From an optimization exercise on the open Yosys and OpenROAD flow, aimed at a short achievable clock period and few clock cycles; shortcuts taken in it are not production practice.
Function was checked by simulation only, so behaviour that the tests miss may differ from the original.
Not every run is shown, and edits may drop behaviour that the tests do not exercise.
The clock port is modelled as an ideal driver; clocking choices that lean on that would not hold on a real chip.

[flow/config.mk]
export PLATFORM = sky130hd
export DESIGN_NAME = single_cycle
export DESIGN_NICKNAME = single_cycle
export VERILOG_FILES = /design/flow/design.v
export SDC_FILE = /design/flow/constraint.sdc
export NUM_CORES = 4
export LEC_CHECK = 0
export CAP_MARGIN = 20
export CORE_MARGIN = 2
export CORE_UTILIZATION = 30
export PLACE_DENSITY = 0.38
export SLEW_MARGIN = 20
export SYNTH_HIERARCHICAL = 1
export SYNTH_MINIMUM_KEEP_SIZE = 0
[flow/constraint.sdc]
create_clock -name core_clock -period 125.0 [get_ports {clk}]
set_input_delay 25.0000 -clock core_clock [delete_from_list [all_inputs] [get_ports {clk}]]
set_output_delay 25.0000 -clock core_clock [all_outputs]
set_load 0.01 [all_outputs]
[flow/design.v]
`timescale 1ns / 1ps
module adder(input [31:0] a, b,
             output [31:0] y);
  assign y = a + b;
endmodule
module alu(
input [31:0] a, b, 
input [4:0] shamt,
input [3:0] alu_control, 
output reg [31:0] result, wd0, wd1,
output zero
);
wire [31:0] b2, sum, slt, sra_sign, sra_aux;
wire [63:0] product, quotient, remainder;
assign b2 = alu_control[2] ? ~b:b; 
assign sum = a + b2 + alu_control[2];
assign slt = sum[31];
assign sra_sign = ~(32'hffff_ffff >> shamt) & {32{b[31]}};
assign sra_aux = b >> shamt;
assign product = a * b;
assign quotient = {32'd0, (b == 32'd0) ? 32'hffff_ffff : a / b};
assign remainder = {32'd0, (b == 32'd0) ? a : a % b};
always@(*)
  begin
    result = 32'd0;
    wd0 = 32'd0;
    wd1 = 32'd0;
    case(alu_control[3:0])
      4'b0000: result = a & b;
      4'b0001: result = a | b;
      4'b0010: result = sum;
      4'b0011: result = b << shamt;
      4'b1011: result = b << a;
      4'b0100: result = b >> shamt;
      4'b1100: result = b >> a;
      4'b0101: result = sra_sign | sra_aux;
      4'b0110: result = sum;
      4'b0111: result = slt;
      4'b1010: 
        begin
          result = product[31:0]; 
          wd0 = product[31:0];
          wd1 = product[63:32];
        end
      4'b1110: 
        begin
          result = quotient[31:0]; 
          wd0 = quotient[31:0];
          wd1 = remainder[31:0];
        end
      4'b1000: result = b << 5'd16;
      default: result = 32'd0;
    endcase
  end
  assign zero = (result == 32'd0);
endmodule
`timescale 1ns / 1ps
module aludec(
input [5:0] funct,
input [4:0] shamt,
input [3:0] aluop,
output reg [3:0] alucontrol,
output jumpreg
);
  always @(*)
    case(aluop)
      4'b0000: alucontrol <= 4'b0010; 
      4'b0001: alucontrol <= 4'b0110; 
      4'b0100: alucontrol <= 4'b0000; 
      4'b0101: alucontrol <= 4'b0001; 
      4'b0111: alucontrol <= 4'b0111; 
      4'b1000: alucontrol <= 4'b1000; 
      default: case(funct) 
          6'b100000: alucontrol <= 4'b0010; 
          6'b100010: alucontrol <= 4'b0110; 
          6'b100100: alucontrol <= 4'b0000; 
          6'b100101: alucontrol <= 4'b0001; 
          6'b101010: alucontrol <= 4'b0111; 
          6'b000000: alucontrol <= 4'b0011; 
          6'b000010: alucontrol <= 4'b0100; 
          6'b000011: alucontrol <= 4'b0101; 
          6'b000100: alucontrol <= 4'b1011; 
          6'b000110: alucontrol <= 4'b1100; 
          6'b011000: alucontrol <= 4'b1010; 
          6'b011010: alucontrol <= 4'b1110; 
          default:   alucontrol <= 4'b0000; 
        endcase
    endcase
assign jumpreg = (funct == 6'b001000) ? 1 : 0;
endmodule
`timescale 1ns / 1ps
module controller(
input [5:0] op, funct,
input [4:0] shamt,
input zero,
output memwrite,
output pcsrc, alusrc,
output regwrite, spregwrite,
output [1:0] regdst, 
output memtoreg,
output jump, jal, jumpreg,
output [3:0] alucontrol,
output spra, readhilo
);
wire [3:0] aluop;
wire branch;
maindec main_decoder(op, funct, memwrite, branch, alusrc, regwrite, spregwrite, regdst, memtoreg, jump, jal, aluop, spra, readhilo);
aludec alu_decoder(funct, shamt, aluop, alucontrol, jumpreg);
assign pcsrc = branch & zero;
endmodule
`timescale 1ns / 1ps
module datapath(
input clk, reset,
input memtoreg, 
input pcsrc,
input alusrc, 
input [1:0] regdst,
input regwrite, spregwrite, jump, jal, jumpreg,
input [4:0] shamt,
input [3:0] alucontrol,
output zero,
output [31:0] pc,
input [31:0] instr,
output [31:0] aluout, writedata,
input [31:0] readdata,
input spra, readhilo
);
wire [4:0]  writereg;
wire [31:0] pcnextjr, pcnext, pcnextbr, pcplus4, pcbranch;
wire [31:0] signimm, signimmsh;
wire [31:0] srca, srcb, wd0, wd1, sprd;
wire [31:0] result, resultjal, resulthilo;
flopr #(32) pcreg(clk, reset, pcnext, pc);  
adder pcadd1(pc, 32'b100, pcplus4);
sl2  immsh(signimm, signimmsh);
adder pcadd2(pcplus4, signimmsh, pcbranch);
mux2 #(32)pcbrmux(pcplus4, pcbranch, pcsrc, pcnextbr);
mux2 #(32)pcmux(pcnextbr, {pcplus4[31:28], instr[25:0], 2'b00}, jump, pcnext);
mux2 #(32)pcmuxjr(pcnext, srca, jumpreg, pcnextjr);
regfile reg_file(clk, regwrite, instr[25:21], instr[20:16], writereg, resulthilo, srca, writedata);  
mux3 #(5) wrmux(instr[20:16], instr[15:11], 5'b11111, regdst, writereg);
mux2 #(32)resmux(aluout, readdata, memtoreg, result);
mux2 #(32)wrmuxjal(result, pcplus4, jal, resultjal);
mux2 #(32)wrmuxhilo(resultjal, sprd, readhilo, resulthilo);
signext se(instr[15:0], signimm);
mux2 #(32)srcbmux(writedata, signimm, alusrc, srcb);  
alu alu(srca, srcb, shamt, alucontrol, aluout, wd0, wd1, zero);
spregfile sprf(clk, spregwrite, spra, wd0, wd1, sprd);  
endmodule
`timescale 1ns / 1ps
module flopr #(parameter WIDTH = 8)
              (
input clk, reset,
input [WIDTH-1:0] d, 
output reg [WIDTH-1:0] q
);
always @(posedge clk, posedge reset)
    if(reset)
        q <= 0;
    else
        q <= d;
endmodule
`timescale 1ns / 1ps
module maindec(
input [5:0] op, funct,
output memwrite,
output branch, alusrc,
output regwrite, spregwrite,
output [1:0] regdst, 
output memtoreg,
output jump, jal,
output [3:0] aluop,
output reg spra,
output readhilo
);
reg [14:0] controls;
assign {regwrite, regdst, alusrc,branch, memwrite, memtoreg, jump, jal, aluop, spregwrite, readhilo} = controls;
always @(*)
 begin
   spra <= (funct == 6'b010000);
   case(op)
      6'b000000: 
      	begin
      		case(funct)
      			6'b011000: controls <= 15'b101000000001010;  
      			6'b011010: controls <= 15'b101000000001010;  
      			default:   
      			  begin
      			    case(funct)
      			      6'b010000: 
      			        begin
      			          spra <= 1'b1;
      			          controls <= 15'b101000000001001;
      			        end
      			      6'b010010: 
      			        begin
      			          spra <= 1'b0;
      			          controls <= 15'b101000000001001;
      			        end
      			      default: controls <= 15'b101000000001000;  
      			    endcase
      			  end
      		endcase
      	end
      6'b100011: controls <= 15'b100100100000000;  
      6'b101011: controls <= 15'b000101000000000;  
      6'b000100: controls <= 15'b000010000000100;  
      6'b001000: controls <= 15'b100100000000000;  
      6'b000010: controls <= 15'b000000010000000;  
      6'b000011: controls <= 15'b111000011000000;  
      6'b001100: controls <= 15'b100100000010000;  
      6'b001101: controls <= 15'b100100000010100;  
      6'b001010: controls <= 15'b100100000011100;  
      6'b001111: controls <= 15'b100100000100000;  
      default:   controls <= 15'b000000000000000;  
    endcase
 end
endmodule
`timescale 1ns / 1ps
module mux2 #(parameter WIDTH = 8)
             (input  [WIDTH-1:0] d0, d1, 
              input              s, 
              output [WIDTH-1:0] y);
  assign y = s ? d1 : d0; 
endmodule
`timescale 1ns / 1ps
module mux3 #(parameter WIDTH = 8)
             (input [WIDTH-1:0] d0, d1, d2,
              input [1:0] s, 
              output [WIDTH-1:0] y);
  assign y = (s == 2'b00) ? d0 : ((s == 2'b01) ? d1 : d2); 
endmodule
`timescale 1ns / 1ps
module regfile(
input clk, 
input we3, 
input [4:0] ra1, ra2, wa3, 
input [31:0] wd3, 
output [31:0] rd1, rd2
);
reg [31:0] rf[31:0];
always@(posedge clk)
    if (we3) rf[wa3] <= wd3;	
assign rd1 = (ra1 != 0) ? rf[ra1] : 0;
assign rd2 = (ra2 != 0) ? rf[ra2] : 0;
endmodule
`timescale 1ns / 1ps
module signext(input  [15:0] a,
               output [31:0] y);
       assign y = {{16{a[15]}}, a};
endmodule
`timescale 1ns / 1ps
module sl2(input  [31:0] a,
           output [31:0] y);
  assign y = {a[29:0], 2'b00};
endmodule
`timescale 1ns / 1ps
module spregfile(
input clk, 
input we, 
input ra, 
input  [31:0] wd0, wd1, 
output [31:0] rd
);
reg [31:0] rf[1:0];
always @(posedge clk)
    if (we == 1'b1)
      begin
        rf[1'b0] <= wd0;
        rf[1'b1] <= wd1;
      end
   assign rd = (ra != 1'b0) ? rf[1'b1] : rf[1'b0];
endmodule
`timescale 1ns / 1ps
module single_cycle(
input clk, reset,
output [31:0] pc,
input [31:0] instr,
output memwrite,
output [31:0] aluout, writedata,
input [31:0] readdata
);
  localparam DSTEP = 4;               
  localparam DCYC  = (32 + DSTEP - 1) / DSTEP;    
  localparam QW    = DCYC * DSTEP;                
  localparam BI    = 5;               
  localparam BN    = 1 << BI;
  localparam TB    = 12;              
  reg  [31:0] pc_q;
  reg  [31:0] ir_q, irpc_q;
  reg         irv_q;
  reg  [31:0] aluout_q, wdata_q;
  reg         memwrite_q;
  reg         ldm_v;                  
  reg  [4:0]  ldm_rd;
  reg         ldw_v;                  
  reg  [4:0]  ldw_rd;
  reg  [31:0] ldr_q;
  reg  [31:0] hi_q, lo_q;
  reg         dv_busy, dv_pend;     
  reg  [4:0]  dv_rd;
  reg  [5:0]  dv_cnt;                 
  reg  [31:0] dv_rem, dv_d;
  reg  [QW-1:0] dv_q;
  assign pc        = pc_q;
  assign memwrite  = memwrite_q;
  assign aluout    = aluout_q;
  assign writedata = wdata_q;
  wire        weA;                    
  wire [4:0]  waA;
  wire [31:0] wdA;
  wire        weB = ldw_v;            
  wire [4:0]  waB = ldw_rd;
  wire [31:0] wdB = ldr_q;
  wire        weC = dv_pend & ~dv_busy;    
  wire [4:0]  waC = dv_rd;
  wire [31:0] wdC = lo_q;
  wire [1023:0] rff;
  assign rff[31:0] = 32'd0;
  genvar gi;
  generate for (gi = 1; gi < 32; gi = gi + 1) begin : R
    reg [31:0] q;
    always @(posedge clk)
      if (weA && waA == gi) q <= wdA;
      else if (weC && waC == gi) q <= wdC;
      else if (weB && waB == gi) q <= wdB;
    assign rff[gi*32 +: 32] = q;
  end endgenerate
  wire [5:0]  op    = ir_q[31:26];
  wire [5:0]  fn    = ir_q[5:0];
  wire [4:0]  rs    = ir_q[25:21];
  wire [4:0]  rt    = ir_q[20:16];
  wire [4:0]  rd    = ir_q[15:11];
  wire [4:0]  sh    = ir_q[10:6];
  wire [31:0] simm  = {{16{ir_q[15]}}, ir_q[15:0]};
  wire rtype  = op == 6'b000000;
  wire f_add  = rtype && fn == 6'b100000;
  wire f_sub  = rtype && fn == 6'b100010;
  wire f_and  = rtype && fn == 6'b100100;
  wire f_or   = rtype && fn == 6'b100101;
  wire f_slt  = rtype && fn == 6'b101010;
  wire f_sll  = rtype && fn == 6'b000000;
  wire f_srl  = rtype && fn == 6'b000010;
  wire f_sra  = rtype && fn == 6'b000011;
  wire f_sllv = rtype && fn == 6'b000100;
  wire f_srlv = rtype && fn == 6'b000110;
  wire f_mult = rtype && fn == 6'b011000;
  wire f_div  = rtype && fn == 6'b011010;
  wire f_mfhi = rtype && fn == 6'b010000;
  wire f_mflo = rtype && fn == 6'b010010;
  wire o_lw   = op == 6'b100011;
  wire o_sw   = op == 6'b101011;
  wire o_beq  = op == 6'b000100;
  wire o_addi = op == 6'b001000;
  wire o_j    = op == 6'b000010;
  wire o_jal  = op == 6'b000011;
  wire o_andi = op == 6'b001100;
  wire o_ori  = op == 6'b001101;
  wire o_slti = op == 6'b001010;
  wire o_lui  = op == 6'b001111;
  wire f_shi  = f_sll | f_srl | f_sra;
  wire f_mhl  = f_mfhi | f_mflo;
  wire uses_rs = (rtype & ~f_shi & ~f_mhl) | o_lw | o_sw | o_beq | o_addi | o_andi | o_ori | o_slti;
  wire uses_rt = (rtype & ~f_mhl) | o_sw | o_beq;
  wire muldiv  = f_mult | f_div | f_mhl;
  wire [31:0] rf_rs = rff[rs*32 +: 32];
  wire [31:0] rf_rt = rff[rt*32 +: 32];
  wire [31:0] a = (ldw_v && ldw_rd == rs && rs != 5'd0) ? ldr_q : rf_rs;
  wire [31:0] b = (ldw_v && ldw_rd == rt && rt != 5'd0) ? ldr_q : rf_rt;
  wire ld_haz = ldm_v && ldm_rd != 5'd0 &&
                ((uses_rs && rs == ldm_rd) || (uses_rt && rt == ldm_rd));
  wire [32*(DSTEP+1)-1:0] drem_c;
  wire [QW*(DSTEP+1)-1:0] dq_c;
  assign drem_c[31:0] = dv_rem;
  assign dq_c[QW-1:0]  = dv_q;
  generate for (gi = 0; gi < DSTEP; gi = gi + 1) begin : DS
    wire [31:0] r0 = drem_c[gi*32 +: 32];
    wire [QW-1:0] q0 = dq_c[gi*QW +: QW];
    wire [32:0] r1 = {r0, q0[QW-1]};
    wire [33:0] df = {1'b0, r1} - {2'b00, dv_d};
    wire        ge = ~df[33];
    assign drem_c[(gi+1)*32 +: 32] = ge ? df[31:0] : r1[31:0];
    assign dq_c[(gi+1)*QW +: QW]   = {q0[QW-2:0], ge};
  end endgenerate
  wire [31:0] dv_rem_n = drem_c[DSTEP*32 +: 32];
  wire [QW-1:0] dv_q_n = dq_c[DSTEP*QW +: QW];
  wire        dv_last  = dv_busy && dv_cnt == 6'd0;
  function [5:0] blen(input [31:0] x);
    integer i;
    begin
      blen = 6'd0;
      for (i = 0; i < 32; i = i + 1)
        if (x[i]) blen = i + 1;
    end
  endfunction
  wire [5:0] la = blen(a);
  wire [5:0] lb = blen(b);
  wire        dz    = b == 32'd0;
  wire        altb  = a < b;
  wire        p2    = (b & (b - 32'd1)) == 32'd0;
  wire        dfast = dz | altb | p2;
  wire [4:0]  p2k   = lb[4:0] - 5'd1;
  wire [31:0] fq    = dz ? 32'hffff_ffff : altb ? 32'd0 : a >> p2k;
  wire [31:0] fr    = (dz | altb) ? a : a & (b - 32'd1);
  wire [6:0] nq = {1'b0, la} - {1'b0, lb} + 7'd1;    
  reg  [5:0] dn;                                     
  always @(*) begin
    if (b == 32'd0 || nq > QW - DSTEP) dn = QW;
    else if (la < lb) dn = DSTEP;
    else dn = ((nq[5:0] + DSTEP - 1) / DSTEP) * DSTEP;
  end
  wire [31:0] bsrc  = rtype ? b : simm;
  wire [31:0] sum   = a + bsrc;
  wire [31:0] diff  = a - bsrc;
  wire [63:0] prod  = a * b;
  wire [31:0] sra_v = (b >> sh) | (~(32'hffff_ffff >> sh) & {32{b[31]}});
  reg  [31:0] res;
  always @(*) begin
    res = 32'd0;
    if (f_add | o_addi | o_lw | o_sw) res = sum;
    else if (f_sub)           res = diff;
    else if (f_and | o_andi)  res = a & bsrc;
    else if (f_or | o_ori)    res = a | bsrc;
    else if (f_slt | o_slti)  res = {31'd0, diff[31]};
    else if (f_sll)           res = b << sh;
    else if (f_srl)           res = b >> sh;
    else if (f_sra)           res = sra_v;
    else if (f_sllv)          res = b << a;
    else if (f_srlv)          res = b >> a;
    else if (f_mult)          res = prod[31:0];
    else if (f_div)           res = fq;
    else if (f_mfhi)          res = hi_q;
    else if (f_mflo)          res = lo_q;
    else if (o_lui)           res = {ir_q[15:0], 16'd0};
    else if (o_jal)           res = irpc_q + 32'd4;
  end
  wire e_wr;
  wire [4:0] e_wa = o_jal ? 5'd31 : rtype ? rd : rt;
  wire dv_haz = dv_pend && ((uses_rs && rs == dv_rd) || (uses_rt && rt == dv_rd) ||
                            ((e_wr || o_lw) && e_wa == dv_rd));
  wire div_stall = (muldiv & dv_busy) | (f_div & dv_pend) | dv_haz;
  wire stallE  = irv_q & (ld_haz | div_stall);
  wire doE     = irv_q & ~stallE;
  wire div_start = doE & f_div & ~dfast;
  wire [31:0] pc4E  = irpc_q + 32'd4;
  wire [31:0] brtgt = pc4E + {simm[29:0], 2'b00};
  wire        eq    = a == b;
  wire [31:0] npcE  = (o_j | o_jal) ? {pc4E[31:28], ir_q[25:0], 2'b00} :
                      (o_beq & eq) ? brtgt : pc4E;
  wire redirect = doE && npcE != pc_q;
  assign e_wr = (rtype & (f_add | f_sub | f_and | f_or | f_slt | f_shi | f_sllv | f_srlv |
                          f_mult | f_mhl | (f_div & dfast))) |
                o_addi | o_andi | o_ori | o_slti | o_lui | o_jal;
  assign weA = doE & e_wr;
  assign waA = e_wa;
  assign wdA = res;
  reg  [BN-1:0]     bt_v;
  reg  [TB-1:BI+2]  bt_tag [0:BN-1];
  reg  [4:0]        bt_rs  [0:BN-1];
  reg  [4:0]        bt_rt  [0:BN-1];
  reg  [TB-1:2]     bt_tgt [0:BN-1];
  wire [BI-1:0] fidx = pc_q[BI+1:2];
  wire [BI-1:0] eidx = irpc_q[BI+1:2];
  wire          bt_hit = bt_v[fidx] && bt_tag[fidx] == pc_q[TB-1:BI+2];
  wire [4:0]    prs = bt_rs[fidx];
  wire [4:0]    prt = bt_rt[fidx];
  wire [31:0]   prf_rs = rff[prs*32 +: 32];
  wire [31:0]   prf_rt = rff[prt*32 +: 32];
  wire fwdA_s = weA && waA == prs;
  wire fwdA_t = weA && waA == prt;
  wire fwdB_s = ldw_v && ldw_rd == prs;
  wire fwdB_t = ldw_v && ldw_rd == prt;
  wire [31:0] pa = (prs == 5'd0) ? 32'd0 : fwdA_s ? wdA : fwdB_s ? ldr_q : prf_rs;
  wire [31:0] pb = (prt == 5'd0) ? 32'd0 : fwdA_t ? wdA : fwdB_t ? ldr_q : prf_rt;
  wire pend_s = prs != 5'd0 && !fwdA_s &&
                ((ldm_v && ldm_rd == prs) || (irv_q && o_lw && rt == prs) ||
                 (dv_pend && dv_rd == prs) || (irv_q && f_div && rd == prs));
  wire pend_t = prt != 5'd0 && !fwdA_t &&
                ((ldm_v && ldm_rd == prt) || (irv_q && o_lw && rt == prt) ||
                 (dv_pend && dv_rd == prt) || (irv_q && f_div && rd == prt));
  wire p_taken = bt_hit && !pend_s && !pend_t && pa == pb;
  wire [31:0] pc4F = pc_q + 32'd4;
  wire [31:0] pred = p_taken ? {pc_q[31:TB], bt_tgt[fidx], 2'b00} : pc4F;
  wire bt_wr = doE && o_beq && rs != rt;
  always @(posedge clk or posedge reset)
    if (reset) bt_v <= {BN{1'b0}};
    else if (bt_wr) bt_v[eidx] <= 1'b1;
  always @(posedge clk)
    if (bt_wr) begin
      bt_tag[eidx] <= irpc_q[TB-1:BI+2];
      bt_rs[eidx]  <= rs;
      bt_rt[eidx]  <= rt;
      bt_tgt[eidx] <= brtgt[TB-1:2];
    end
  wire [13:0] php = pc4F[31:18] + 14'd1;
  wire [13:0] phm = pc4F[31:18] - 14'd1;
  wire        use_base = redirect | stallE;
  wire [31:0] base = redirect ? npcE : stallE ? pc_q : pred;
  wire [31:0] pc_next;
  fetchsel fsel(.instr(instr), .pc4(pc4F), .php(php), .phm(phm), .base(base),
                .use_base(use_base), .pc_next(pc_next));
  always @(posedge clk or posedge reset)
    if (reset) begin
      pc_q  <= 32'd0;
      irv_q <= 1'b0;
    end else begin
      pc_q  <= pc_next;
      if (redirect) irv_q <= 1'b0;
      else if (!stallE) irv_q <= 1'b1;
    end
  always @(posedge clk)
    if (!stallE) begin
      ir_q   <= instr;
      irpc_q <= pc_q;
    end
  always @(posedge clk or posedge reset)
    if (reset) begin
      memwrite_q <= 1'b0;
      ldm_v      <= 1'b0;
      ldw_v      <= 1'b0;
    end else begin
      memwrite_q <= doE & o_sw;
      ldm_v      <= doE & o_lw;
      ldw_v      <= ldm_v && ldm_rd != 5'd0 && !(weA && waA == ldm_rd);
    end
  always @(posedge clk) begin
    if (doE) begin
      aluout_q <= res;
      wdata_q  <= b;
      ldm_rd   <= rt;
    end
    ldw_rd <= ldm_rd;
    ldr_q  <= readdata;
  end
  always @(posedge clk or posedge reset)
    if (reset) begin
      dv_busy <= 1'b0;
      dv_pend <= 1'b0;
      dv_cnt  <= 6'd0;
    end else begin
      if (div_start) begin
        dv_busy <= 1'b1;
        dv_cnt  <= dn - DSTEP;
        dv_pend <= rd != 5'd0;
      end else if (dv_busy) begin
        dv_cnt <= dv_cnt - DSTEP;
        if (dv_last) dv_busy <= 1'b0;
      end else if (weC)
        dv_pend <= 1'b0;
    end
  always @(posedge clk) begin
    if (div_start) begin
      dv_rd  <= rd;
      dv_rem <= (dn >= 6'd32) ? 32'd0 : a >> dn;
      dv_q   <= {{(QW-32){1'b0}}, a} << (QW - dn);
      dv_d   <= b;
    end else if (dv_busy) begin
      dv_rem <= dv_rem_n;
      dv_q   <= dv_q_n;
    end
    if (dv_last) begin
      hi_q <= dv_rem_n;
      lo_q <= dv_q_n[31:0];
    end else if (doE && f_div && dfast) begin
      hi_q <= fr;
      lo_q <= fq;
    end else if (doE && f_mult) begin
      hi_q <= prod[63:32];
      lo_q <= prod[31:0];
    end
  end
endmodule
module fetchsel(
input  [31:0] instr,
input  [31:0] pc4,
input  [13:0] php, phm,      
input  [31:0] base,
input         use_base,
output [31:0] pc_next
);
  wire fj  = instr[31:27] == 5'b00001;
  wire fbs = instr[31:26] == 6'b000100 && instr[25:21] == instr[20:16];
  wire [31:0] fjt = {pc4[31:28], instr[25:0], 2'b00};
  wire [16:0] fbl = {1'b0, pc4[17:2]} + {1'b0, instr[15:0]};
  wire [13:0] fbh = (fbl[16] & ~instr[15]) ? php : (~fbl[16] & instr[15]) ? phm : pc4[31:18];
  wire [31:0] fbt = {fbh, fbl[15:0], 2'b00};
  assign pc_next = (use_base | ~(fj | fbs)) ? base : fj ? fjt : fbt;
endmodule
[flow/flow/run.sh]
#!/bin/bash
# Standard ORFS layout, with timing repair aimed at 26.5 ns paths (slack margin
# 98.5 ns against the 125 ns clock) so the I/O and register paths get sized.
set -euo pipefail
bash standard.sh SETUP_SLACK_MARGIN=98.5 finish > standard_make.log 2>&1
[flow/standard.sh]
#!/bin/bash
# synth_recipe.tcl (not shown) runs the flow's synth.tcl, then flattens the netlist and writes it again
# the make line also repeats each setting of config.mk as NAME=value (left out here)
make -C /OpenROAD-flow-scripts/flow DESIGN_CONFIG=/design/flow/config.mk WORK_HOME=/design/flow/orfs CLKGATE_MAP_FILE= SYNTH_SCRIPT=/design/flow/synth_recipe.tcl "${@:-finish}"
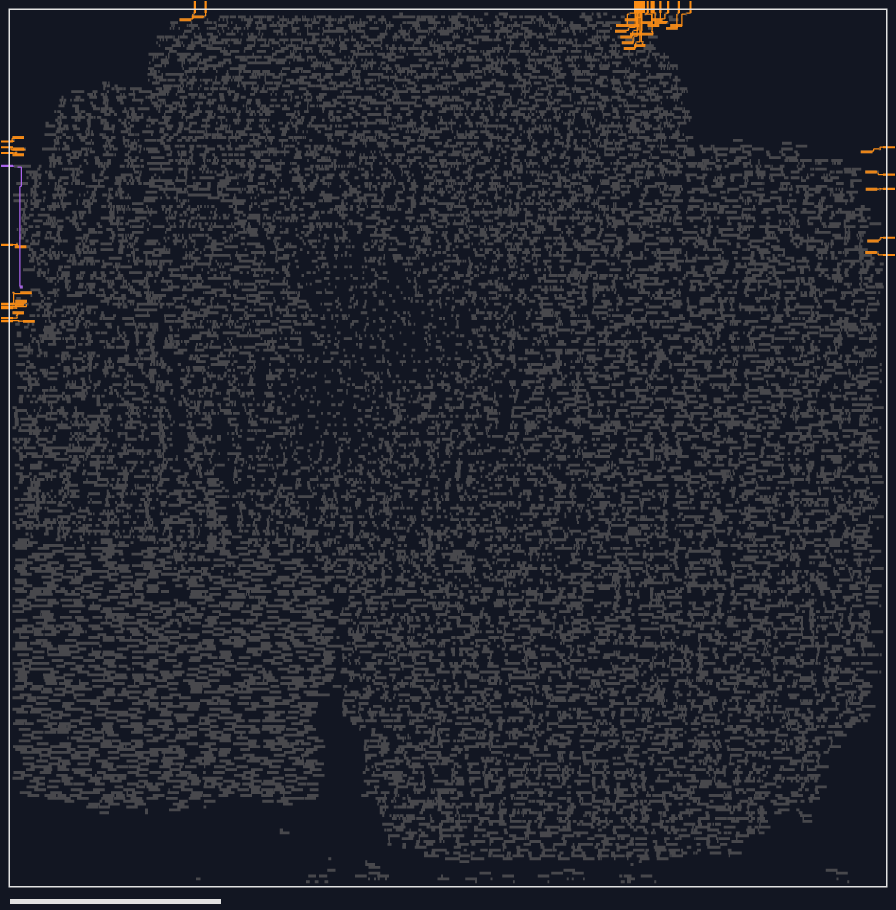
run_1/io_fan.png
The bar under the picture is 200 µm long.
legend:
  orange:
    port: writedata
    direction: output
    edge: 18 north, 9 west, 5 east
    end_cells: 32
    buffers: 32
    wire: 616 µm
  purple:
    port: reset
    direction: input
    edge: west
    end_cells: 1
    buffers: 1
    wire: 122 µm

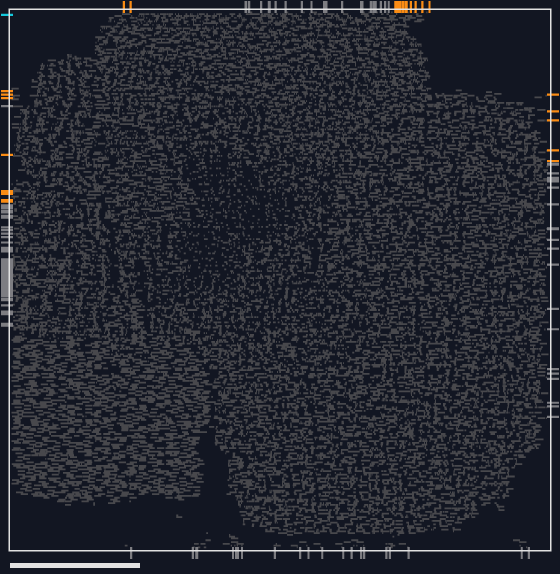
run_1/io_placement.png
The bar under the picture is 200 µm long. Pins as bars across the die edge, other pins in gray.
legend:
  orange:
    port: writedata
    pins: 32
    direction: output
    edge: 18 north, 9 west, 5 east
  cyan:
    port: clk
    pins: 1
    direction: input
    edge: west
all pins by edge: 75 west, 40 north, 27 east, 21 south

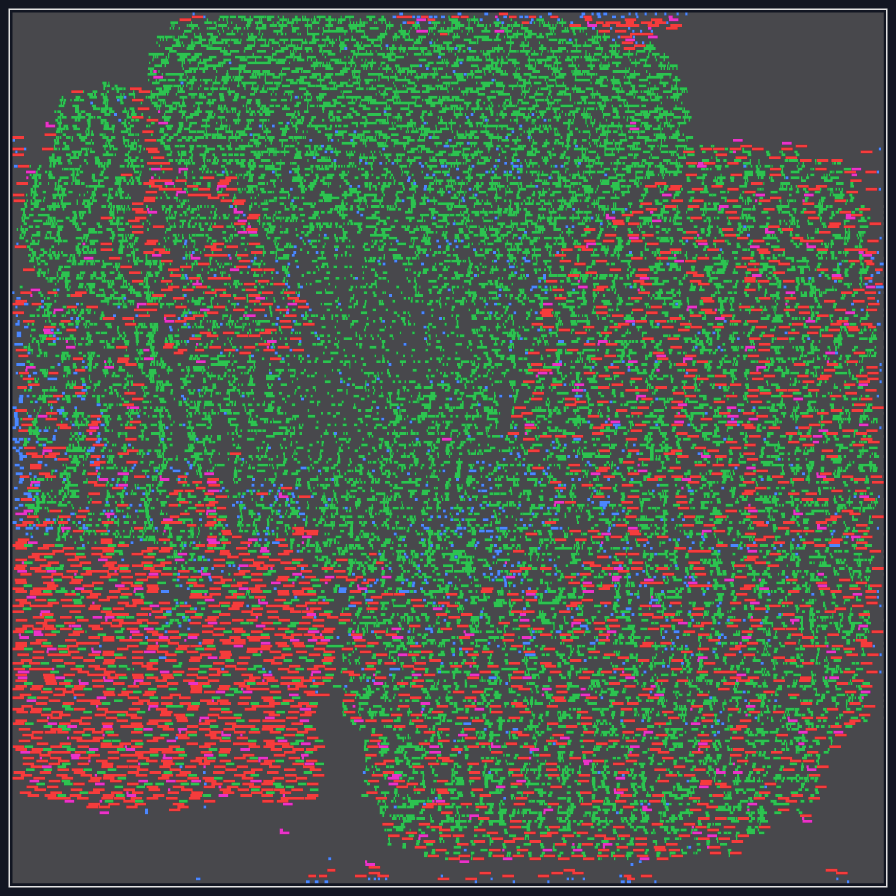
run_1/placement_by_type.png
Fill, decap, tap and diode cells in gray.
legend:
  green:
    class: combinational and other logic
    cells: 17469
    share_of_their_area: 61%
  red:
    class: sequential cells
    cells: 2201
    share_of_their_area: 30%
  magenta:
    class: clock drivers and dummy loads
    cells: 539
    share_of_their_area: 4.3%
  blue:
    class: remaining buffers and delay cells
    cells: 1136
    share_of_their_area: 4.2%

==> run 1: worst register-to-register path, delay by kind of cell (launching register included) <==
family | cells | cell delay [ps]
compound gates | 57 | 14350
buf+inv | 5 | 1910
fa+ha+maj | 4 | 1240
simple gates | 9 | 1210
mux | 2 | 920
flops | 1 | 420
==> run 1: through the flow <==
step	hold WS [ps]	worst slack, ps	utilization [%]	std cells
after floorplan	346	98150	-	21647
after global placement	434	96720	32.1	29733
after detailed placement	439	96860	32.2	29744
after CTS	451	98210	33.6	30333
after global routing	461	98260	33.6	30353
final	450	98320	33.7	30473
==> run 1: routing by layer <==
layer,global-route usage [%],vias up,share of wire (%)
li1,-,76984,-
met1,48.0,98431,41
met2,50.9,13046,41
met3,10.1,3113,11
met4,22.5,42,7.5
met5,0.200,-,0.036
==> run 1: per-module statistics from Yosys, one instance, submodules excluded <==
| module | area, µm² | cells inside | copies in the design |
|---|---|---|---|
| fetchsel | 2190 | 337 | 1 |
| single_cycle | 202000 | 21310 | 1 |
==> run 1: flip-flops by register name (all words and copies together) (netlist names), 160 cells and up <==
name / flops
bt_tag: 160
bt_rs: 160
R.q: 992
bt_rt: 160
bt_tgt: 320
==> run 1: how the worst min path moves through the flow <==
stage / depth (start not counted) / startpoint / end
after floorplan: 0 / ldm_rd[0] / ldw_rd[0]
after global placement: 1 / bt_v[21] / bt_v[21]
after detailed placement: 1 / bt_v[31] / bt_v[31]
after CTS: 1 / bt_v[31] / bt_v[31]
after global routing: 1 / bt_v[22] / bt_v[22]
final: 1 / bt_v[31] / bt_v[31]
==> run 1: kinds of logic (layout without fill, tap and decap cells) <==
logic type / Yosys count / after routing
AND/OR/NAND/NOR: 6512 / 6512
AO/OA/AOI/OAI: 4809 / 4809
buffers and inverters: 3341 / 3039
multiplexers: 2801 / 2801
flip-flops: 2201 / 2201
adder cells (fa/ha/maj): 1558 / 1558
XOR/XNOR: 425 / 425
other: 0 / 131
==> run 1: cells in the final DEF, fill, tap and decap left out, drive strengths merged, types with 368 or more instances in the layout <==
master	n
a21oi	1207
buf	1069
clkbuf	381
edfxtp	2090
fa	907
ha	651
inv	1346
mux2	468
mux2i	1647
mux4	686
nand2	3362
nand3	419
nor2	1643
o211ai	368
o21ai	1319
==> run 1: area by class of cell <==
cell class	count	area, µm²
antenna	131	328
clock buffer	379	8040
clock inverter	160	1340
fill	69889	451000
inverter	1364	5140
multi-input combinational	16105	128000
sequential	2201	65400
tap	8997	11300
timing repair buffer	1136	9150
==> run 1: repair_timing <==
| item | 4_1_cts | 5_1_grt |
|---|---|---|
| resized for setup | 473 | 34 |
| gates cloned | 0 | 1 |
| setup buffers | 50 | 6 |
| setup endpoints to repair | 128 | 108 |
| pin swaps | 9 | 9 |
| hold endpoints to repair | 0 | 0 |
| hold buffers | 0 | 0 |
==> metrics.log, run 1 <==
INFO  metric synth_nets = 23271
INFO  metric max_stage_delay = 570 ps
INFO  metric via_count = 191616
INFO  metric synth_flop_cell = sky130_fd_sc_hd__edfxtp_1
INFO  metric syn-cell-area = 0.204 mm²
INFO  metric synth-edff-count = 2090
INFO  metric fmax = 37.5 MHz
INFO  metric tritoncts = yes
INFO  metric relSlewSlack = 11.8%
INFO  metric core-area = 0.680 mm²
INFO  metric synth_xor_area_share = 1.82%
INFO  metric antenna_found_initial = 176
INFO  metric outcome = timing/DRC/antenna clean
INFO  metric gpl.final_weighted_congestion = 1.02
INFO  metric timing.critical_path.buf_inv = 1
INFO  metric finalClockSkew = 106 ps
INFO  metric synth_compound_area_share = 15.0%
INFO  metric register_bit_total_from_synthesis = 2201
INFO  metric cp_data_required_time = 100000 ps
INFO  metric dieHeight = 829 µm
INFO  metric area_share_of_and_or_nand_nor_cells_after_synthesis = 13.6%
INFO  metric netlist.area_leader.share = 30.7%
INFO  metric synth_fa_ha_area_share = 12.9%
INFO  metric dp.final_hpwl = 872000 µm
INFO  metric placedInstanceArea = 0.219 mm²
INFO  metric max_slew.worst_pin.slew = 1310 ps
INFO  metric dominant_cell_by_count_in_the_synthesized_netlist = sky130_fd_sc_hd__nand2_1
INFO  metric die_width = 829 µm
INFO  metric count_of_input_and_output_buffers = 162
INFO  metric end_point_of_the_critical_path = pc[5]
INFO  metric synth_top_family_by_area = multiplexers
INFO  metric yosysUniqueCellTypes = 121
INFO  metric critical_path.endpoint_type = output pin
INFO  metric overall_routed_net_length = 1280000 µm
INFO  metric gr-usage-all-layers = 35.9%
INFO  metric cts_buffers = 305
INFO  metric floorplan.rows = 303
INFO  metric ctsHtreeMaxLevel = 5
INFO  metric ys.warnings.count = 7
INFO  metric wire_per_inst = 42.2 µm
INFO  metric netlist_top_cells_count = sky130_fd_sc_hd__nand2_1, sky130_fd_sc_hd__edfxtp_1, sky130_fd_sc_hd__mux2i_1, sky130_fd_sc_hd__nor2_1, sky130_fd_sc_hd__inv_1
INFO  metric cp-startpoint = pc_q[5]
INFO  metric finish.net_count = 22737
INFO  metric route.antenna.remaining_nets = 0
INFO  metric final_worst_path_cycle_share = 21.3%
INFO  metric slowest_stage = sky130_fd_sc_hd__dfrtp_4
INFO  metric r2r_end = dv_rem[16]
INFO  metric drv_slew = 0
INFO  metric syn-mean-instance-area = 9.44 µm²
INFO  metric fp.dieArea = 0.688 mm²
INFO  metric post-synth-top-area-cell = sky130_fd_sc_hd__edfxtp_1
INFO  metric cp_data_arrival_time = 1680 ps
INFO  metric critical_path_peak_fanout = 3
INFO  metric post_synth_mux_area_share = 18.2%
INFO  metric final-hold-violation-count = 0
INFO  metric cts.root.buffer_cell = sky130_fd_sc_hd__clkbuf_16
INFO  metric vias_per_cell = 6.29
INFO  metric cts.reportedPaths.clkPinSlew = 60 ps
INFO  metric crit_path_start_kind = register
INFO  metric grt_first_pass_wirelength = 1690000 µm
INFO  metric worst_path_dominant_cell_family = flip-flops
INFO  metric r2r_setup_slack = 104640 ps
INFO  metric cap_viol_max_count = 0
INFO  metric grt_setup_unrepaired = true
INFO  metric detailedRoute.firstPassIterationCount = 9
INFO  metric syn2layout_area_growth = 12.1%
INFO  metric crit_chain = buf_6
INFO  metric timing.setup.tns = 0 ps
INFO  metric io-pin-count = 163
INFO  metric final_layout_size_suffix_gt1_share = 14.8%
INFO  metric path_depth = 1
INFO  metric initial_utilization = 30.1%
INFO  metric timing.rr.start = dv_d[1]
INFO  metric synth_sequential_area_ratio = 32.0%
INFO  metric cts.sink_count = 2201
INFO  metric final_cell_area = 0.229 mm²
INFO  metric final_worst_path_period_need = 26680 ps
INFO  metric insertion_delay = 1040 ps
INFO  metric cell_types_with_the_largest_area_share_after_synthesis = sky130_fd_sc_hd__edfxtp_1, sky130_fd_sc_hd__fa_1, sky130_fd_sc_hd__mux2i_1
INFO  metric crit_type = reg2out
INFO  metric drc = 0
INFO  metric synth_cells = 21647
INFO  metric grt_pass1_vias = 178102
Testbench counts for the RTL of run 1, summed over its fixed seeds: cycles 16,382.
==> run 2: changes to the inputs <==
--- a/flow/design.v
+++ b/flow/design.v
@@ -304,3 +304,4 @@
   reg  [QW-1:0] dv_q;
-  assign pc        = pc_q;
+  reg  [31:0] pc_o;                   
+  assign pc        = pc_o;
   assign memwrite  = memwrite_q;
@@ -511,2 +512,4 @@
   always @(posedge clk)
+    pc_o <= reset ? 32'd0 : pc_next;
+  always @(posedge clk)
     if (!stallE) begin
==> flow/flow/run.sh (replaced) <==
#!/bin/bash
# Standard ORFS layout. Timing repair aims at 26.2 ns paths (slack margin
# 98.8 ns against the 125 ns clock) so the I/O and register paths get sized;
# sizing may change a cell's footprint (detailed placement follows each
# repair), and the port buffers start as buf_8.
set -euo pipefail
bash standard.sh SETUP_SLACK_MARGIN=98.8 MATCH_CELL_FOOTPRINT=0 \
  "BUFFER_PORTS_ARGS=-buffer_cell sky130_fd_sc_hd__buf_8" finish > standard_make.log 2>&1
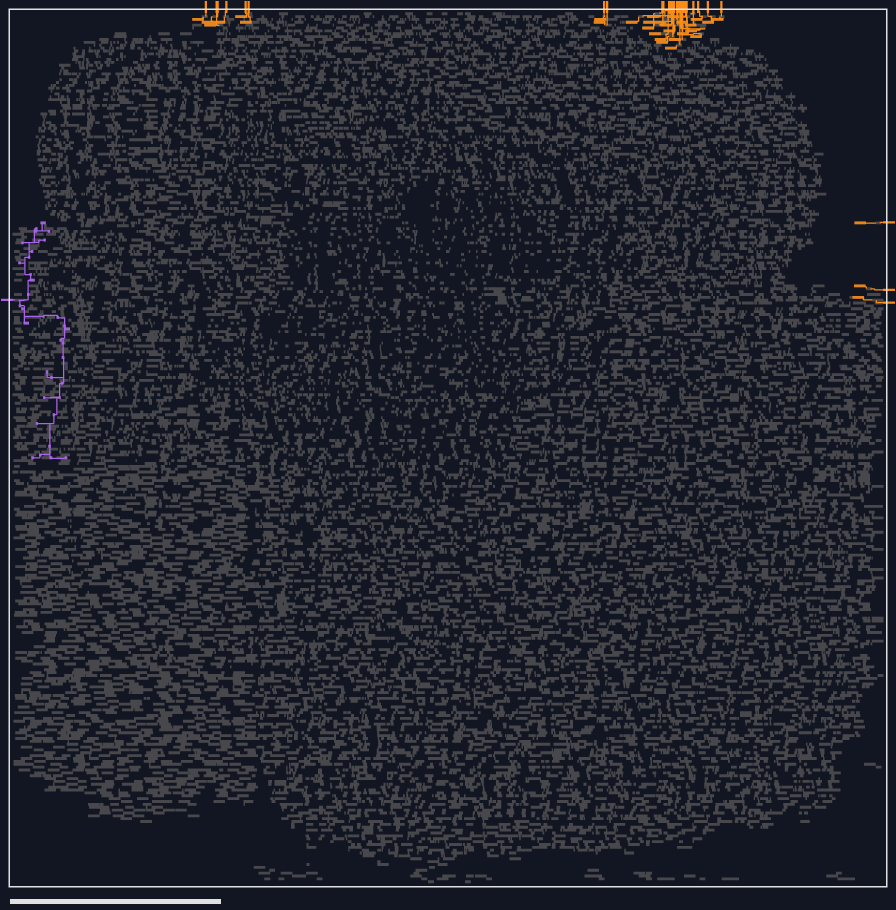
run_2/io_fan.png
The bar under the picture is 200 µm long.
legend:
  orange:
    port: writedata
    direction: output
    edge: 29 north, 3 east
    end_cells: 32
    buffers: 32
    wire: 648 µm
  purple:
    port: reset
    direction: input
    edge: west
    end_cells: 33
    buffers: 1
    wire: 453 µm
I/O Pins: 163
count of input and output buffers: 162

==> metrics.log, run 2 <==
INFO  metric dieHeight = 832 µm (+0.30%)
INFO  metric cts_buffers = 305 (unchanged)
INFO  metric grt_first_pass_wirelength = 1730000 µm (+2.4%)
INFO  metric timing.final.setup_violations = 0
INFO  metric final_cell_area = 0.232 mm² (+1.4%)
INFO  metric top_register = R.q
INFO  metric drc = 0 (unchanged)
INFO  metric netlist_top_cells_count = sky130_fd_sc_hd__nand2_1, sky130_fd_sc_hd__edfxtp_1, sky130_fd_sc_hd__mux2i_1, sky130_fd_sc_hd__nor2_1, sky130_fd_sc_hd__clkbuf_1
INFO  metric placedInstanceArea = 0.221 mm² (+1.2%)
INFO  metric crit_chain = buf_8
INFO  metric mostFrequentLayoutCell = sky130_fd_sc_hd__nand2_1
INFO  metric max_slew.worst_pin.slew = 1370 ps (+59.3 ps)
INFO  metric cp_data_required_time = 100000 ps (about the same)
INFO  metric synth_flop_cell = sky130_fd_sc_hd__edfxtp_1
INFO  metric fp.dieArea = 0.692 mm² (+0.60%)
INFO  metric ctsHtreeMaxLevel = 5 (unchanged)
INFO  metric max_stage_delay = 410 ps (-160 ps)
INFO  metric r2r.worst_path.cells = 76
INFO  metric top_library_cells_by_usage_in_the_layout_fill_and_taps_aside = sky130_fd_sc_hd__nand2_1, sky130_fd_sc_hd__edfxtp_1, sky130_fd_sc_hd__mux2i_1
INFO  metric overall_routed_net_length = 1320000 µm (+2.7%)
INFO  metric core-area = 0.684 mm² (+0.61%)
INFO  metric reg.largest.list = R.q: 992 flops, bt_tgt: 320 flops
INFO  metric antenna_found_initial = 204 (+16%)
INFO  metric dp.final_hpwl = 919000 µm (+5.4%)
INFO  metric worst_path_dominant_cell_family = flip-flops
INFO  metric die_width = 832 µm (+0.30%)
INFO  metric cts.reportedPaths.clkPinSlew = 60 ps (about the same)
INFO  metric cts_hold_repair.buffers = 0 (unchanged)
INFO  metric final_layout_size_suffix_gt1_share = 14.1% (-0.73 points)
INFO  metric via_count = 195472 (+2.0%)
INFO  metric grt.overflow.total = 0
INFO  metric worstHoldPathType = reg2reg
INFO  metric cts.root.buffer_cell = sky130_fd_sc_hd__clkbuf_16
INFO  metric drv_slew = 0 (unchanged)
INFO  metric relSlewSlack = 8.15% (-3.7 points)
INFO  metric hold_ws = 471 ps (+21.1 ps)
INFO  metric timing.setup.tns = 0 ps (unchanged)
INFO  metric synth-async-reset-ratio = 3.31%
INFO  metric cap_viol_max_count = 0 (unchanged)
INFO  metric syn2layout_area_growth = 12.9%
INFO  metric synth_sequential_area_ratio = 32.1% (+0.12 points)
INFO  metric slowest_stage = sky130_fd_sc_hd__edfxtp_1
INFO  metric whs_path_depth = 1 (unchanged)
INFO  metric cp_data_arrival_time = 1620 ps (-60 ps)
INFO  metric register_bit_total_from_synthesis = 2233 (+1.5%)
INFO  metric grt_setup_unrepaired = true
INFO  metric path_depth = 1 (unchanged)
INFO  metric critical_path_peak_fanout = 1 (-2)
INFO  metric initial_utilization = 30.1% (about the same)
INFO  metric crit_type = reg2out
INFO  metric post-synth-top-area-cell = sky130_fd_sc_hd__edfxtp_1
INFO  metric finalClockSkew = 128 ps (+21.8 ps)
INFO  metric final_worst_path_cycle_share = 21.3% (-0.052 points)
INFO  metric synth_cells = 21982 (+1.5%)
INFO  metric grt_start_max_net_pins = 112
INFO  metric ys.warnings.count = 7 (unchanged)
INFO  metric final-hold-violation-count = 0 (unchanged)
INFO  metric timing.critical_path.buf_inv = 1 (unchanged)
INFO  metric critical_path.endpoint_type = output pin
INFO  metric syn-mean-instance-area = 9.35 µm² (-0.93%)
INFO  metric cts.sink_count = 2233 (+1.5%)
INFO  metric detailedRoute.firstPassIterationCount = 10 (+1)
INFO  metric synth_nets = 23606 (+1.4%)
INFO  metric vias_per_cell = 6.34 (+0.81%)
INFO  metric grt_pass1_vias = 181273 (+1.8%)
INFO  metric max-clock-path-buffers = 4
INFO  metric netlist.area_leader.share = 30.5% (-0.18 points)
INFO  metric outcome = timing/DRC/antenna clean
INFO  metric gpl.final_weighted_congestion = 1.04 (+1.6%)
INFO  metric final_worst_path_period_need = 26620 ps (-64.8 ps)
INFO  metric cell_types_with_the_largest_area_share_after_synthesis = sky130_fd_sc_hd__edfxtp_1, sky130_fd_sc_hd__mux2i_1, sky130_fd_sc_hd__fa_1
INFO  metric largest_register_ffs = 992 (unchanged)
INFO  metric crit_path_start_kind = register
INFO  metric syn-cell-area = 0.206 mm² (+0.60%)
INFO  metric drt_iter0_markers = 31249
INFO  metric finish.net_count = 23073 (+1.5%)
INFO  metric fmax = 37.6 MHz (+0.24%)
INFO  metric route.antenna.remaining_nets = 0 (unchanged)
INFO  metric dominant_cell_by_count_in_the_synthesized_netlist = sky130_fd_sc_hd__nand2_1
INFO  metric tritoncts = yes
INFO  metric floorplan.rows = 304 (+0.33%)
INFO  metric synth-edff-count = 2090 (unchanged)
INFO  metric yosysUniqueCellTypes = 122 (+0.83%)
INFO  metric insertion_delay = 1070 ps (+30 ps)
Testbench counts for the RTL of run 2, summed over its fixed seeds: cycles 16,382.
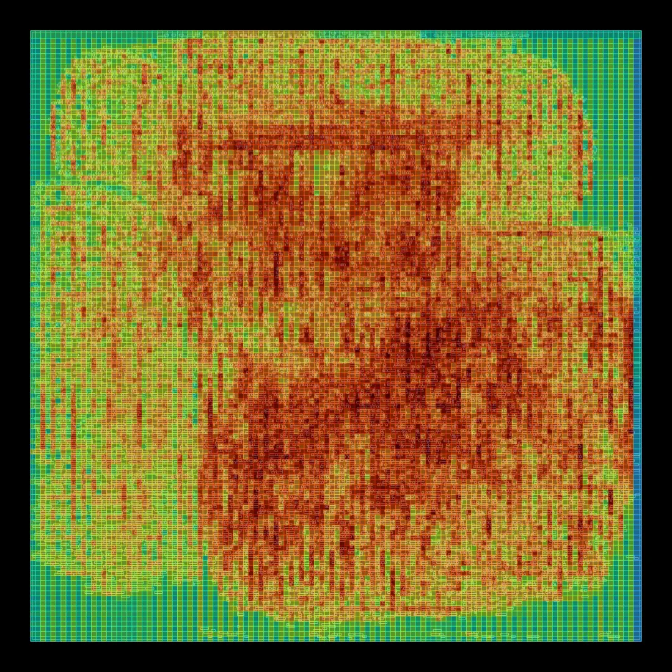
run_2/congestion.png
grt met3 use: 12.0%
Util after Layout: 33.9%
global-route usage over all layers: 36.7%
met2 track demand over resource: 51.2%
average wire per cell in the routed design: 42.8 µm

-- run 2: final timing paths --
| path | startpoint | endpoint | slack [ps] |
|---|---|---|---|
| setup reg to reg | dv_d[1] | dv_rem[25] | 103070 |
| setup / recovery | aluout_q[20] | aluout[20] | 98380 |
| hold reg to reg | bt_v[6] | bt_v[6] | 470 |
| hold / removal | bt_v[6] | bt_v[6] | 470 |
| min in group asynchronous | reset | pc_q[29] | 24290 |
| max in group asynchronous | reset | pc_q[5] | 99400 |
-- run 2: per-module statistics from Yosys, one instance, submodules excluded --
module        flip-flops and latches  times used  area, µm²
fetchsel                           0           1       2190
single_cycle                    2233           1     203000
-- run 2: through the flow --
stage | instances | setup WS, ps
floorplan | 21982 | 98020
global placement | 30130 | 96740
detailed placement | 30143 | 96820
CTS | 30699 | 98310
global route | 30734 | 98340
finish | 30835 | 98380
-- run 2: routing by layer --
layer	up-vias	routed length [µm]	GRT usage, %	part of all wire, %
li1	78248	-	-	-
met1	100371	545000	49.7	41
met2	13732	529000	51.2	40
met3	3043	157000	12.0	12
met4	78	87700	20.3	6.6
met5	-	714	0.372	0.054
-- run 2: final cells by class --
type | count | area [µm²]
Clock inverter | 157 | 1640
Tap cell | 9027 | 11300
Sequential cell | 2233 | 66100
Timing Repair Buffer | 1162 | 10400
Clock buffer | 390 | 8230
Inverter | 1381 | 5200
Antenna cell | 119 | 298
Fill cell | 69970 | 452000
Multi-Input combinational cell | 16366 | 129000
-- run 2: logic make-up (layout without fill, tap and decap cells) --
logic type | count (synthesis) | in the layout | share of synthesized area [%]
AND/OR/NAND/NOR | 6798 | 6798 | 14.3
AO/OA/AOI/OAI | 4738 | 4738 | 14.7
buffers and inverters | 3383 | 3090 | 6.53
multiplexers | 2842 | 2842 | 17.7
flip-flops | 2233 | 2233 | 32.1
adder cells (fa/ha/maj) | 1558 | 1558 | 12.8
XOR/XNOR | 430 | 430 | 1.84
other | 0 | 119 | 0
-- run 2: timing repair --
item	4_1_cts	5_1_grt
pin swaps	17	18
endpoints found under the hold margin	0	0
endpoints found under the setup margin	161	130
gates resized for setup	51	30
setup buffers	9	13
gates cloned	0	0
==> run 3: changes to the inputs <==
--- a/flow/config.mk
+++ b/flow/config.mk
@@ -10,2 +10,3 @@
 export CORE_UTILIZATION = 30
+export MIN_ROUTING_LAYER = met2
 export PLACE_DENSITY = 0.38
==> metrics.log, run 3 <==
INFO  metric syn-cell-area = 0.206 mm² (unchanged)
INFO  metric ctsHtreeMaxLevel = 5 (unchanged)
INFO  metric yosysUniqueCellTypes = 122 (unchanged)
INFO  metric place_worst_setup_slack = 96860 ps (+38.7 ps)
INFO  metric synth-edff-count = 2090 (unchanged)
INFO  metric cell_types_with_the_largest_area_share_after_synthesis = sky130_fd_sc_hd__edfxtp_1, sky130_fd_sc_hd__mux2i_1, sky130_fd_sc_hd__fa_1
INFO  metric grt.overflow.total = 604
INFO  metric synth_sequential_area_ratio = 32.1% (unchanged)
INFO  metric netlist_top_cells_count = sky130_fd_sc_hd__nand2_1, sky130_fd_sc_hd__edfxtp_1, sky130_fd_sc_hd__mux2i_1, sky130_fd_sc_hd__nor2_1, sky130_fd_sc_hd__clkbuf_1
INFO  metric synth_nets = 23606 (unchanged)
INFO  metric count_of_input_and_output_buffers = 162 (unchanged)
INFO  metric gr-usage-all-layers = 67.4%
INFO  metric die_width = 832 µm (unchanged)
INFO  metric ys.warnings.count = 7 (unchanged)
INFO  metric grt_start_max_net_pins = 115
INFO  metric dominant_cell_by_count_in_the_synthesized_netlist = sky130_fd_sc_hd__nand2_1
INFO  metric syn-mean-instance-area = 9.35 µm² (unchanged)
INFO  metric io-pin-count = 163 (unchanged)
INFO  metric cts_buffers = 304 (-0.33%)
INFO  metric halt_point_of_the_flow = 5_1_grt
INFO  metric synth_flop_cell = sky130_fd_sc_hd__edfxtp_1
INFO  metric placedInstanceArea = 0.223 mm² (+0.52%)
INFO  metric grt_first_pass_wirelength = 2120000 µm
INFO  metric placed_cells_incl_taps = 30260 (+0.39%)
INFO  metric gpl.final_weighted_congestion = 1.14 (+9.5%)
INFO  metric floorplan.rows = 304 (unchanged)
INFO  metric synth-async-reset-ratio = 3.31% (unchanged)
INFO  metric max-clock-path-buffers = 4 (unchanged)
INFO  metric outcome = aborted with a tool error
INFO  metric dieHeight = 832 µm (unchanged)
INFO  metric cts.root.buffer_cell = sky130_fd_sc_hd__clkbuf_16
INFO  metric toolErrorMsg = [ERROR GRT-0116] Global routing finished with congestion. Check the congestion regions in the DRC Viewer.
INFO  metric cts.sink_count = 2233 (unchanged)
INFO  metric netlist.area_leader.share = 30.5% (unchanged)
INFO  metric cts_hold_repair.buffers = 0 (unchanged)
INFO  metric register_bit_total_from_synthesis = 2233 (unchanged)
INFO  metric grt_pass1_vias = 295080
INFO  metric post-synth-top-area-cell = sky130_fd_sc_hd__edfxtp_1
INFO  metric synth_cells = 21982 (unchanged)
INFO  metric initial_utilization = 30.1% (unchanged)
INFO  metric dp.final_hpwl = 1030000 µm (+12%)
==> run 3: worst max path at each step <==
stage | from | endpoint | slack (ps) | cells after the start
floorplan | instr[0] | pc_o[24] | 98020 | 9
global placement | instr[31] | pc_o[28] | 96770 | 8
detailed placement | instr[31] | pc_o[29] | 96860 | 8
CTS | aluout_q[20] | aluout[20] | 98310 | 1
==> run 3: kinds of logic after synthesis <==
kind of cell             Yosys count  share of synthesized area, %
XOR/XNOR                         430                          1.84
AND/OR/NAND/NOR                 6798                          14.3
adder cells (fa/ha/maj)         1558                          12.8
AO/OA/AOI/OAI                   4738                          14.7
flip-flops                      2233                          32.1
multiplexers                    2842                          17.7
buffers and inverters           3383                          6.53
==> run 3: layer usage <==
layer  GRT overflow  GRT usage, %
met4             29          38.3
met1              -             -
met2              9          71.3
met5             73          57.2
met3            493          81.4
==> run 3: what timing repair did <==
action                                  4_1_cts
gates resized for setup                      58
pin swaps                                    18
endpoints found under the setup margin      161
gates cloned                                  1
buffers inserted                             14
hold endpoints to repair                      0
==> run 3: per-module statistics from Yosys, one instance, submodules excluded <==
module / flip-flops and latches / cells / cell area, µm²
single_cycle: 2233 / 21645 / 203000
fetchsel: 0 / 337 / 2190
==> run 4: changes to the inputs <==
--- a/flow/design.v
+++ b/flow/design.v
@@ -285,3 +285,3 @@
   localparam QW    = DCYC * DSTEP;                
-  localparam BI    = 5;               
+  localparam BI    = 4;               
   localparam BN    = 1 << BI;
@@ -499,5 +499,7 @@
   wire [31:0] base = redirect ? npcE : stallE ? pc_q : pred;
-  wire [31:0] pc_next;
+  wire [31:0] pc_next, pc_next_o;
   fetchsel fsel(.instr(instr), .pc4(pc4F), .php(php), .phm(phm), .base(base),
                 .use_base(use_base), .pc_next(pc_next));
+  fetchsel fselo(.instr(instr), .pc4(pc4F), .php(php), .phm(phm), .base(base),
+                 .use_base(use_base), .pc_next(pc_next_o));
   always @(posedge clk or posedge reset)
@@ -511,4 +513,5 @@
     end
-  always @(posedge clk)
-    pc_o <= reset ? 32'd0 : pc_next;
+  always @(posedge clk or posedge reset)
+    if (reset) pc_o <= 32'd0;
+    else pc_o <= pc_next_o;
   always @(posedge clk)
@@ -529,7 +532,5 @@
   always @(posedge clk) begin
-    if (doE) begin
-      aluout_q <= res;
-      wdata_q  <= b;
-      ldm_rd   <= rt;
-    end
+    aluout_q <= res;
+    wdata_q  <= b;
+    if (doE) ldm_rd <= rt;
     ldw_rd <= ldm_rd;
@@ -557,3 +558,3 @@
       dv_rem <= (dn >= 6'd32) ? 32'd0 : a >> dn;
-      dv_q   <= {{(QW-32){1'b0}}, a} << (QW - dn);
+      dv_q   <= {{QW{1'b0}}, a} << (QW - dn);
       dv_d   <= b;
--- a/flow/config.mk
+++ b/flow/config.mk
@@ -7,8 +7,7 @@
 export LEC_CHECK = 0
-export CAP_MARGIN = 20
+export CAP_MARGIN = 30
 export CORE_MARGIN = 2
 export CORE_UTILIZATION = 30
-export MIN_ROUTING_LAYER = met2
 export PLACE_DENSITY = 0.38
-export SLEW_MARGIN = 20
+export SLEW_MARGIN = 30
 export SYNTH_HIERARCHICAL = 1
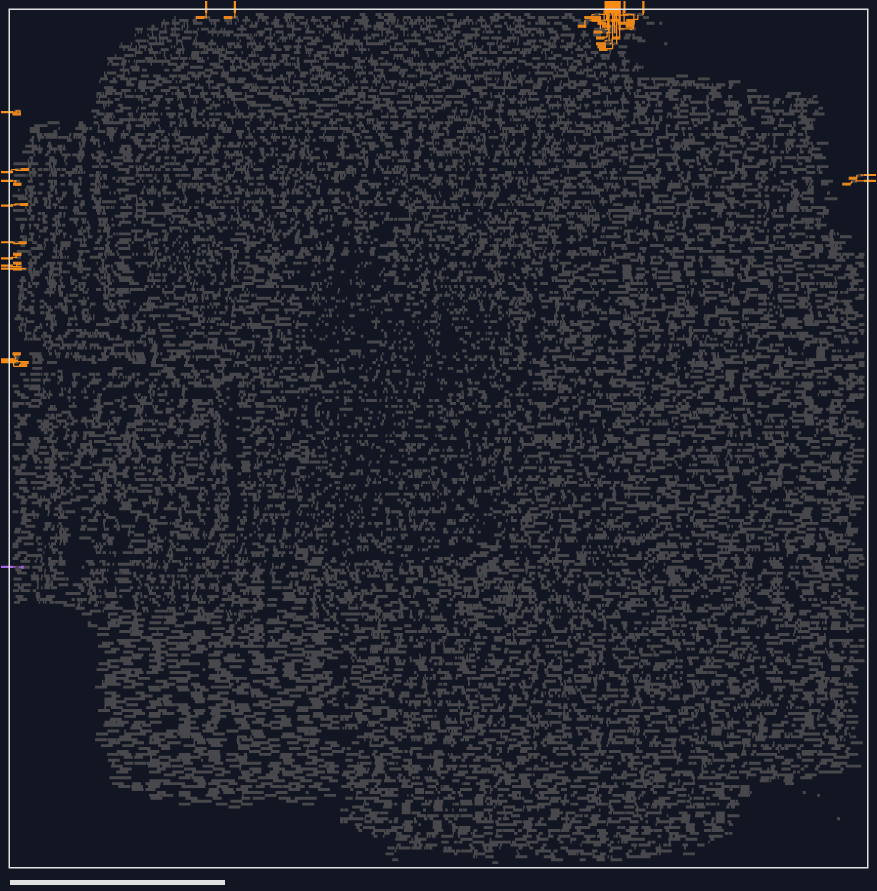
run_4/io_fan.png
The bar under the picture is 200 µm long.
legend:
  orange:
    port: writedata
    direction: output
    edge: 19 north, 11 west, 2 east
    end_cells: 32
    buffers: 32
    wire: 648 µm
  purple:
    port: reset
    direction: input
    edge: west
    end_cells: 1
    buffers: 1
    wire: 5.90 µm

==> metrics.log, run 4 <==
INFO  metric synth_cells = 20042 (-8.8%)
INFO  metric final_worst_path_period_need = 26510 ps
INFO  metric cp_data_required_time = 100000 ps
INFO  metric floorplan.rows = 291 (-4.3%)
INFO  metric netlist_top_cells_count = sky130_fd_sc_hd__nand2_1, sky130_fd_sc_hd__nor2_1, sky130_fd_sc_hd__edfxtp_1, sky130_fd_sc_hd__clkbuf_1, sky130_fd_sc_hd__a21oi_1
INFO  metric syn-cell-area = 0.189 mm² (-8.2%)
INFO  metric grt_pass1_vias = 167480
INFO  metric finalClockSkew = 113 ps
INFO  metric mostFrequentLayoutCell = sky130_fd_sc_hd__nand2_1
INFO  metric grt.met2_usage = 51.5%
INFO  metric drv_slew = 0
INFO  metric synth-async-reset-ratio = 4.91% (+1.6 points)
INFO  metric cell_types_with_the_largest_area_share_after_synthesis = sky130_fd_sc_hd__edfxtp_1, sky130_fd_sc_hd__mux4_2, sky130_fd_sc_hd__fa_1
INFO  metric synth_nets = 21685 (-8.1%)
INFO  metric cts_hold_repair.buffers = 0 (unchanged)
INFO  metric hold_ws = 454 ps
INFO  metric vias_per_cell = 6.30
INFO  metric syn-mean-instance-area = 9.42 µm² (+0.69%)
INFO  metric detailedRoute.firstPassIterationCount = 8
INFO  metric cp_data_arrival_time = 1510 ps
INFO  metric grt.busiest_layer = met2
INFO  metric cap_viol_max_count = 0
INFO  metric place_worst_setup_slack = 97010 ps (+148 ps)
INFO  metric grt_first_pass_wirelength = 1550000 µm
INFO  metric max_slew.worst_pin.slew = 1200 ps
INFO  metric crit_type = reg2out
INFO  metric outcome = timing/DRC/antenna clean
INFO  metric worst_path_dominant_cell_family = flip-flops
INFO  metric wire_per_inst = 41.4 µm
INFO  metric layout_setup_ws = 98490 ps
INFO  metric finalNonFillerCells = 28102
INFO  metric core-area = 0.627 mm²
INFO  metric ctsHtreeMaxLevel = 5 (unchanged)
INFO  metric timing.critical_path.buf_inv = 1
INFO  metric largest_register_ffs = 992
INFO  metric crit_chain = buf_8
INFO  metric cts.root.buffer_cell = sky130_fd_sc_hd__clkbuf_16
INFO  metric final_worst_path_cycle_share = 21.2%
INFO  metric ys.warnings.count = 7 (unchanged)
INFO  metric timing.setup.tns = 0 ps
INFO  metric count_of_input_and_output_buffers = 162 (unchanged)
INFO  metric top_library_cells_by_usage_in_the_layout_fill_and_taps_aside = sky130_fd_sc_hd__nand2_1, sky130_fd_sc_hd__nor2_1, sky130_fd_sc_hd__edfxtp_1
INFO  metric synth_sequential_area_ratio = 28.4% (-3.7 points)
INFO  metric top_register = R.q
INFO  metric final_layout_size_suffix_gt1_share = 17.5%
INFO  metric timing.final.setup_violations = 0
INFO  metric register_bit_total_from_synthesis = 1833 (-18%)
INFO  metric grt.overflow.total = 0
INFO  metric worstHoldPathType = reg2reg
INFO  metric synth_flop_cell = sky130_fd_sc_hd__edfxtp_1
INFO  metric antenna_found_initial = 138
INFO  metric finish.net_count = 21077
INFO  metric reg.largest.list = R.q: 992 flops, bt_tgt: 160 flops, bt_tag: 96 flops
INFO  metric cts.sink_count = 1833 (-18%)
INFO  metric globalRouteMet1Util = 47.3%
INFO  metric tritoncts = yes
INFO  metric insertion_delay = 1050 ps
INFO  metric dp.final_hpwl = 803000 µm (-22%)
INFO  metric grt_start_max_net_pins = 89
INFO  metric cts.reportedPaths.clkPinSlew = 60 ps
INFO  metric fmax = 37.7 MHz
INFO  metric fp.dieArea = 0.635 mm²
INFO  metric netlist.area_leader.share = 26.1% (-4.4 points)
INFO  metric overall_routed_net_length = 1160000 µm
INFO  metric max-clock-path-buffers = 4 (unchanged)
INFO  metric final-hold-violation-count = 0
INFO  metric crit_path_start_kind = register
INFO  metric route.antenna.remaining_nets = 0
INFO  metric critical_path_peak_fanout = 1
INFO  metric via_count = 176994
INFO  metric syn2layout_area_growth = 13.0%
INFO  metric fillCellCount = 64463
INFO  metric drt_iter0_markers = 25715
INFO  metric max_stage_delay = 420 ps
INFO  metric dominant_cell_by_count_in_the_synthesized_netlist = sky130_fd_sc_hd__nand2_1
INFO  metric gr-usage-all-layers = 35.4%
INFO  metric synth-edff-count = 1642 (-21%)
INFO  metric initial_utilization = 30.1% (about the same)
INFO  metric relSlewSlack = 20.3%
INFO  metric post-synth-top-area-cell = sky130_fd_sc_hd__edfxtp_1
INFO  metric placed_cells_incl_taps = 27466 (-9.2%)
INFO  metric critical_path.endpoint_type = output pin
INFO  metric gpl.final_weighted_congestion = 1.02 (-10%)
INFO  metric io-pin-count = 163 (unchanged)
INFO  metric slowest_stage = sky130_fd_sc_hd__dfrtp_1
INFO  metric cts_buffers = 262 (-14%)
INFO  metric grt_setup_unrepaired = true
INFO  metric use_met3 = 8.39%
INFO  metric yosysUniqueCellTypes = 123 (+0.82%)
INFO  metric drc = 0
Testbench counts for the RTL of run 4, summed over its fixed seeds: cycles 16,382.
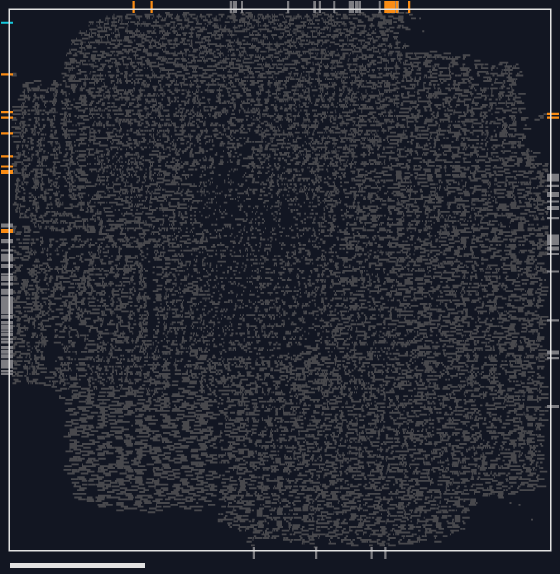
run_4/io_placement.png
The bar under the picture is 200 µm long. Pins as bars across the die edge, other pins in gray.
legend:
  cyan:
    port: clk
    pins: 1
    direction: input
    edge: west
  orange:
    port: writedata
    pins: 32
    direction: output
    edge: 19 north, 11 west, 2 east
all pins by edge: 81 west, 41 north, 37 east, 4 south
Die Y-Extent: 797 µm
Die Width: 797 µm

==> run 4: cell types whose count changed after synthesis, moves of 85 or more <==
| cell | before | now |
|---|---|---|
| sky130_fd_sc_hd__o21ai_0 | 1172 | 998 |
| sky130_fd_sc_hd__nor2_1 | 1699 | 1847 |
| sky130_fd_sc_hd__a211oi_1 | 255 | 350 |
| sky130_fd_sc_hd__nand2_1 | 3314 | 2619 |
| sky130_fd_sc_hd__mux4_2 | 609 | 961 |
| sky130_fd_sc_hd__mux2_2 | 306 | 482 |
| sky130_fd_sc_hd__a31oi_1 | 174 | 331 |
| sky130_fd_sc_hd__mux2i_1 | 1917 | 979 |
| sky130_fd_sc_hd__edfxtp_1 | 2090 | 1642 |
| sky130_fd_sc_hd__a311oi_1 | 235 | 57 |
| sky130_fd_sc_hd__nand3_1 | 573 | 224 |
| sky130_fd_sc_hd__and2_1 | 80 | 195 |
| sky130_fd_sc_hd__o221ai_1 | 54 | 139 |
==> run 4: cells by family after synthesis <==
| kind of cell | synth area share [%] |
|---|---|
| compound gates | 15.6 |
| simple gates | 13.6 |
| mux | 19.7 |
| buf+inv | 6.71 |
| flops | 28.4 |
| fa+ha+maj | 14.1 |
| xor+xnor | 1.97 |
==> run 4: worst paths after layout <==
path	from	end	slack [ps]	cells after the start
worst max-delay path	pc_o[18]	pc[18]	98490	1
worst min-delay path	bt_v[2]	bt_v[2]	450	1
worst max register to register	dv_d[1]	hi_q[7]	104760	76
worst min register to register	bt_v[2]	bt_v[2]	450	1
max in group asynchronous	reset	pc_q[21]	99860	3
min in group asynchronous	reset	pc_q[2]	23970	2
==> run 4: repair_timing <==
item                       4_1_cts  5_1_grt
resized for setup              109       18
cloned                           2        1
hold endpoints to repair         0        0
pin swaps                       41       29
setup endpoints to repair      150      132
setup buffers                   30       14
==> run 4: per-stage QoR <==
stage	instance area, µm²	util, %
2_1_floorplan	189000	-
3_3_place_gp	202000	32.3
3_5_place_dp	203000	32.4
4_1_cts	213000	33.9
5_1_grt	213000	34.0
6_report	213000	34.0
==> run 4: layout make-up <==
| class | instances | area, µm² | share of cell area (%) |
|---|---|---|---|
| Tap cell | 8350 | 10400 | 4.90 |
| Sequential cell | 1833 | 53700 | 25.2 |
| Timing Repair Buffer | 1021 | 9810 | 4.60 |
| Antenna cell | 104 | 260 | 0.122 |
| Inverter | 1360 | 5120 | 2.40 |
| Clock buffer | 320 | 6960 | 3.26 |
| Clock inverter | 158 | 1650 | 0.775 |
| Multi-Input combinational cell | 14956 | 125000 | 58.8 |
==> run 4: routing by layer <==
layer  up-vias  part of all wire (%)  wire length [µm]
met5         -                 0.024               278
met4        32                   7.6             88800
met3      2835                   9.8            114000
met2     11368                    42            485000
met1     91255                    41            475000
li1      71504                     -                 -
==> run 4: Yosys stat by module (local to each module, per instance) <==
module	area, µm²	cells inside
single_cycle	184000	19368
fetchsel	2190	337
==> run 5: changes to the inputs <==
--- a/flow/design.v
+++ b/flow/design.v
@@ -495,4 +495,2 @@
     end
-  wire [13:0] php = pc4F[31:18] + 14'd1;
-  wire [13:0] phm = pc4F[31:18] - 14'd1;
   wire        use_base = redirect | stallE;
@@ -500,5 +498,5 @@
   wire [31:0] pc_next, pc_next_o;
-  fetchsel fsel(.instr(instr), .pc4(pc4F), .php(php), .phm(phm), .base(base),
+  fetchsel fsel(.instr(instr), .pc4(pc4F), .base(base),
                 .use_base(use_base), .pc_next(pc_next));
-  fetchsel fselo(.instr(instr), .pc4(pc4F), .php(php), .phm(phm), .base(base),
+  fetchsel fselo(.instr(instr), .pc4(pc4F), .base(base),
                  .use_base(use_base), .pc_next(pc_next_o));
@@ -579,3 +577,2 @@
 input  [31:0] pc4,
-input  [13:0] php, phm,      
 input  [31:0] base,
@@ -587,5 +584,4 @@
   wire [31:0] fjt = {pc4[31:28], instr[25:0], 2'b00};
-  wire [16:0] fbl = {1'b0, pc4[17:2]} + {1'b0, instr[15:0]};
-  wire [13:0] fbh = (fbl[16] & ~instr[15]) ? php : (~fbl[16] & instr[15]) ? phm : pc4[31:18];
-  wire [31:0] fbt = {fbh, fbl[15:0], 2'b00};
+  wire [9:0]  fbl = pc4[11:2] + instr[9:0];
+  wire [31:0] fbt = {pc4[31:12], fbl, 2'b00};
   assign pc_next = (use_base | ~(fj | fbs)) ? base : fj ? fjt : fbt;
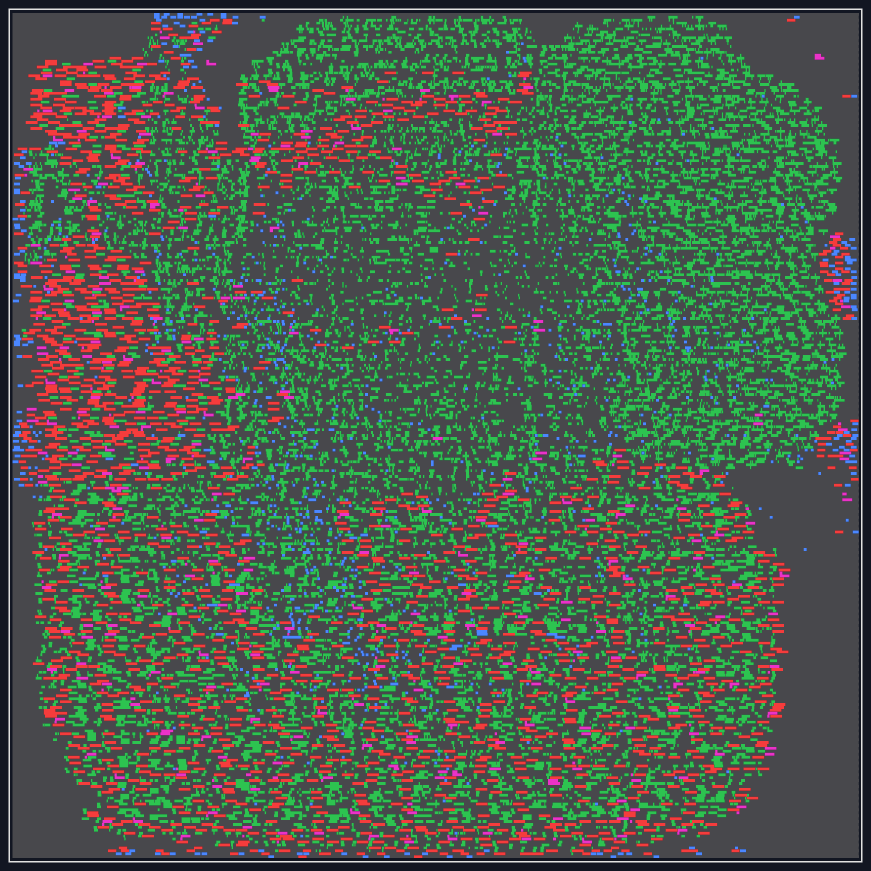
run_5/placement_by_type.png
Fill, decap, tap and diode cells in gray.
legend:
  blue:
    class: remaining buffers and delay cells
    cells: 1054
    share_of_their_area: 4.9%
  red:
    class: sequential cells
    cells: 1833
    share_of_their_area: 27%
  green:
    class: combinational and other logic
    cells: 15553
    share_of_their_area: 64%
  magenta:
    class: clock drivers and dummy loads
    cells: 455
    share_of_their_area: 4.1%

==> metrics.log, run 5 <==
INFO  metric outcome = timing/DRC/antenna clean
INFO  metric grt_setup_unrepaired = true
INFO  metric count_of_input_and_output_buffers = 162 (unchanged)
INFO  metric top_register = R.q
INFO  metric dominant_cell_by_count_in_the_synthesized_netlist = sky130_fd_sc_hd__nand2_1
INFO  metric critical_path_peak_fanout = 1 (unchanged)
INFO  metric drt_iter0_markers = 26629 (+3.6%)
INFO  metric relSlewSlack = 13.3% (-7.0 points)
INFO  metric grt.overflow.total = 0 (unchanged)
INFO  metric fp.dieArea = 0.626 mm² (-1.4%)
INFO  metric cp_data_arrival_time = 1630 ps (+120 ps)
INFO  metric critical_path.endpoint_type = output pin
INFO  metric max_stage_delay = 420 ps (about the same)
INFO  metric postLayoutCoreUtil = 33.9% (-0.049 points)
INFO  metric route.antenna.remaining_nets = 0 (unchanged)
INFO  metric fillCellCount = 63086 (-2.1%)
INFO  metric core-area = 0.619 mm² (-1.4%)
INFO  metric netlist_top_cells_count = sky130_fd_sc_hd__nand2_1, sky130_fd_sc_hd__edfxtp_1, sky130_fd_sc_hd__nor2_1, sky130_fd_sc_hd__inv_1, sky130_fd_sc_hd__o21ai_0
INFO  metric crit_path_start_kind = register
INFO  metric finish.net_count = 20310 (-3.6%)
INFO  metric worstHoldPathType = reg2reg
INFO  metric syn-mean-instance-area = 9.71 µm² (+3.2%)
INFO  metric max-clock-path-buffers = 4 (unchanged)
INFO  metric ys.warnings.count = 7 (unchanged)
INFO  metric floorplan.rows = 289 (-0.69%)
INFO  metric synth_nets = 20775 (-4.2%)
INFO  metric post-synth-top-area-cell = sky130_fd_sc_hd__edfxtp_1
INFO  metric reg.largest.list = R.q: 992 flops, bt_tgt: 160 flops, bt_tag: 96 flops
INFO  metric synth_fa_ha_area_share = 14.1% (+0.060 points)
INFO  metric synth_compound_area_share = 14.4% (-1.2 points)
INFO  metric finalClockSkew = 149 ps (+36.1 ps)
INFO  metric register_bit_total_from_synthesis = 1833 (unchanged)
INFO  metric gpl.final_weighted_congestion = 1.04 (+2.4%)
INFO  metric highest_layer = met5
INFO  metric syn-cell-area = 0.186 mm² (-1.4%)
INFO  metric netlist.area_leader.share = 26.5% (+0.37 points)
INFO  metric cts.root.buffer_cell = sky130_fd_sc_hd__clkbuf_16
INFO  metric insertion_delay = 1090 ps (+40 ps)
INFO  metric final_worst_path_period_need = 26630 ps (+122 ps)
INFO  metric worst_path_dominant_cell_family = flip-flops
INFO  metric cts_buffers = 245 (-6.5%)
INFO  metric antenna_found_initial = 150 (+8.7%)
INFO  metric drc = 0 (unchanged)
INFO  metric timing.final.setup_violations = 0 (unchanged)
INFO  metric synth_top_family_by_area = multiplexers
INFO  metric yosysUniqueCellTypes = 131 (+6.5%)
INFO  metric min-delay-start = bt_v[2]
INFO  metric vias_per_cell = 6.33 (+0.48%)
INFO  metric via_count = 172558 (-2.5%)
INFO  metric cp-startpoint = pc_o[2]
INFO  metric max_slew.worst_pin.slew = 1290 ps (+96.1 ps)
INFO  metric final_layout_size_suffix_gt1_share = 18.0% (+0.48 points)
INFO  metric timing.setup.tns = 0 ps (unchanged)
INFO  metric met3RoutedLength = 132000 µm (+16%)
INFO  metric syn2layout_area_growth = 12.9%
INFO  metric gr-usage-all-layers = 36.1% (+0.68 points)
INFO  metric final_worst_path_cycle_share = 21.3% (+0.098 points)
INFO  metric cell_types_with_the_largest_area_share_after_synthesis = sky130_fd_sc_hd__edfxtp_1, sky130_fd_sc_hd__mux4_2, sky130_fd_sc_hd__fa_1
INFO  metric top_library_cells_by_usage_in_the_layout_fill_and_taps_aside = sky130_fd_sc_hd__nand2_1, sky130_fd_sc_hd__edfxtp_1, sky130_fd_sc_hd__nor2_1
INFO  metric fmax = 37.6 MHz (-0.46%)
INFO  metric synth_xor_area_share = 1.88% (-0.087 points)
INFO  metric mostFrequentLayoutCell = sky130_fd_sc_hd__nand2_1
INFO  metric timing.critical_path.buf_inv = 1 (unchanged)
INFO  metric grt_pass1_vias = 162665 (-2.9%)
INFO  metric synth-edff-count = 1642 (unchanged)
INFO  metric synth_sequential_area_ratio = 28.8% (+0.40 points)
INFO  metric crit_chain = buf_8
INFO  metric cap_viol_max_count = 0 (unchanged)
INFO  metric grt_first_pass_wirelength = 1540000 µm (-0.51%)
INFO  metric grt_start_max_net_pins = 78 (-12%)
INFO  metric finalNonFillerCells = 27268 (-3.0%)
INFO  metric synth_flop_cell = sky130_fd_sc_hd__edfxtp_1
INFO  metric overall_routed_net_length = 1170000 µm (+0.51%)
INFO  metric tritoncts = yes
INFO  metric post_synth_mux_area_share = 21.7% (+2.0 points)
INFO  metric cts_hold_repair.buffers = 0 (unchanged)
INFO  metric synth_cells = 19152 (-4.4%)
INFO  metric dp.final_hpwl = 819000 µm (+2.0%)
INFO  metric synth-async-reset-ratio = 4.91% (unchanged)
INFO  metric final-hold-violation-count = 0 (unchanged)
INFO  metric drv_slew = 0 (unchanged)
INFO  metric wire_per_inst = 42.9 µm (+3.6%)
INFO  metric area_share_of_and_or_nand_nor_cells_after_synthesis = 12.3% (-1.3 points)
INFO  metric io-pin-count = 163 (unchanged)
INFO  metric cts.sink_count = 1833 (unchanged)
INFO  metric cts.reportedPaths.clkPinSlew = 60 ps (about the same)
INFO  metric cp_data_required_time = 100000 ps (about the same)
INFO  metric slowest_stage = sky130_fd_sc_hd__dfrtp_1
INFO  metric timing.rr.start = dv_d[1]
INFO  metric largest_register_ffs = 992 (unchanged)
INFO  metric placed_cells_incl_taps = 26710 (-2.8%)
INFO  metric initial_utilization = 30.1% (about the same)
INFO  metric ctsHtreeMaxLevel = 4 (-1)
INFO  metric crit_type = reg2out
INFO  metric wl_met2 = 481000 µm (-0.83%)
INFO  metric detailedRoute.firstPassIterationCount = 24 (+16)
INFO  metric wl_met1 = 481000 µm (+1.2%)
Testbench counts for the RTL of run 5, summed over its fixed seeds: cycles 16,382.
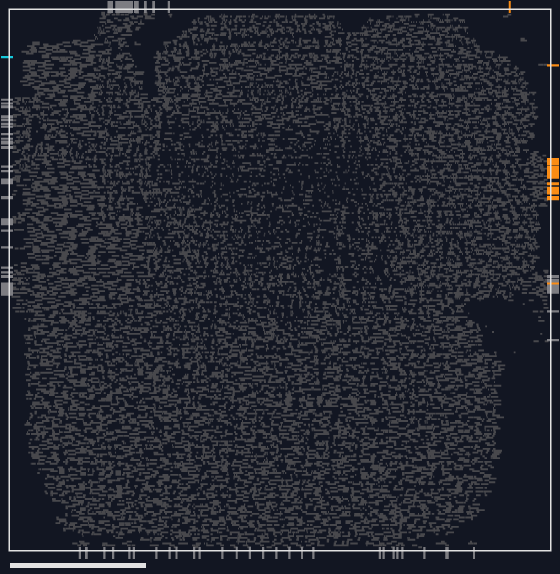
run_5/io_placement.png
The bar under the picture is 200 µm long. Pins as bars across the die edge, other pins in gray.
legend:
  orange:
    port: writedata
    pins: 32
    direction: output
    edge: 31 east, 1 north
  cyan:
    port: clk
    pins: 1
    direction: input
    edge: west
all pins by edge: 50 west, 49 east, 35 north, 29 south
Die Width: 792 µm
Die Y-Extent: 792 µm

==> run 5: changes by cell type after synthesis, sizes merged, moves of 105 or more <==
cell,change
and2,-158
clkbuf,-171
o22ai,+105
mux4,+117
mux2,-193
a211oi,-120
a31oi,-130
a21oi,-373
o21ai,+293
nor2,-348
mux2i,+275
==> run 5: Yosys stat by module, one instance, submodules excluded <==
module / times used / flip-flops and latches
fetchsel: 2 / 0
single_cycle: 1 / 1833
==> run 5: per-stage QoR <==
step                      area [µm²]  setup WS, ps  hold WS (ps)
after floorplan               186000         98340           346
after global placement        201000         97100           433
after detailed placement      201000         97170           440
after CTS                     209000         98280           454
after global routing          210000         98320           461
final                         210000         98370           452
==> run 5: worst paths after layout <==
check / slack, ps / cells past startpoint / end
max: 98370 / 1 / pc[2]
min: 450 / 1 / bt_v[2]
max reg2reg: 105720 / 76 / dv_rem[2]
min reg2reg: 450 / 1 / bt_v[2]
max in group asynchronous: 99630 / 3 / pc_q[2]
min in group asynchronous: 24070 / 2 / pc_o[0]
==> run 5: repair_timing <==
item                                    4_1_cts  5_1_grt
buffers inserted                              2        8
resized for setup                            70        5
gates cloned                                  3        4
pin swaps                                     4        5
endpoints found under the setup margin      129      120
==> run 5: routing by layer <==
layer	track usage (%)	vias to the layer above
met5	0	-
met4	18.7	42
met3	10.2	2387
met2	51.8	11537
met1	49.3	89865
li1	-	68727
==> run 5: final cells by class <==
type                       count  area (µm²)  share of cell area (%)
antenna                       80         200                  0.0953
timing repair buffer        1054        9760                    4.65
clock buffer                 314        6640                    3.16
inverter                    1379        5190                    2.47
tap                         8293       10400                    4.94
clock inverter               141        1450                   0.692
sequential                  1833       53700                    25.6
multi-input combinational  14174      123000                    58.4
==> run 5: kinds of logic after synthesis <==
group,after synthesis
simple gates,5339
compound gates,4235
buf+inv,3152
mux,2638
flops,1833
fa+ha+maj,1557
xor+xnor,398
==> run 6: changes to the inputs <==
--- a/flow/design.v
+++ b/flow/design.v
@@ -499,5 +499,5 @@
   fetchsel fsel(.instr(instr), .pc4(pc4F), .base(base),
-                .use_base(use_base), .pc_next(pc_next));
+                .use_base(use_base), .clr(1'b0), .pc_next(pc_next));
   fetchsel fselo(.instr(instr), .pc4(pc4F), .base(base),
-                 .use_base(use_base), .pc_next(pc_next_o));
+                 .use_base(use_base), .clr(reset), .pc_next(pc_next_o));
   always @(posedge clk or posedge reset)
@@ -511,5 +511,4 @@
     end
-  always @(posedge clk or posedge reset)
-    if (reset) pc_o <= 32'd0;
-    else pc_o <= pc_next_o;
+  always @(posedge clk)
+    pc_o <= pc_next_o;
   always @(posedge clk)
@@ -519,5 +518,6 @@
     end
+  always @(posedge clk)
+    memwrite_q <= doE & o_sw;
   always @(posedge clk or posedge reset)
     if (reset) begin
-      memwrite_q <= 1'b0;
       ldm_v      <= 1'b0;
@@ -525,3 +525,2 @@
     end else begin
-      memwrite_q <= doE & o_sw;
       ldm_v      <= doE & o_lw;
@@ -579,2 +578,3 @@
 input         use_base,
+input         clr,           
 output [31:0] pc_next
@@ -586,3 +586,3 @@
   wire [31:0] fbt = {pc4[31:12], fbl, 2'b00};
-  assign pc_next = (use_base | ~(fj | fbs)) ? base : fj ? fjt : fbt;
+  assign pc_next = clr ? 32'd0 : (use_base | ~(fj | fbs)) ? base : fj ? fjt : fbt;
 endmodule
==> flow/flow/run.sh (replaced) <==
#!/bin/bash
# Standard ORFS layout in two parts. Timing repair aims at 26.2 ns paths (slack
# margin 98.8 ns against the 125 ns clock) so the I/O and register paths get
# sized; sizing may change a cell's footprint (detailed placement follows each
# repair), and the port buffers start as buf_8. After clock tree synthesis the
# flip-flops that drive output ports are set to their strongest drive.
set -euo pipefail
ARGS=(SETUP_SLACK_MARGIN=98.8 MATCH_CELL_FOOTPRINT=0 "BUFFER_PORTS_ARGS=-buffer_cell sky130_fd_sc_hd__buf_8")
bash standard.sh "${ARGS[@]}" cts > standard_cts.log 2>&1
ODB=orfs/results/sky130hd/single_cycle/base/4_cts.odb openroad -no_init -exit flow/upsize_io.tcl > upsize_io.log 2>&1
bash standard.sh "${ARGS[@]}" finish > standard_finish.log 2>&1
==> flow/flow/upsize_io.tcl (new file) <==
# Upsize the flip-flops that drive output ports (through their port buffer)
# to the strongest drive of the same cell type, then legalize placement.
read_db $::env(ODB)
set n 0
foreach port [[ord::get_db_block] getBTerms] {
  if {[$port getIoType] ne "OUTPUT"} { continue }
  set net [$port getNet]
  set buf [[$net getFirstOutput] getInst]
  foreach it [$buf getITerms] {
    if {[$it getIoType] ne "INPUT" || [$it getSigType] eq "POWER" || [$it getSigType] eq "GROUND"} { continue }
    if {[$it getNet] eq "NULL"} { continue }
    set drv [[$it getNet] getFirstOutput]
    if {$drv eq "NULL" || $drv eq ""} { continue }
    set ff [$drv getInst]
    set m [[$ff getMaster] getName]
    if {[regexp {^(sky130_fd_sc_hd__df[a-z]+p)_[12]$} $m -> base]} {
      set new [[ord::get_db] findMaster ${base}_4]
      if {$new ne "NULL"} { $ff swapMaster $new; incr n; puts "upsized [$ff getName] $m -> ${base}_4" }
    }
  }
}
puts "upsized $n flip-flops"
detailed_placement
check_placement -verbose
write_db $::env(ODB)
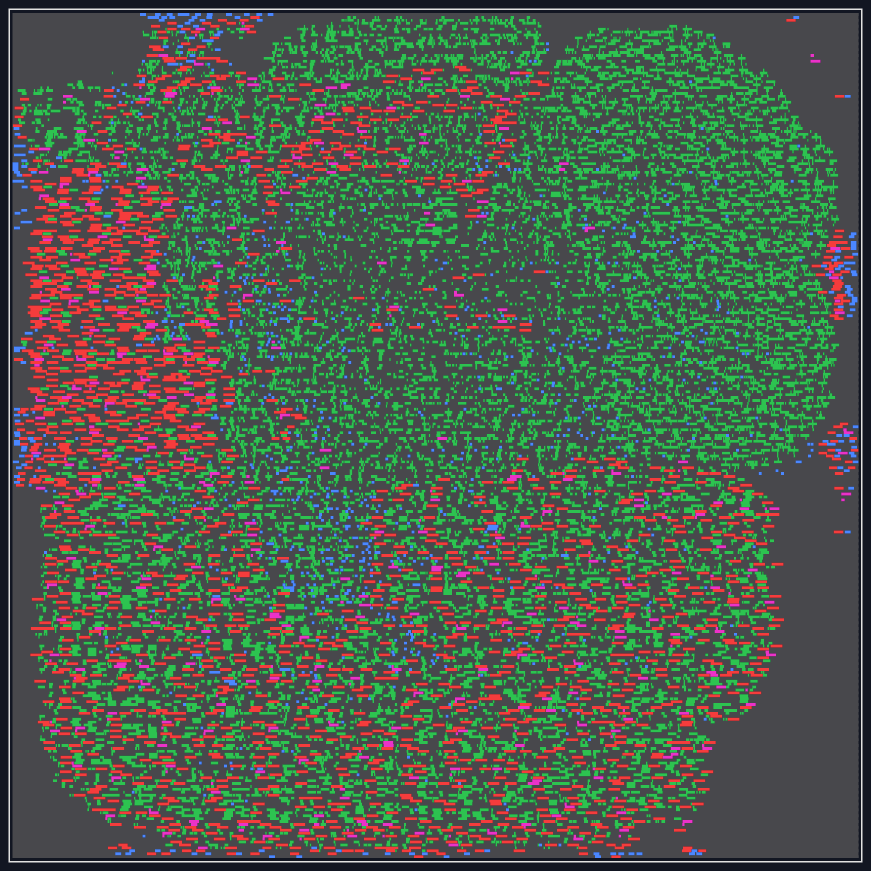
run_6/placement_by_type.png
Fill, decap, tap and diode cells in gray.
legend:
  green:
    class: combinational and other logic
    cells: 15563
    share_of_their_area: 64%
  magenta:
    class: clock drivers and dummy loads
    cells: 467
    share_of_their_area: 4.2%
  blue:
    class: remaining buffers and delay cells
    cells: 1032
    share_of_their_area: 4.7%
  red:
    class: sequential cells
    cells: 1833
    share_of_their_area: 27%
Placeable Area: 0.619 mm²
floorplan row count: 289
Util after Layout: 34.0%
share of cell area taken by flip-flops and latches: 25.6%

==> metrics.log, run 6 <==
INFO  metric r2r.worst_path.cells = 75 (-1.3%)
INFO  metric grt.overflow.total = 0 (unchanged)
INFO  metric cp_data_arrival_time = 1480 ps (-150 ps)
INFO  metric max-clock-path-buffers = 4 (unchanged)
INFO  metric synth_fa_ha_area_share = 14.1% (about the same)
INFO  metric count_of_input_and_output_buffers = 162 (unchanged)
INFO  metric crit_path_start_kind = register
INFO  metric via_count = 172188 (-0.21%)
INFO  metric initial_utilization = 30.1% (about the same)
INFO  metric timing.rr.start = dv_d[1]
INFO  metric r2r_end = dv_rem[21]
INFO  metric wire_per_inst = 42.4 µm (-1.0%)
INFO  metric netlist.area_leader.share = 26.5% (about the same)
INFO  metric sequential_cell_area = 0.0538 mm² (+0.23%)
INFO  metric grt_first_pass_wirelength = 1530000 µm (-0.56%)
INFO  metric syn-cell-area = 0.186 mm² (about the same)
INFO  metric synth_cells = 19175 (+0.12%)
INFO  metric largest_register_ffs = 992 (unchanged)
INFO  metric ys.warnings.count = 7 (unchanged)
INFO  metric post_synth_mux_area_share = 21.7% (about the same)
INFO  metric detailedRoute.firstPassIterationCount = 9 (-63%)
INFO  metric drv_slew = 0 (unchanged)
INFO  metric r2r_setup_slack = 105180 ps (-540 ps)
INFO  metric antenna_found_initial = 130 (-13%)
INFO  metric timing.setup.tns = 0 ps (unchanged)
INFO  metric syn2layout_area_growth = 13.0%
INFO  metric footprint_of_the_multi_input_gates = 0.123 mm² (+0.21%)
INFO  metric io-pin-count = 163 (unchanged)
INFO  metric synth_flop_cell = sky130_fd_sc_hd__edfxtp_1
INFO  metric insertion_delay = 1050 ps (-40 ps)
INFO  metric area_share_of_and_or_nand_nor_cells_after_synthesis = 12.4% (+0.074 points)
INFO  metric placedInstanceArea = 0.201 mm² (-0.14%)
INFO  metric finish.net_count = 20315 (+0.025%)
INFO  metric drc = 0 (unchanged)
INFO  metric vias_per_cell = 6.31 (-0.22%)
INFO  metric gr-usage-all-layers = 35.8% (-0.30 points)
INFO  metric dp.final_hpwl = 807000 µm (-1.6%)
INFO  metric timing.critical_path.buf_inv = 1 (unchanged)
INFO  metric synth_xor_area_share = 1.89% (+0.0089 points)
INFO  metric grt_pass1_vias = 163121 (+0.28%)
INFO  metric reg.largest.list = R.q: 992 flops, bt_tgt: 160 flops, bt_tag: 96 flops
INFO  metric worst_path_dominant_cell_family = flip-flops
INFO  metric path_depth = 1 (unchanged)
INFO  metric yosysUniqueCellTypes = 132 (+0.76%)
INFO  metric route.antenna.remaining_nets = 0 (unchanged)
INFO  metric post-synth-top-area-cell = sky130_fd_sc_hd__edfxtp_1
INFO  metric max_stage_delay = 340 ps (-80 ps)
INFO  metric top_library_cells_by_usage_in_the_layout_fill_and_taps_aside = sky130_fd_sc_hd__nand2_1, sky130_fd_sc_hd__edfxtp_1, sky130_fd_sc_hd__nor2_1
INFO  metric synth_compound_area_share = 14.5% (+0.035 points)
INFO  metric cap_viol_max_count = 0 (unchanged)
INFO  metric tritoncts = yes
INFO  metric top_register = R.q
INFO  metric critical_path_peak_fanout = 1 (unchanged)
INFO  metric ctsHtreeMaxLevel = 5 (+1)
INFO  metric critical_path.endpoint_type = output pin
INFO  metric final_worst_path_cycle_share = 21.2% (-0.12 points)
INFO  metric synth-async-reset-ratio = 3.11% (-1.8 points)
INFO  metric cts_buffers = 262 (+6.9%)
INFO  metric register_bit_total_from_synthesis = 1833 (unchanged)
INFO  metric synth_sequential_area_ratio = 28.7% (-0.097 points)
INFO  metric outcome = timing/DRC/antenna clean
INFO  metric syn-mean-instance-area = 9.71 µm² (about the same)
INFO  metric crit_chain = buf_8
INFO  metric fmax = 37.8 MHz (+0.59%)
INFO  metric gpl.final_weighted_congestion = 1.08 (+3.5%)
INFO  metric cts.reportedPaths.clkPinSlew = 50 ps (about the same)
INFO  metric finalClockSkew = 126 ps (-22.3 ps)
INFO  metric cts.root.buffer_cell = sky130_fd_sc_hd__clkbuf_16
INFO  metric cp_data_required_time = 100000 ps (about the same)
INFO  metric grt_start_max_net_pins = 101 (+29%)
INFO  metric worstHoldPathType = reg2reg
INFO  metric final_worst_path_period_need = 26470 ps (-156 ps)
INFO  metric final_cell_area = 0.210 mm² (+0.18%)
INFO  metric cts_hold_repair.buffers = 0 (unchanged)
INFO  metric cp-startpoint = wdata_q[22]
INFO  metric overall_routed_net_length = 1160000 µm (-1.0%)
INFO  metric synth-edff-count = 1642 (unchanged)
INFO  metric synth_top_family_by_area = multiplexers
INFO  metric drt_iter0_markers = 26301 (-1.2%)
INFO  metric final_layout_size_suffix_gt1_share = 18.1% (+0.042 points)
INFO  metric mostFrequentLayoutCell = sky130_fd_sc_hd__nand2_1
INFO  metric cell_types_with_the_largest_area_share_after_synthesis = sky130_fd_sc_hd__edfxtp_1, sky130_fd_sc_hd__mux4_2, sky130_fd_sc_hd__fa_1
INFO  metric crit_type = reg2out
INFO  metric end_point_of_the_critical_path = writedata[22]
INFO  metric slowest_stage = sky130_fd_sc_hd__dfxtp_4
INFO  metric grt_setup_unrepaired = true
INFO  metric dominant_cell_by_count_in_the_synthesized_netlist = sky130_fd_sc_hd__nand2_1
INFO  metric fp.dieArea = 0.627 mm² (about the same)
INFO  metric final-hold-violation-count = 0 (unchanged)
INFO  metric max_slew.worst_pin.slew = 1340 ps (+45.2 ps)
INFO  metric relSlewSlack = 10.3% (-3.0 points)
INFO  metric fillCellCount = 63115 (+0.046%)
INFO  metric synth_nets = 20798 (+0.11%)
INFO  metric cts.sink_count = 1833 (unchanged)
INFO  metric timing.final.setup_violations = 0 (unchanged)
INFO  metric netlist_top_cells_count = sky130_fd_sc_hd__nand2_1, sky130_fd_sc_hd__edfxtp_1, sky130_fd_sc_hd__nor2_1, sky130_fd_sc_hd__inv_1, sky130_fd_sc_hd__o21ai_0
Testbench counts for the RTL of run 6, summed over its fixed seeds: cycles 16,382.
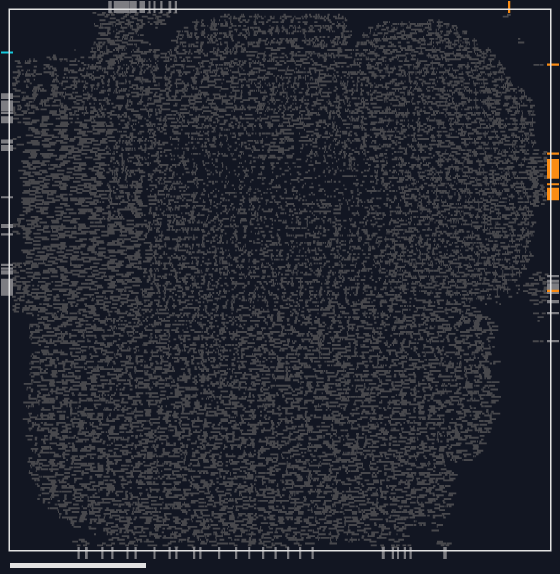
run_6/io_placement.png
The bar under the picture is 200 µm long. Pins as bars across the die edge, other pins in gray.
legend:
  cyan:
    port: clk
    pins: 1
    direction: input
    edge: west
  orange:
    port: writedata
    pins: 32
    direction: output
    edge: 31 east, 1 north
all pins by edge: 50 west, 47 east, 37 north, 29 south
Die Y-Extent: 792 µm
Die Width: 792 µm

## run 6: cell count changes in the layout (fill, tap and decap cells not counted), moves of 17 or more
cell and change:
sky130_fd_sc_hd__dfxtp_4 +97, sky130_fd_sc_hd__dfxtp_2 -60, sky130_fd_sc_hd__a311oi_1 +39, sky130_fd_sc_hd__a31oi_1 -37, sky130_fd_sc_hd__dfrtp_1 -33, sky130_fd_sc_hd__clkbuf_16 +17
## run 6: kinds of logic (layout without fill, tap and decap cells)
| kind of cell | after synthesis | after routing |
|---|---|---|
| other | 1 | 82 |
| AOI/OAI and AO/OA | 4219 | 4221 |
| and+or+nand+nor | 5371 | 5371 |
| adders and majority gates | 1557 | 1557 |
| muxes | 2642 | 2642 |
| DFF | 1833 | 1833 |
| xor gates and xnor gates | 400 | 400 |
| buffers and inverters | 3152 | 2870 |
## run 6: final cells by class
type	instances	share of cell area [%]
clock buffer	343	3.38
inverter	1371	2.45
sequential	1833	25.6
timing repair buffer	1032	4.48
tap	8293	4.93
clock inverter	124	0.632
antenna	81	0.0964
multi-input combinational	14192	58.4
## run 6: repair_timing
| item | 4_1_cts | 5_1_grt |
|---|---|---|
| pin swaps | 3 | 0 |
| gates cloned | 2 | 0 |
| endpoints found under the hold margin | 0 | 0 |
| gates resized for setup | 102 | 3 |
| endpoints found under the setup margin | 157 | 117 |
| setup buffers | 3 | 0 |
## run 6: routing by layer
metal  part of all wire, %  track usage [%]  up-vias
li1                      -                -    68828
met4                   6.8             20.0       42
met5                 0.029                0        -
met1                    40             47.9    89146
met3                    12             12.0     2541
met2                    41             50.5    11631
## run 6: through the flow
stage,cells,setup slack [ps],utilization [%],hold slack (ps)
after floorplan,19175,98550,-,346
after detailed placement,26706,96680,32.5,439
after global placement,26688,96230,32.4,437
after global routing,27196,98480,34.0,461
after CTS,27178,98440,33.9,452
final,27269,98530,34.0,452
## run 6: per-module statistics from Yosys, one instance, submodules excluded
module / flops+latches / copies in the design / cell area [µm²] / cells inside
fetchsel: 0 / 2 / 1220 / 195
single_cycle: 1833 / 1 / 184000 / 18785
## run 6: worst min path at each step
stage / startpoint / end / slack [ps] / depth (start not counted)
after floorplan: ldm_rd[0] / ldw_rd[0] / 350 / 0
after global placement: bt_v[3] / bt_v[3] / 440 / 1
after detailed placement: bt_v[3] / bt_v[3] / 440 / 1
after CTS: bt_v[3] / bt_v[3] / 450 / 1
after global routing: bt_v[3] / bt_v[3] / 460 / 1
final: bt_v[3] / bt_v[3] / 450 / 1

## static timing again, ports no longer ideal
The flow's constraints put no driver on any port. The routed layouts listed below were extracted and timed again, unchanged, in two steps. Step 1 (the two cells are an assumption about what drives the block):
set clk [get_ports {clk}]
set_driving_cell -lib_cell sky130_fd_sc_hd__clkbuf_16 $clk
set_driving_cell -lib_cell sky130_fd_sc_hd__buf_2 [delete_from_list [all_inputs] $clk]
Step 2 also shifts input and output timing later by t, the mid clock arrival at the registers, as if the neighbouring blocks saw the same clock. a / b / c = ideal ports / drivers / drivers and shift; a / b = the first two.
run	shift t [ns]	setup WS [ns]	hold WS [ns]
run 1	1.132	98.318 / 98.176 / 97.535	0.450 / 0.450 / 0.450
run 2	1.161	98.383 / 98.226 / 97.522	0.471 / 0.471 / 0.471
run 4	1.129	98.491 / 98.351 / 97.635	0.454 / 0.454 / 0.454
run 5	1.135	98.369 / 98.245 / 97.757	0.452 / 0.452 / 0.452
run 6	1.112	98.525 / 98.400 / 97.841	0.452 / 0.452 / 0.452
After both steps setup and hold are still met in every run listed. The setup slack of run 2, which loses most, moves by -0.157 ns with the drivers and by -0.861 ns with both steps.
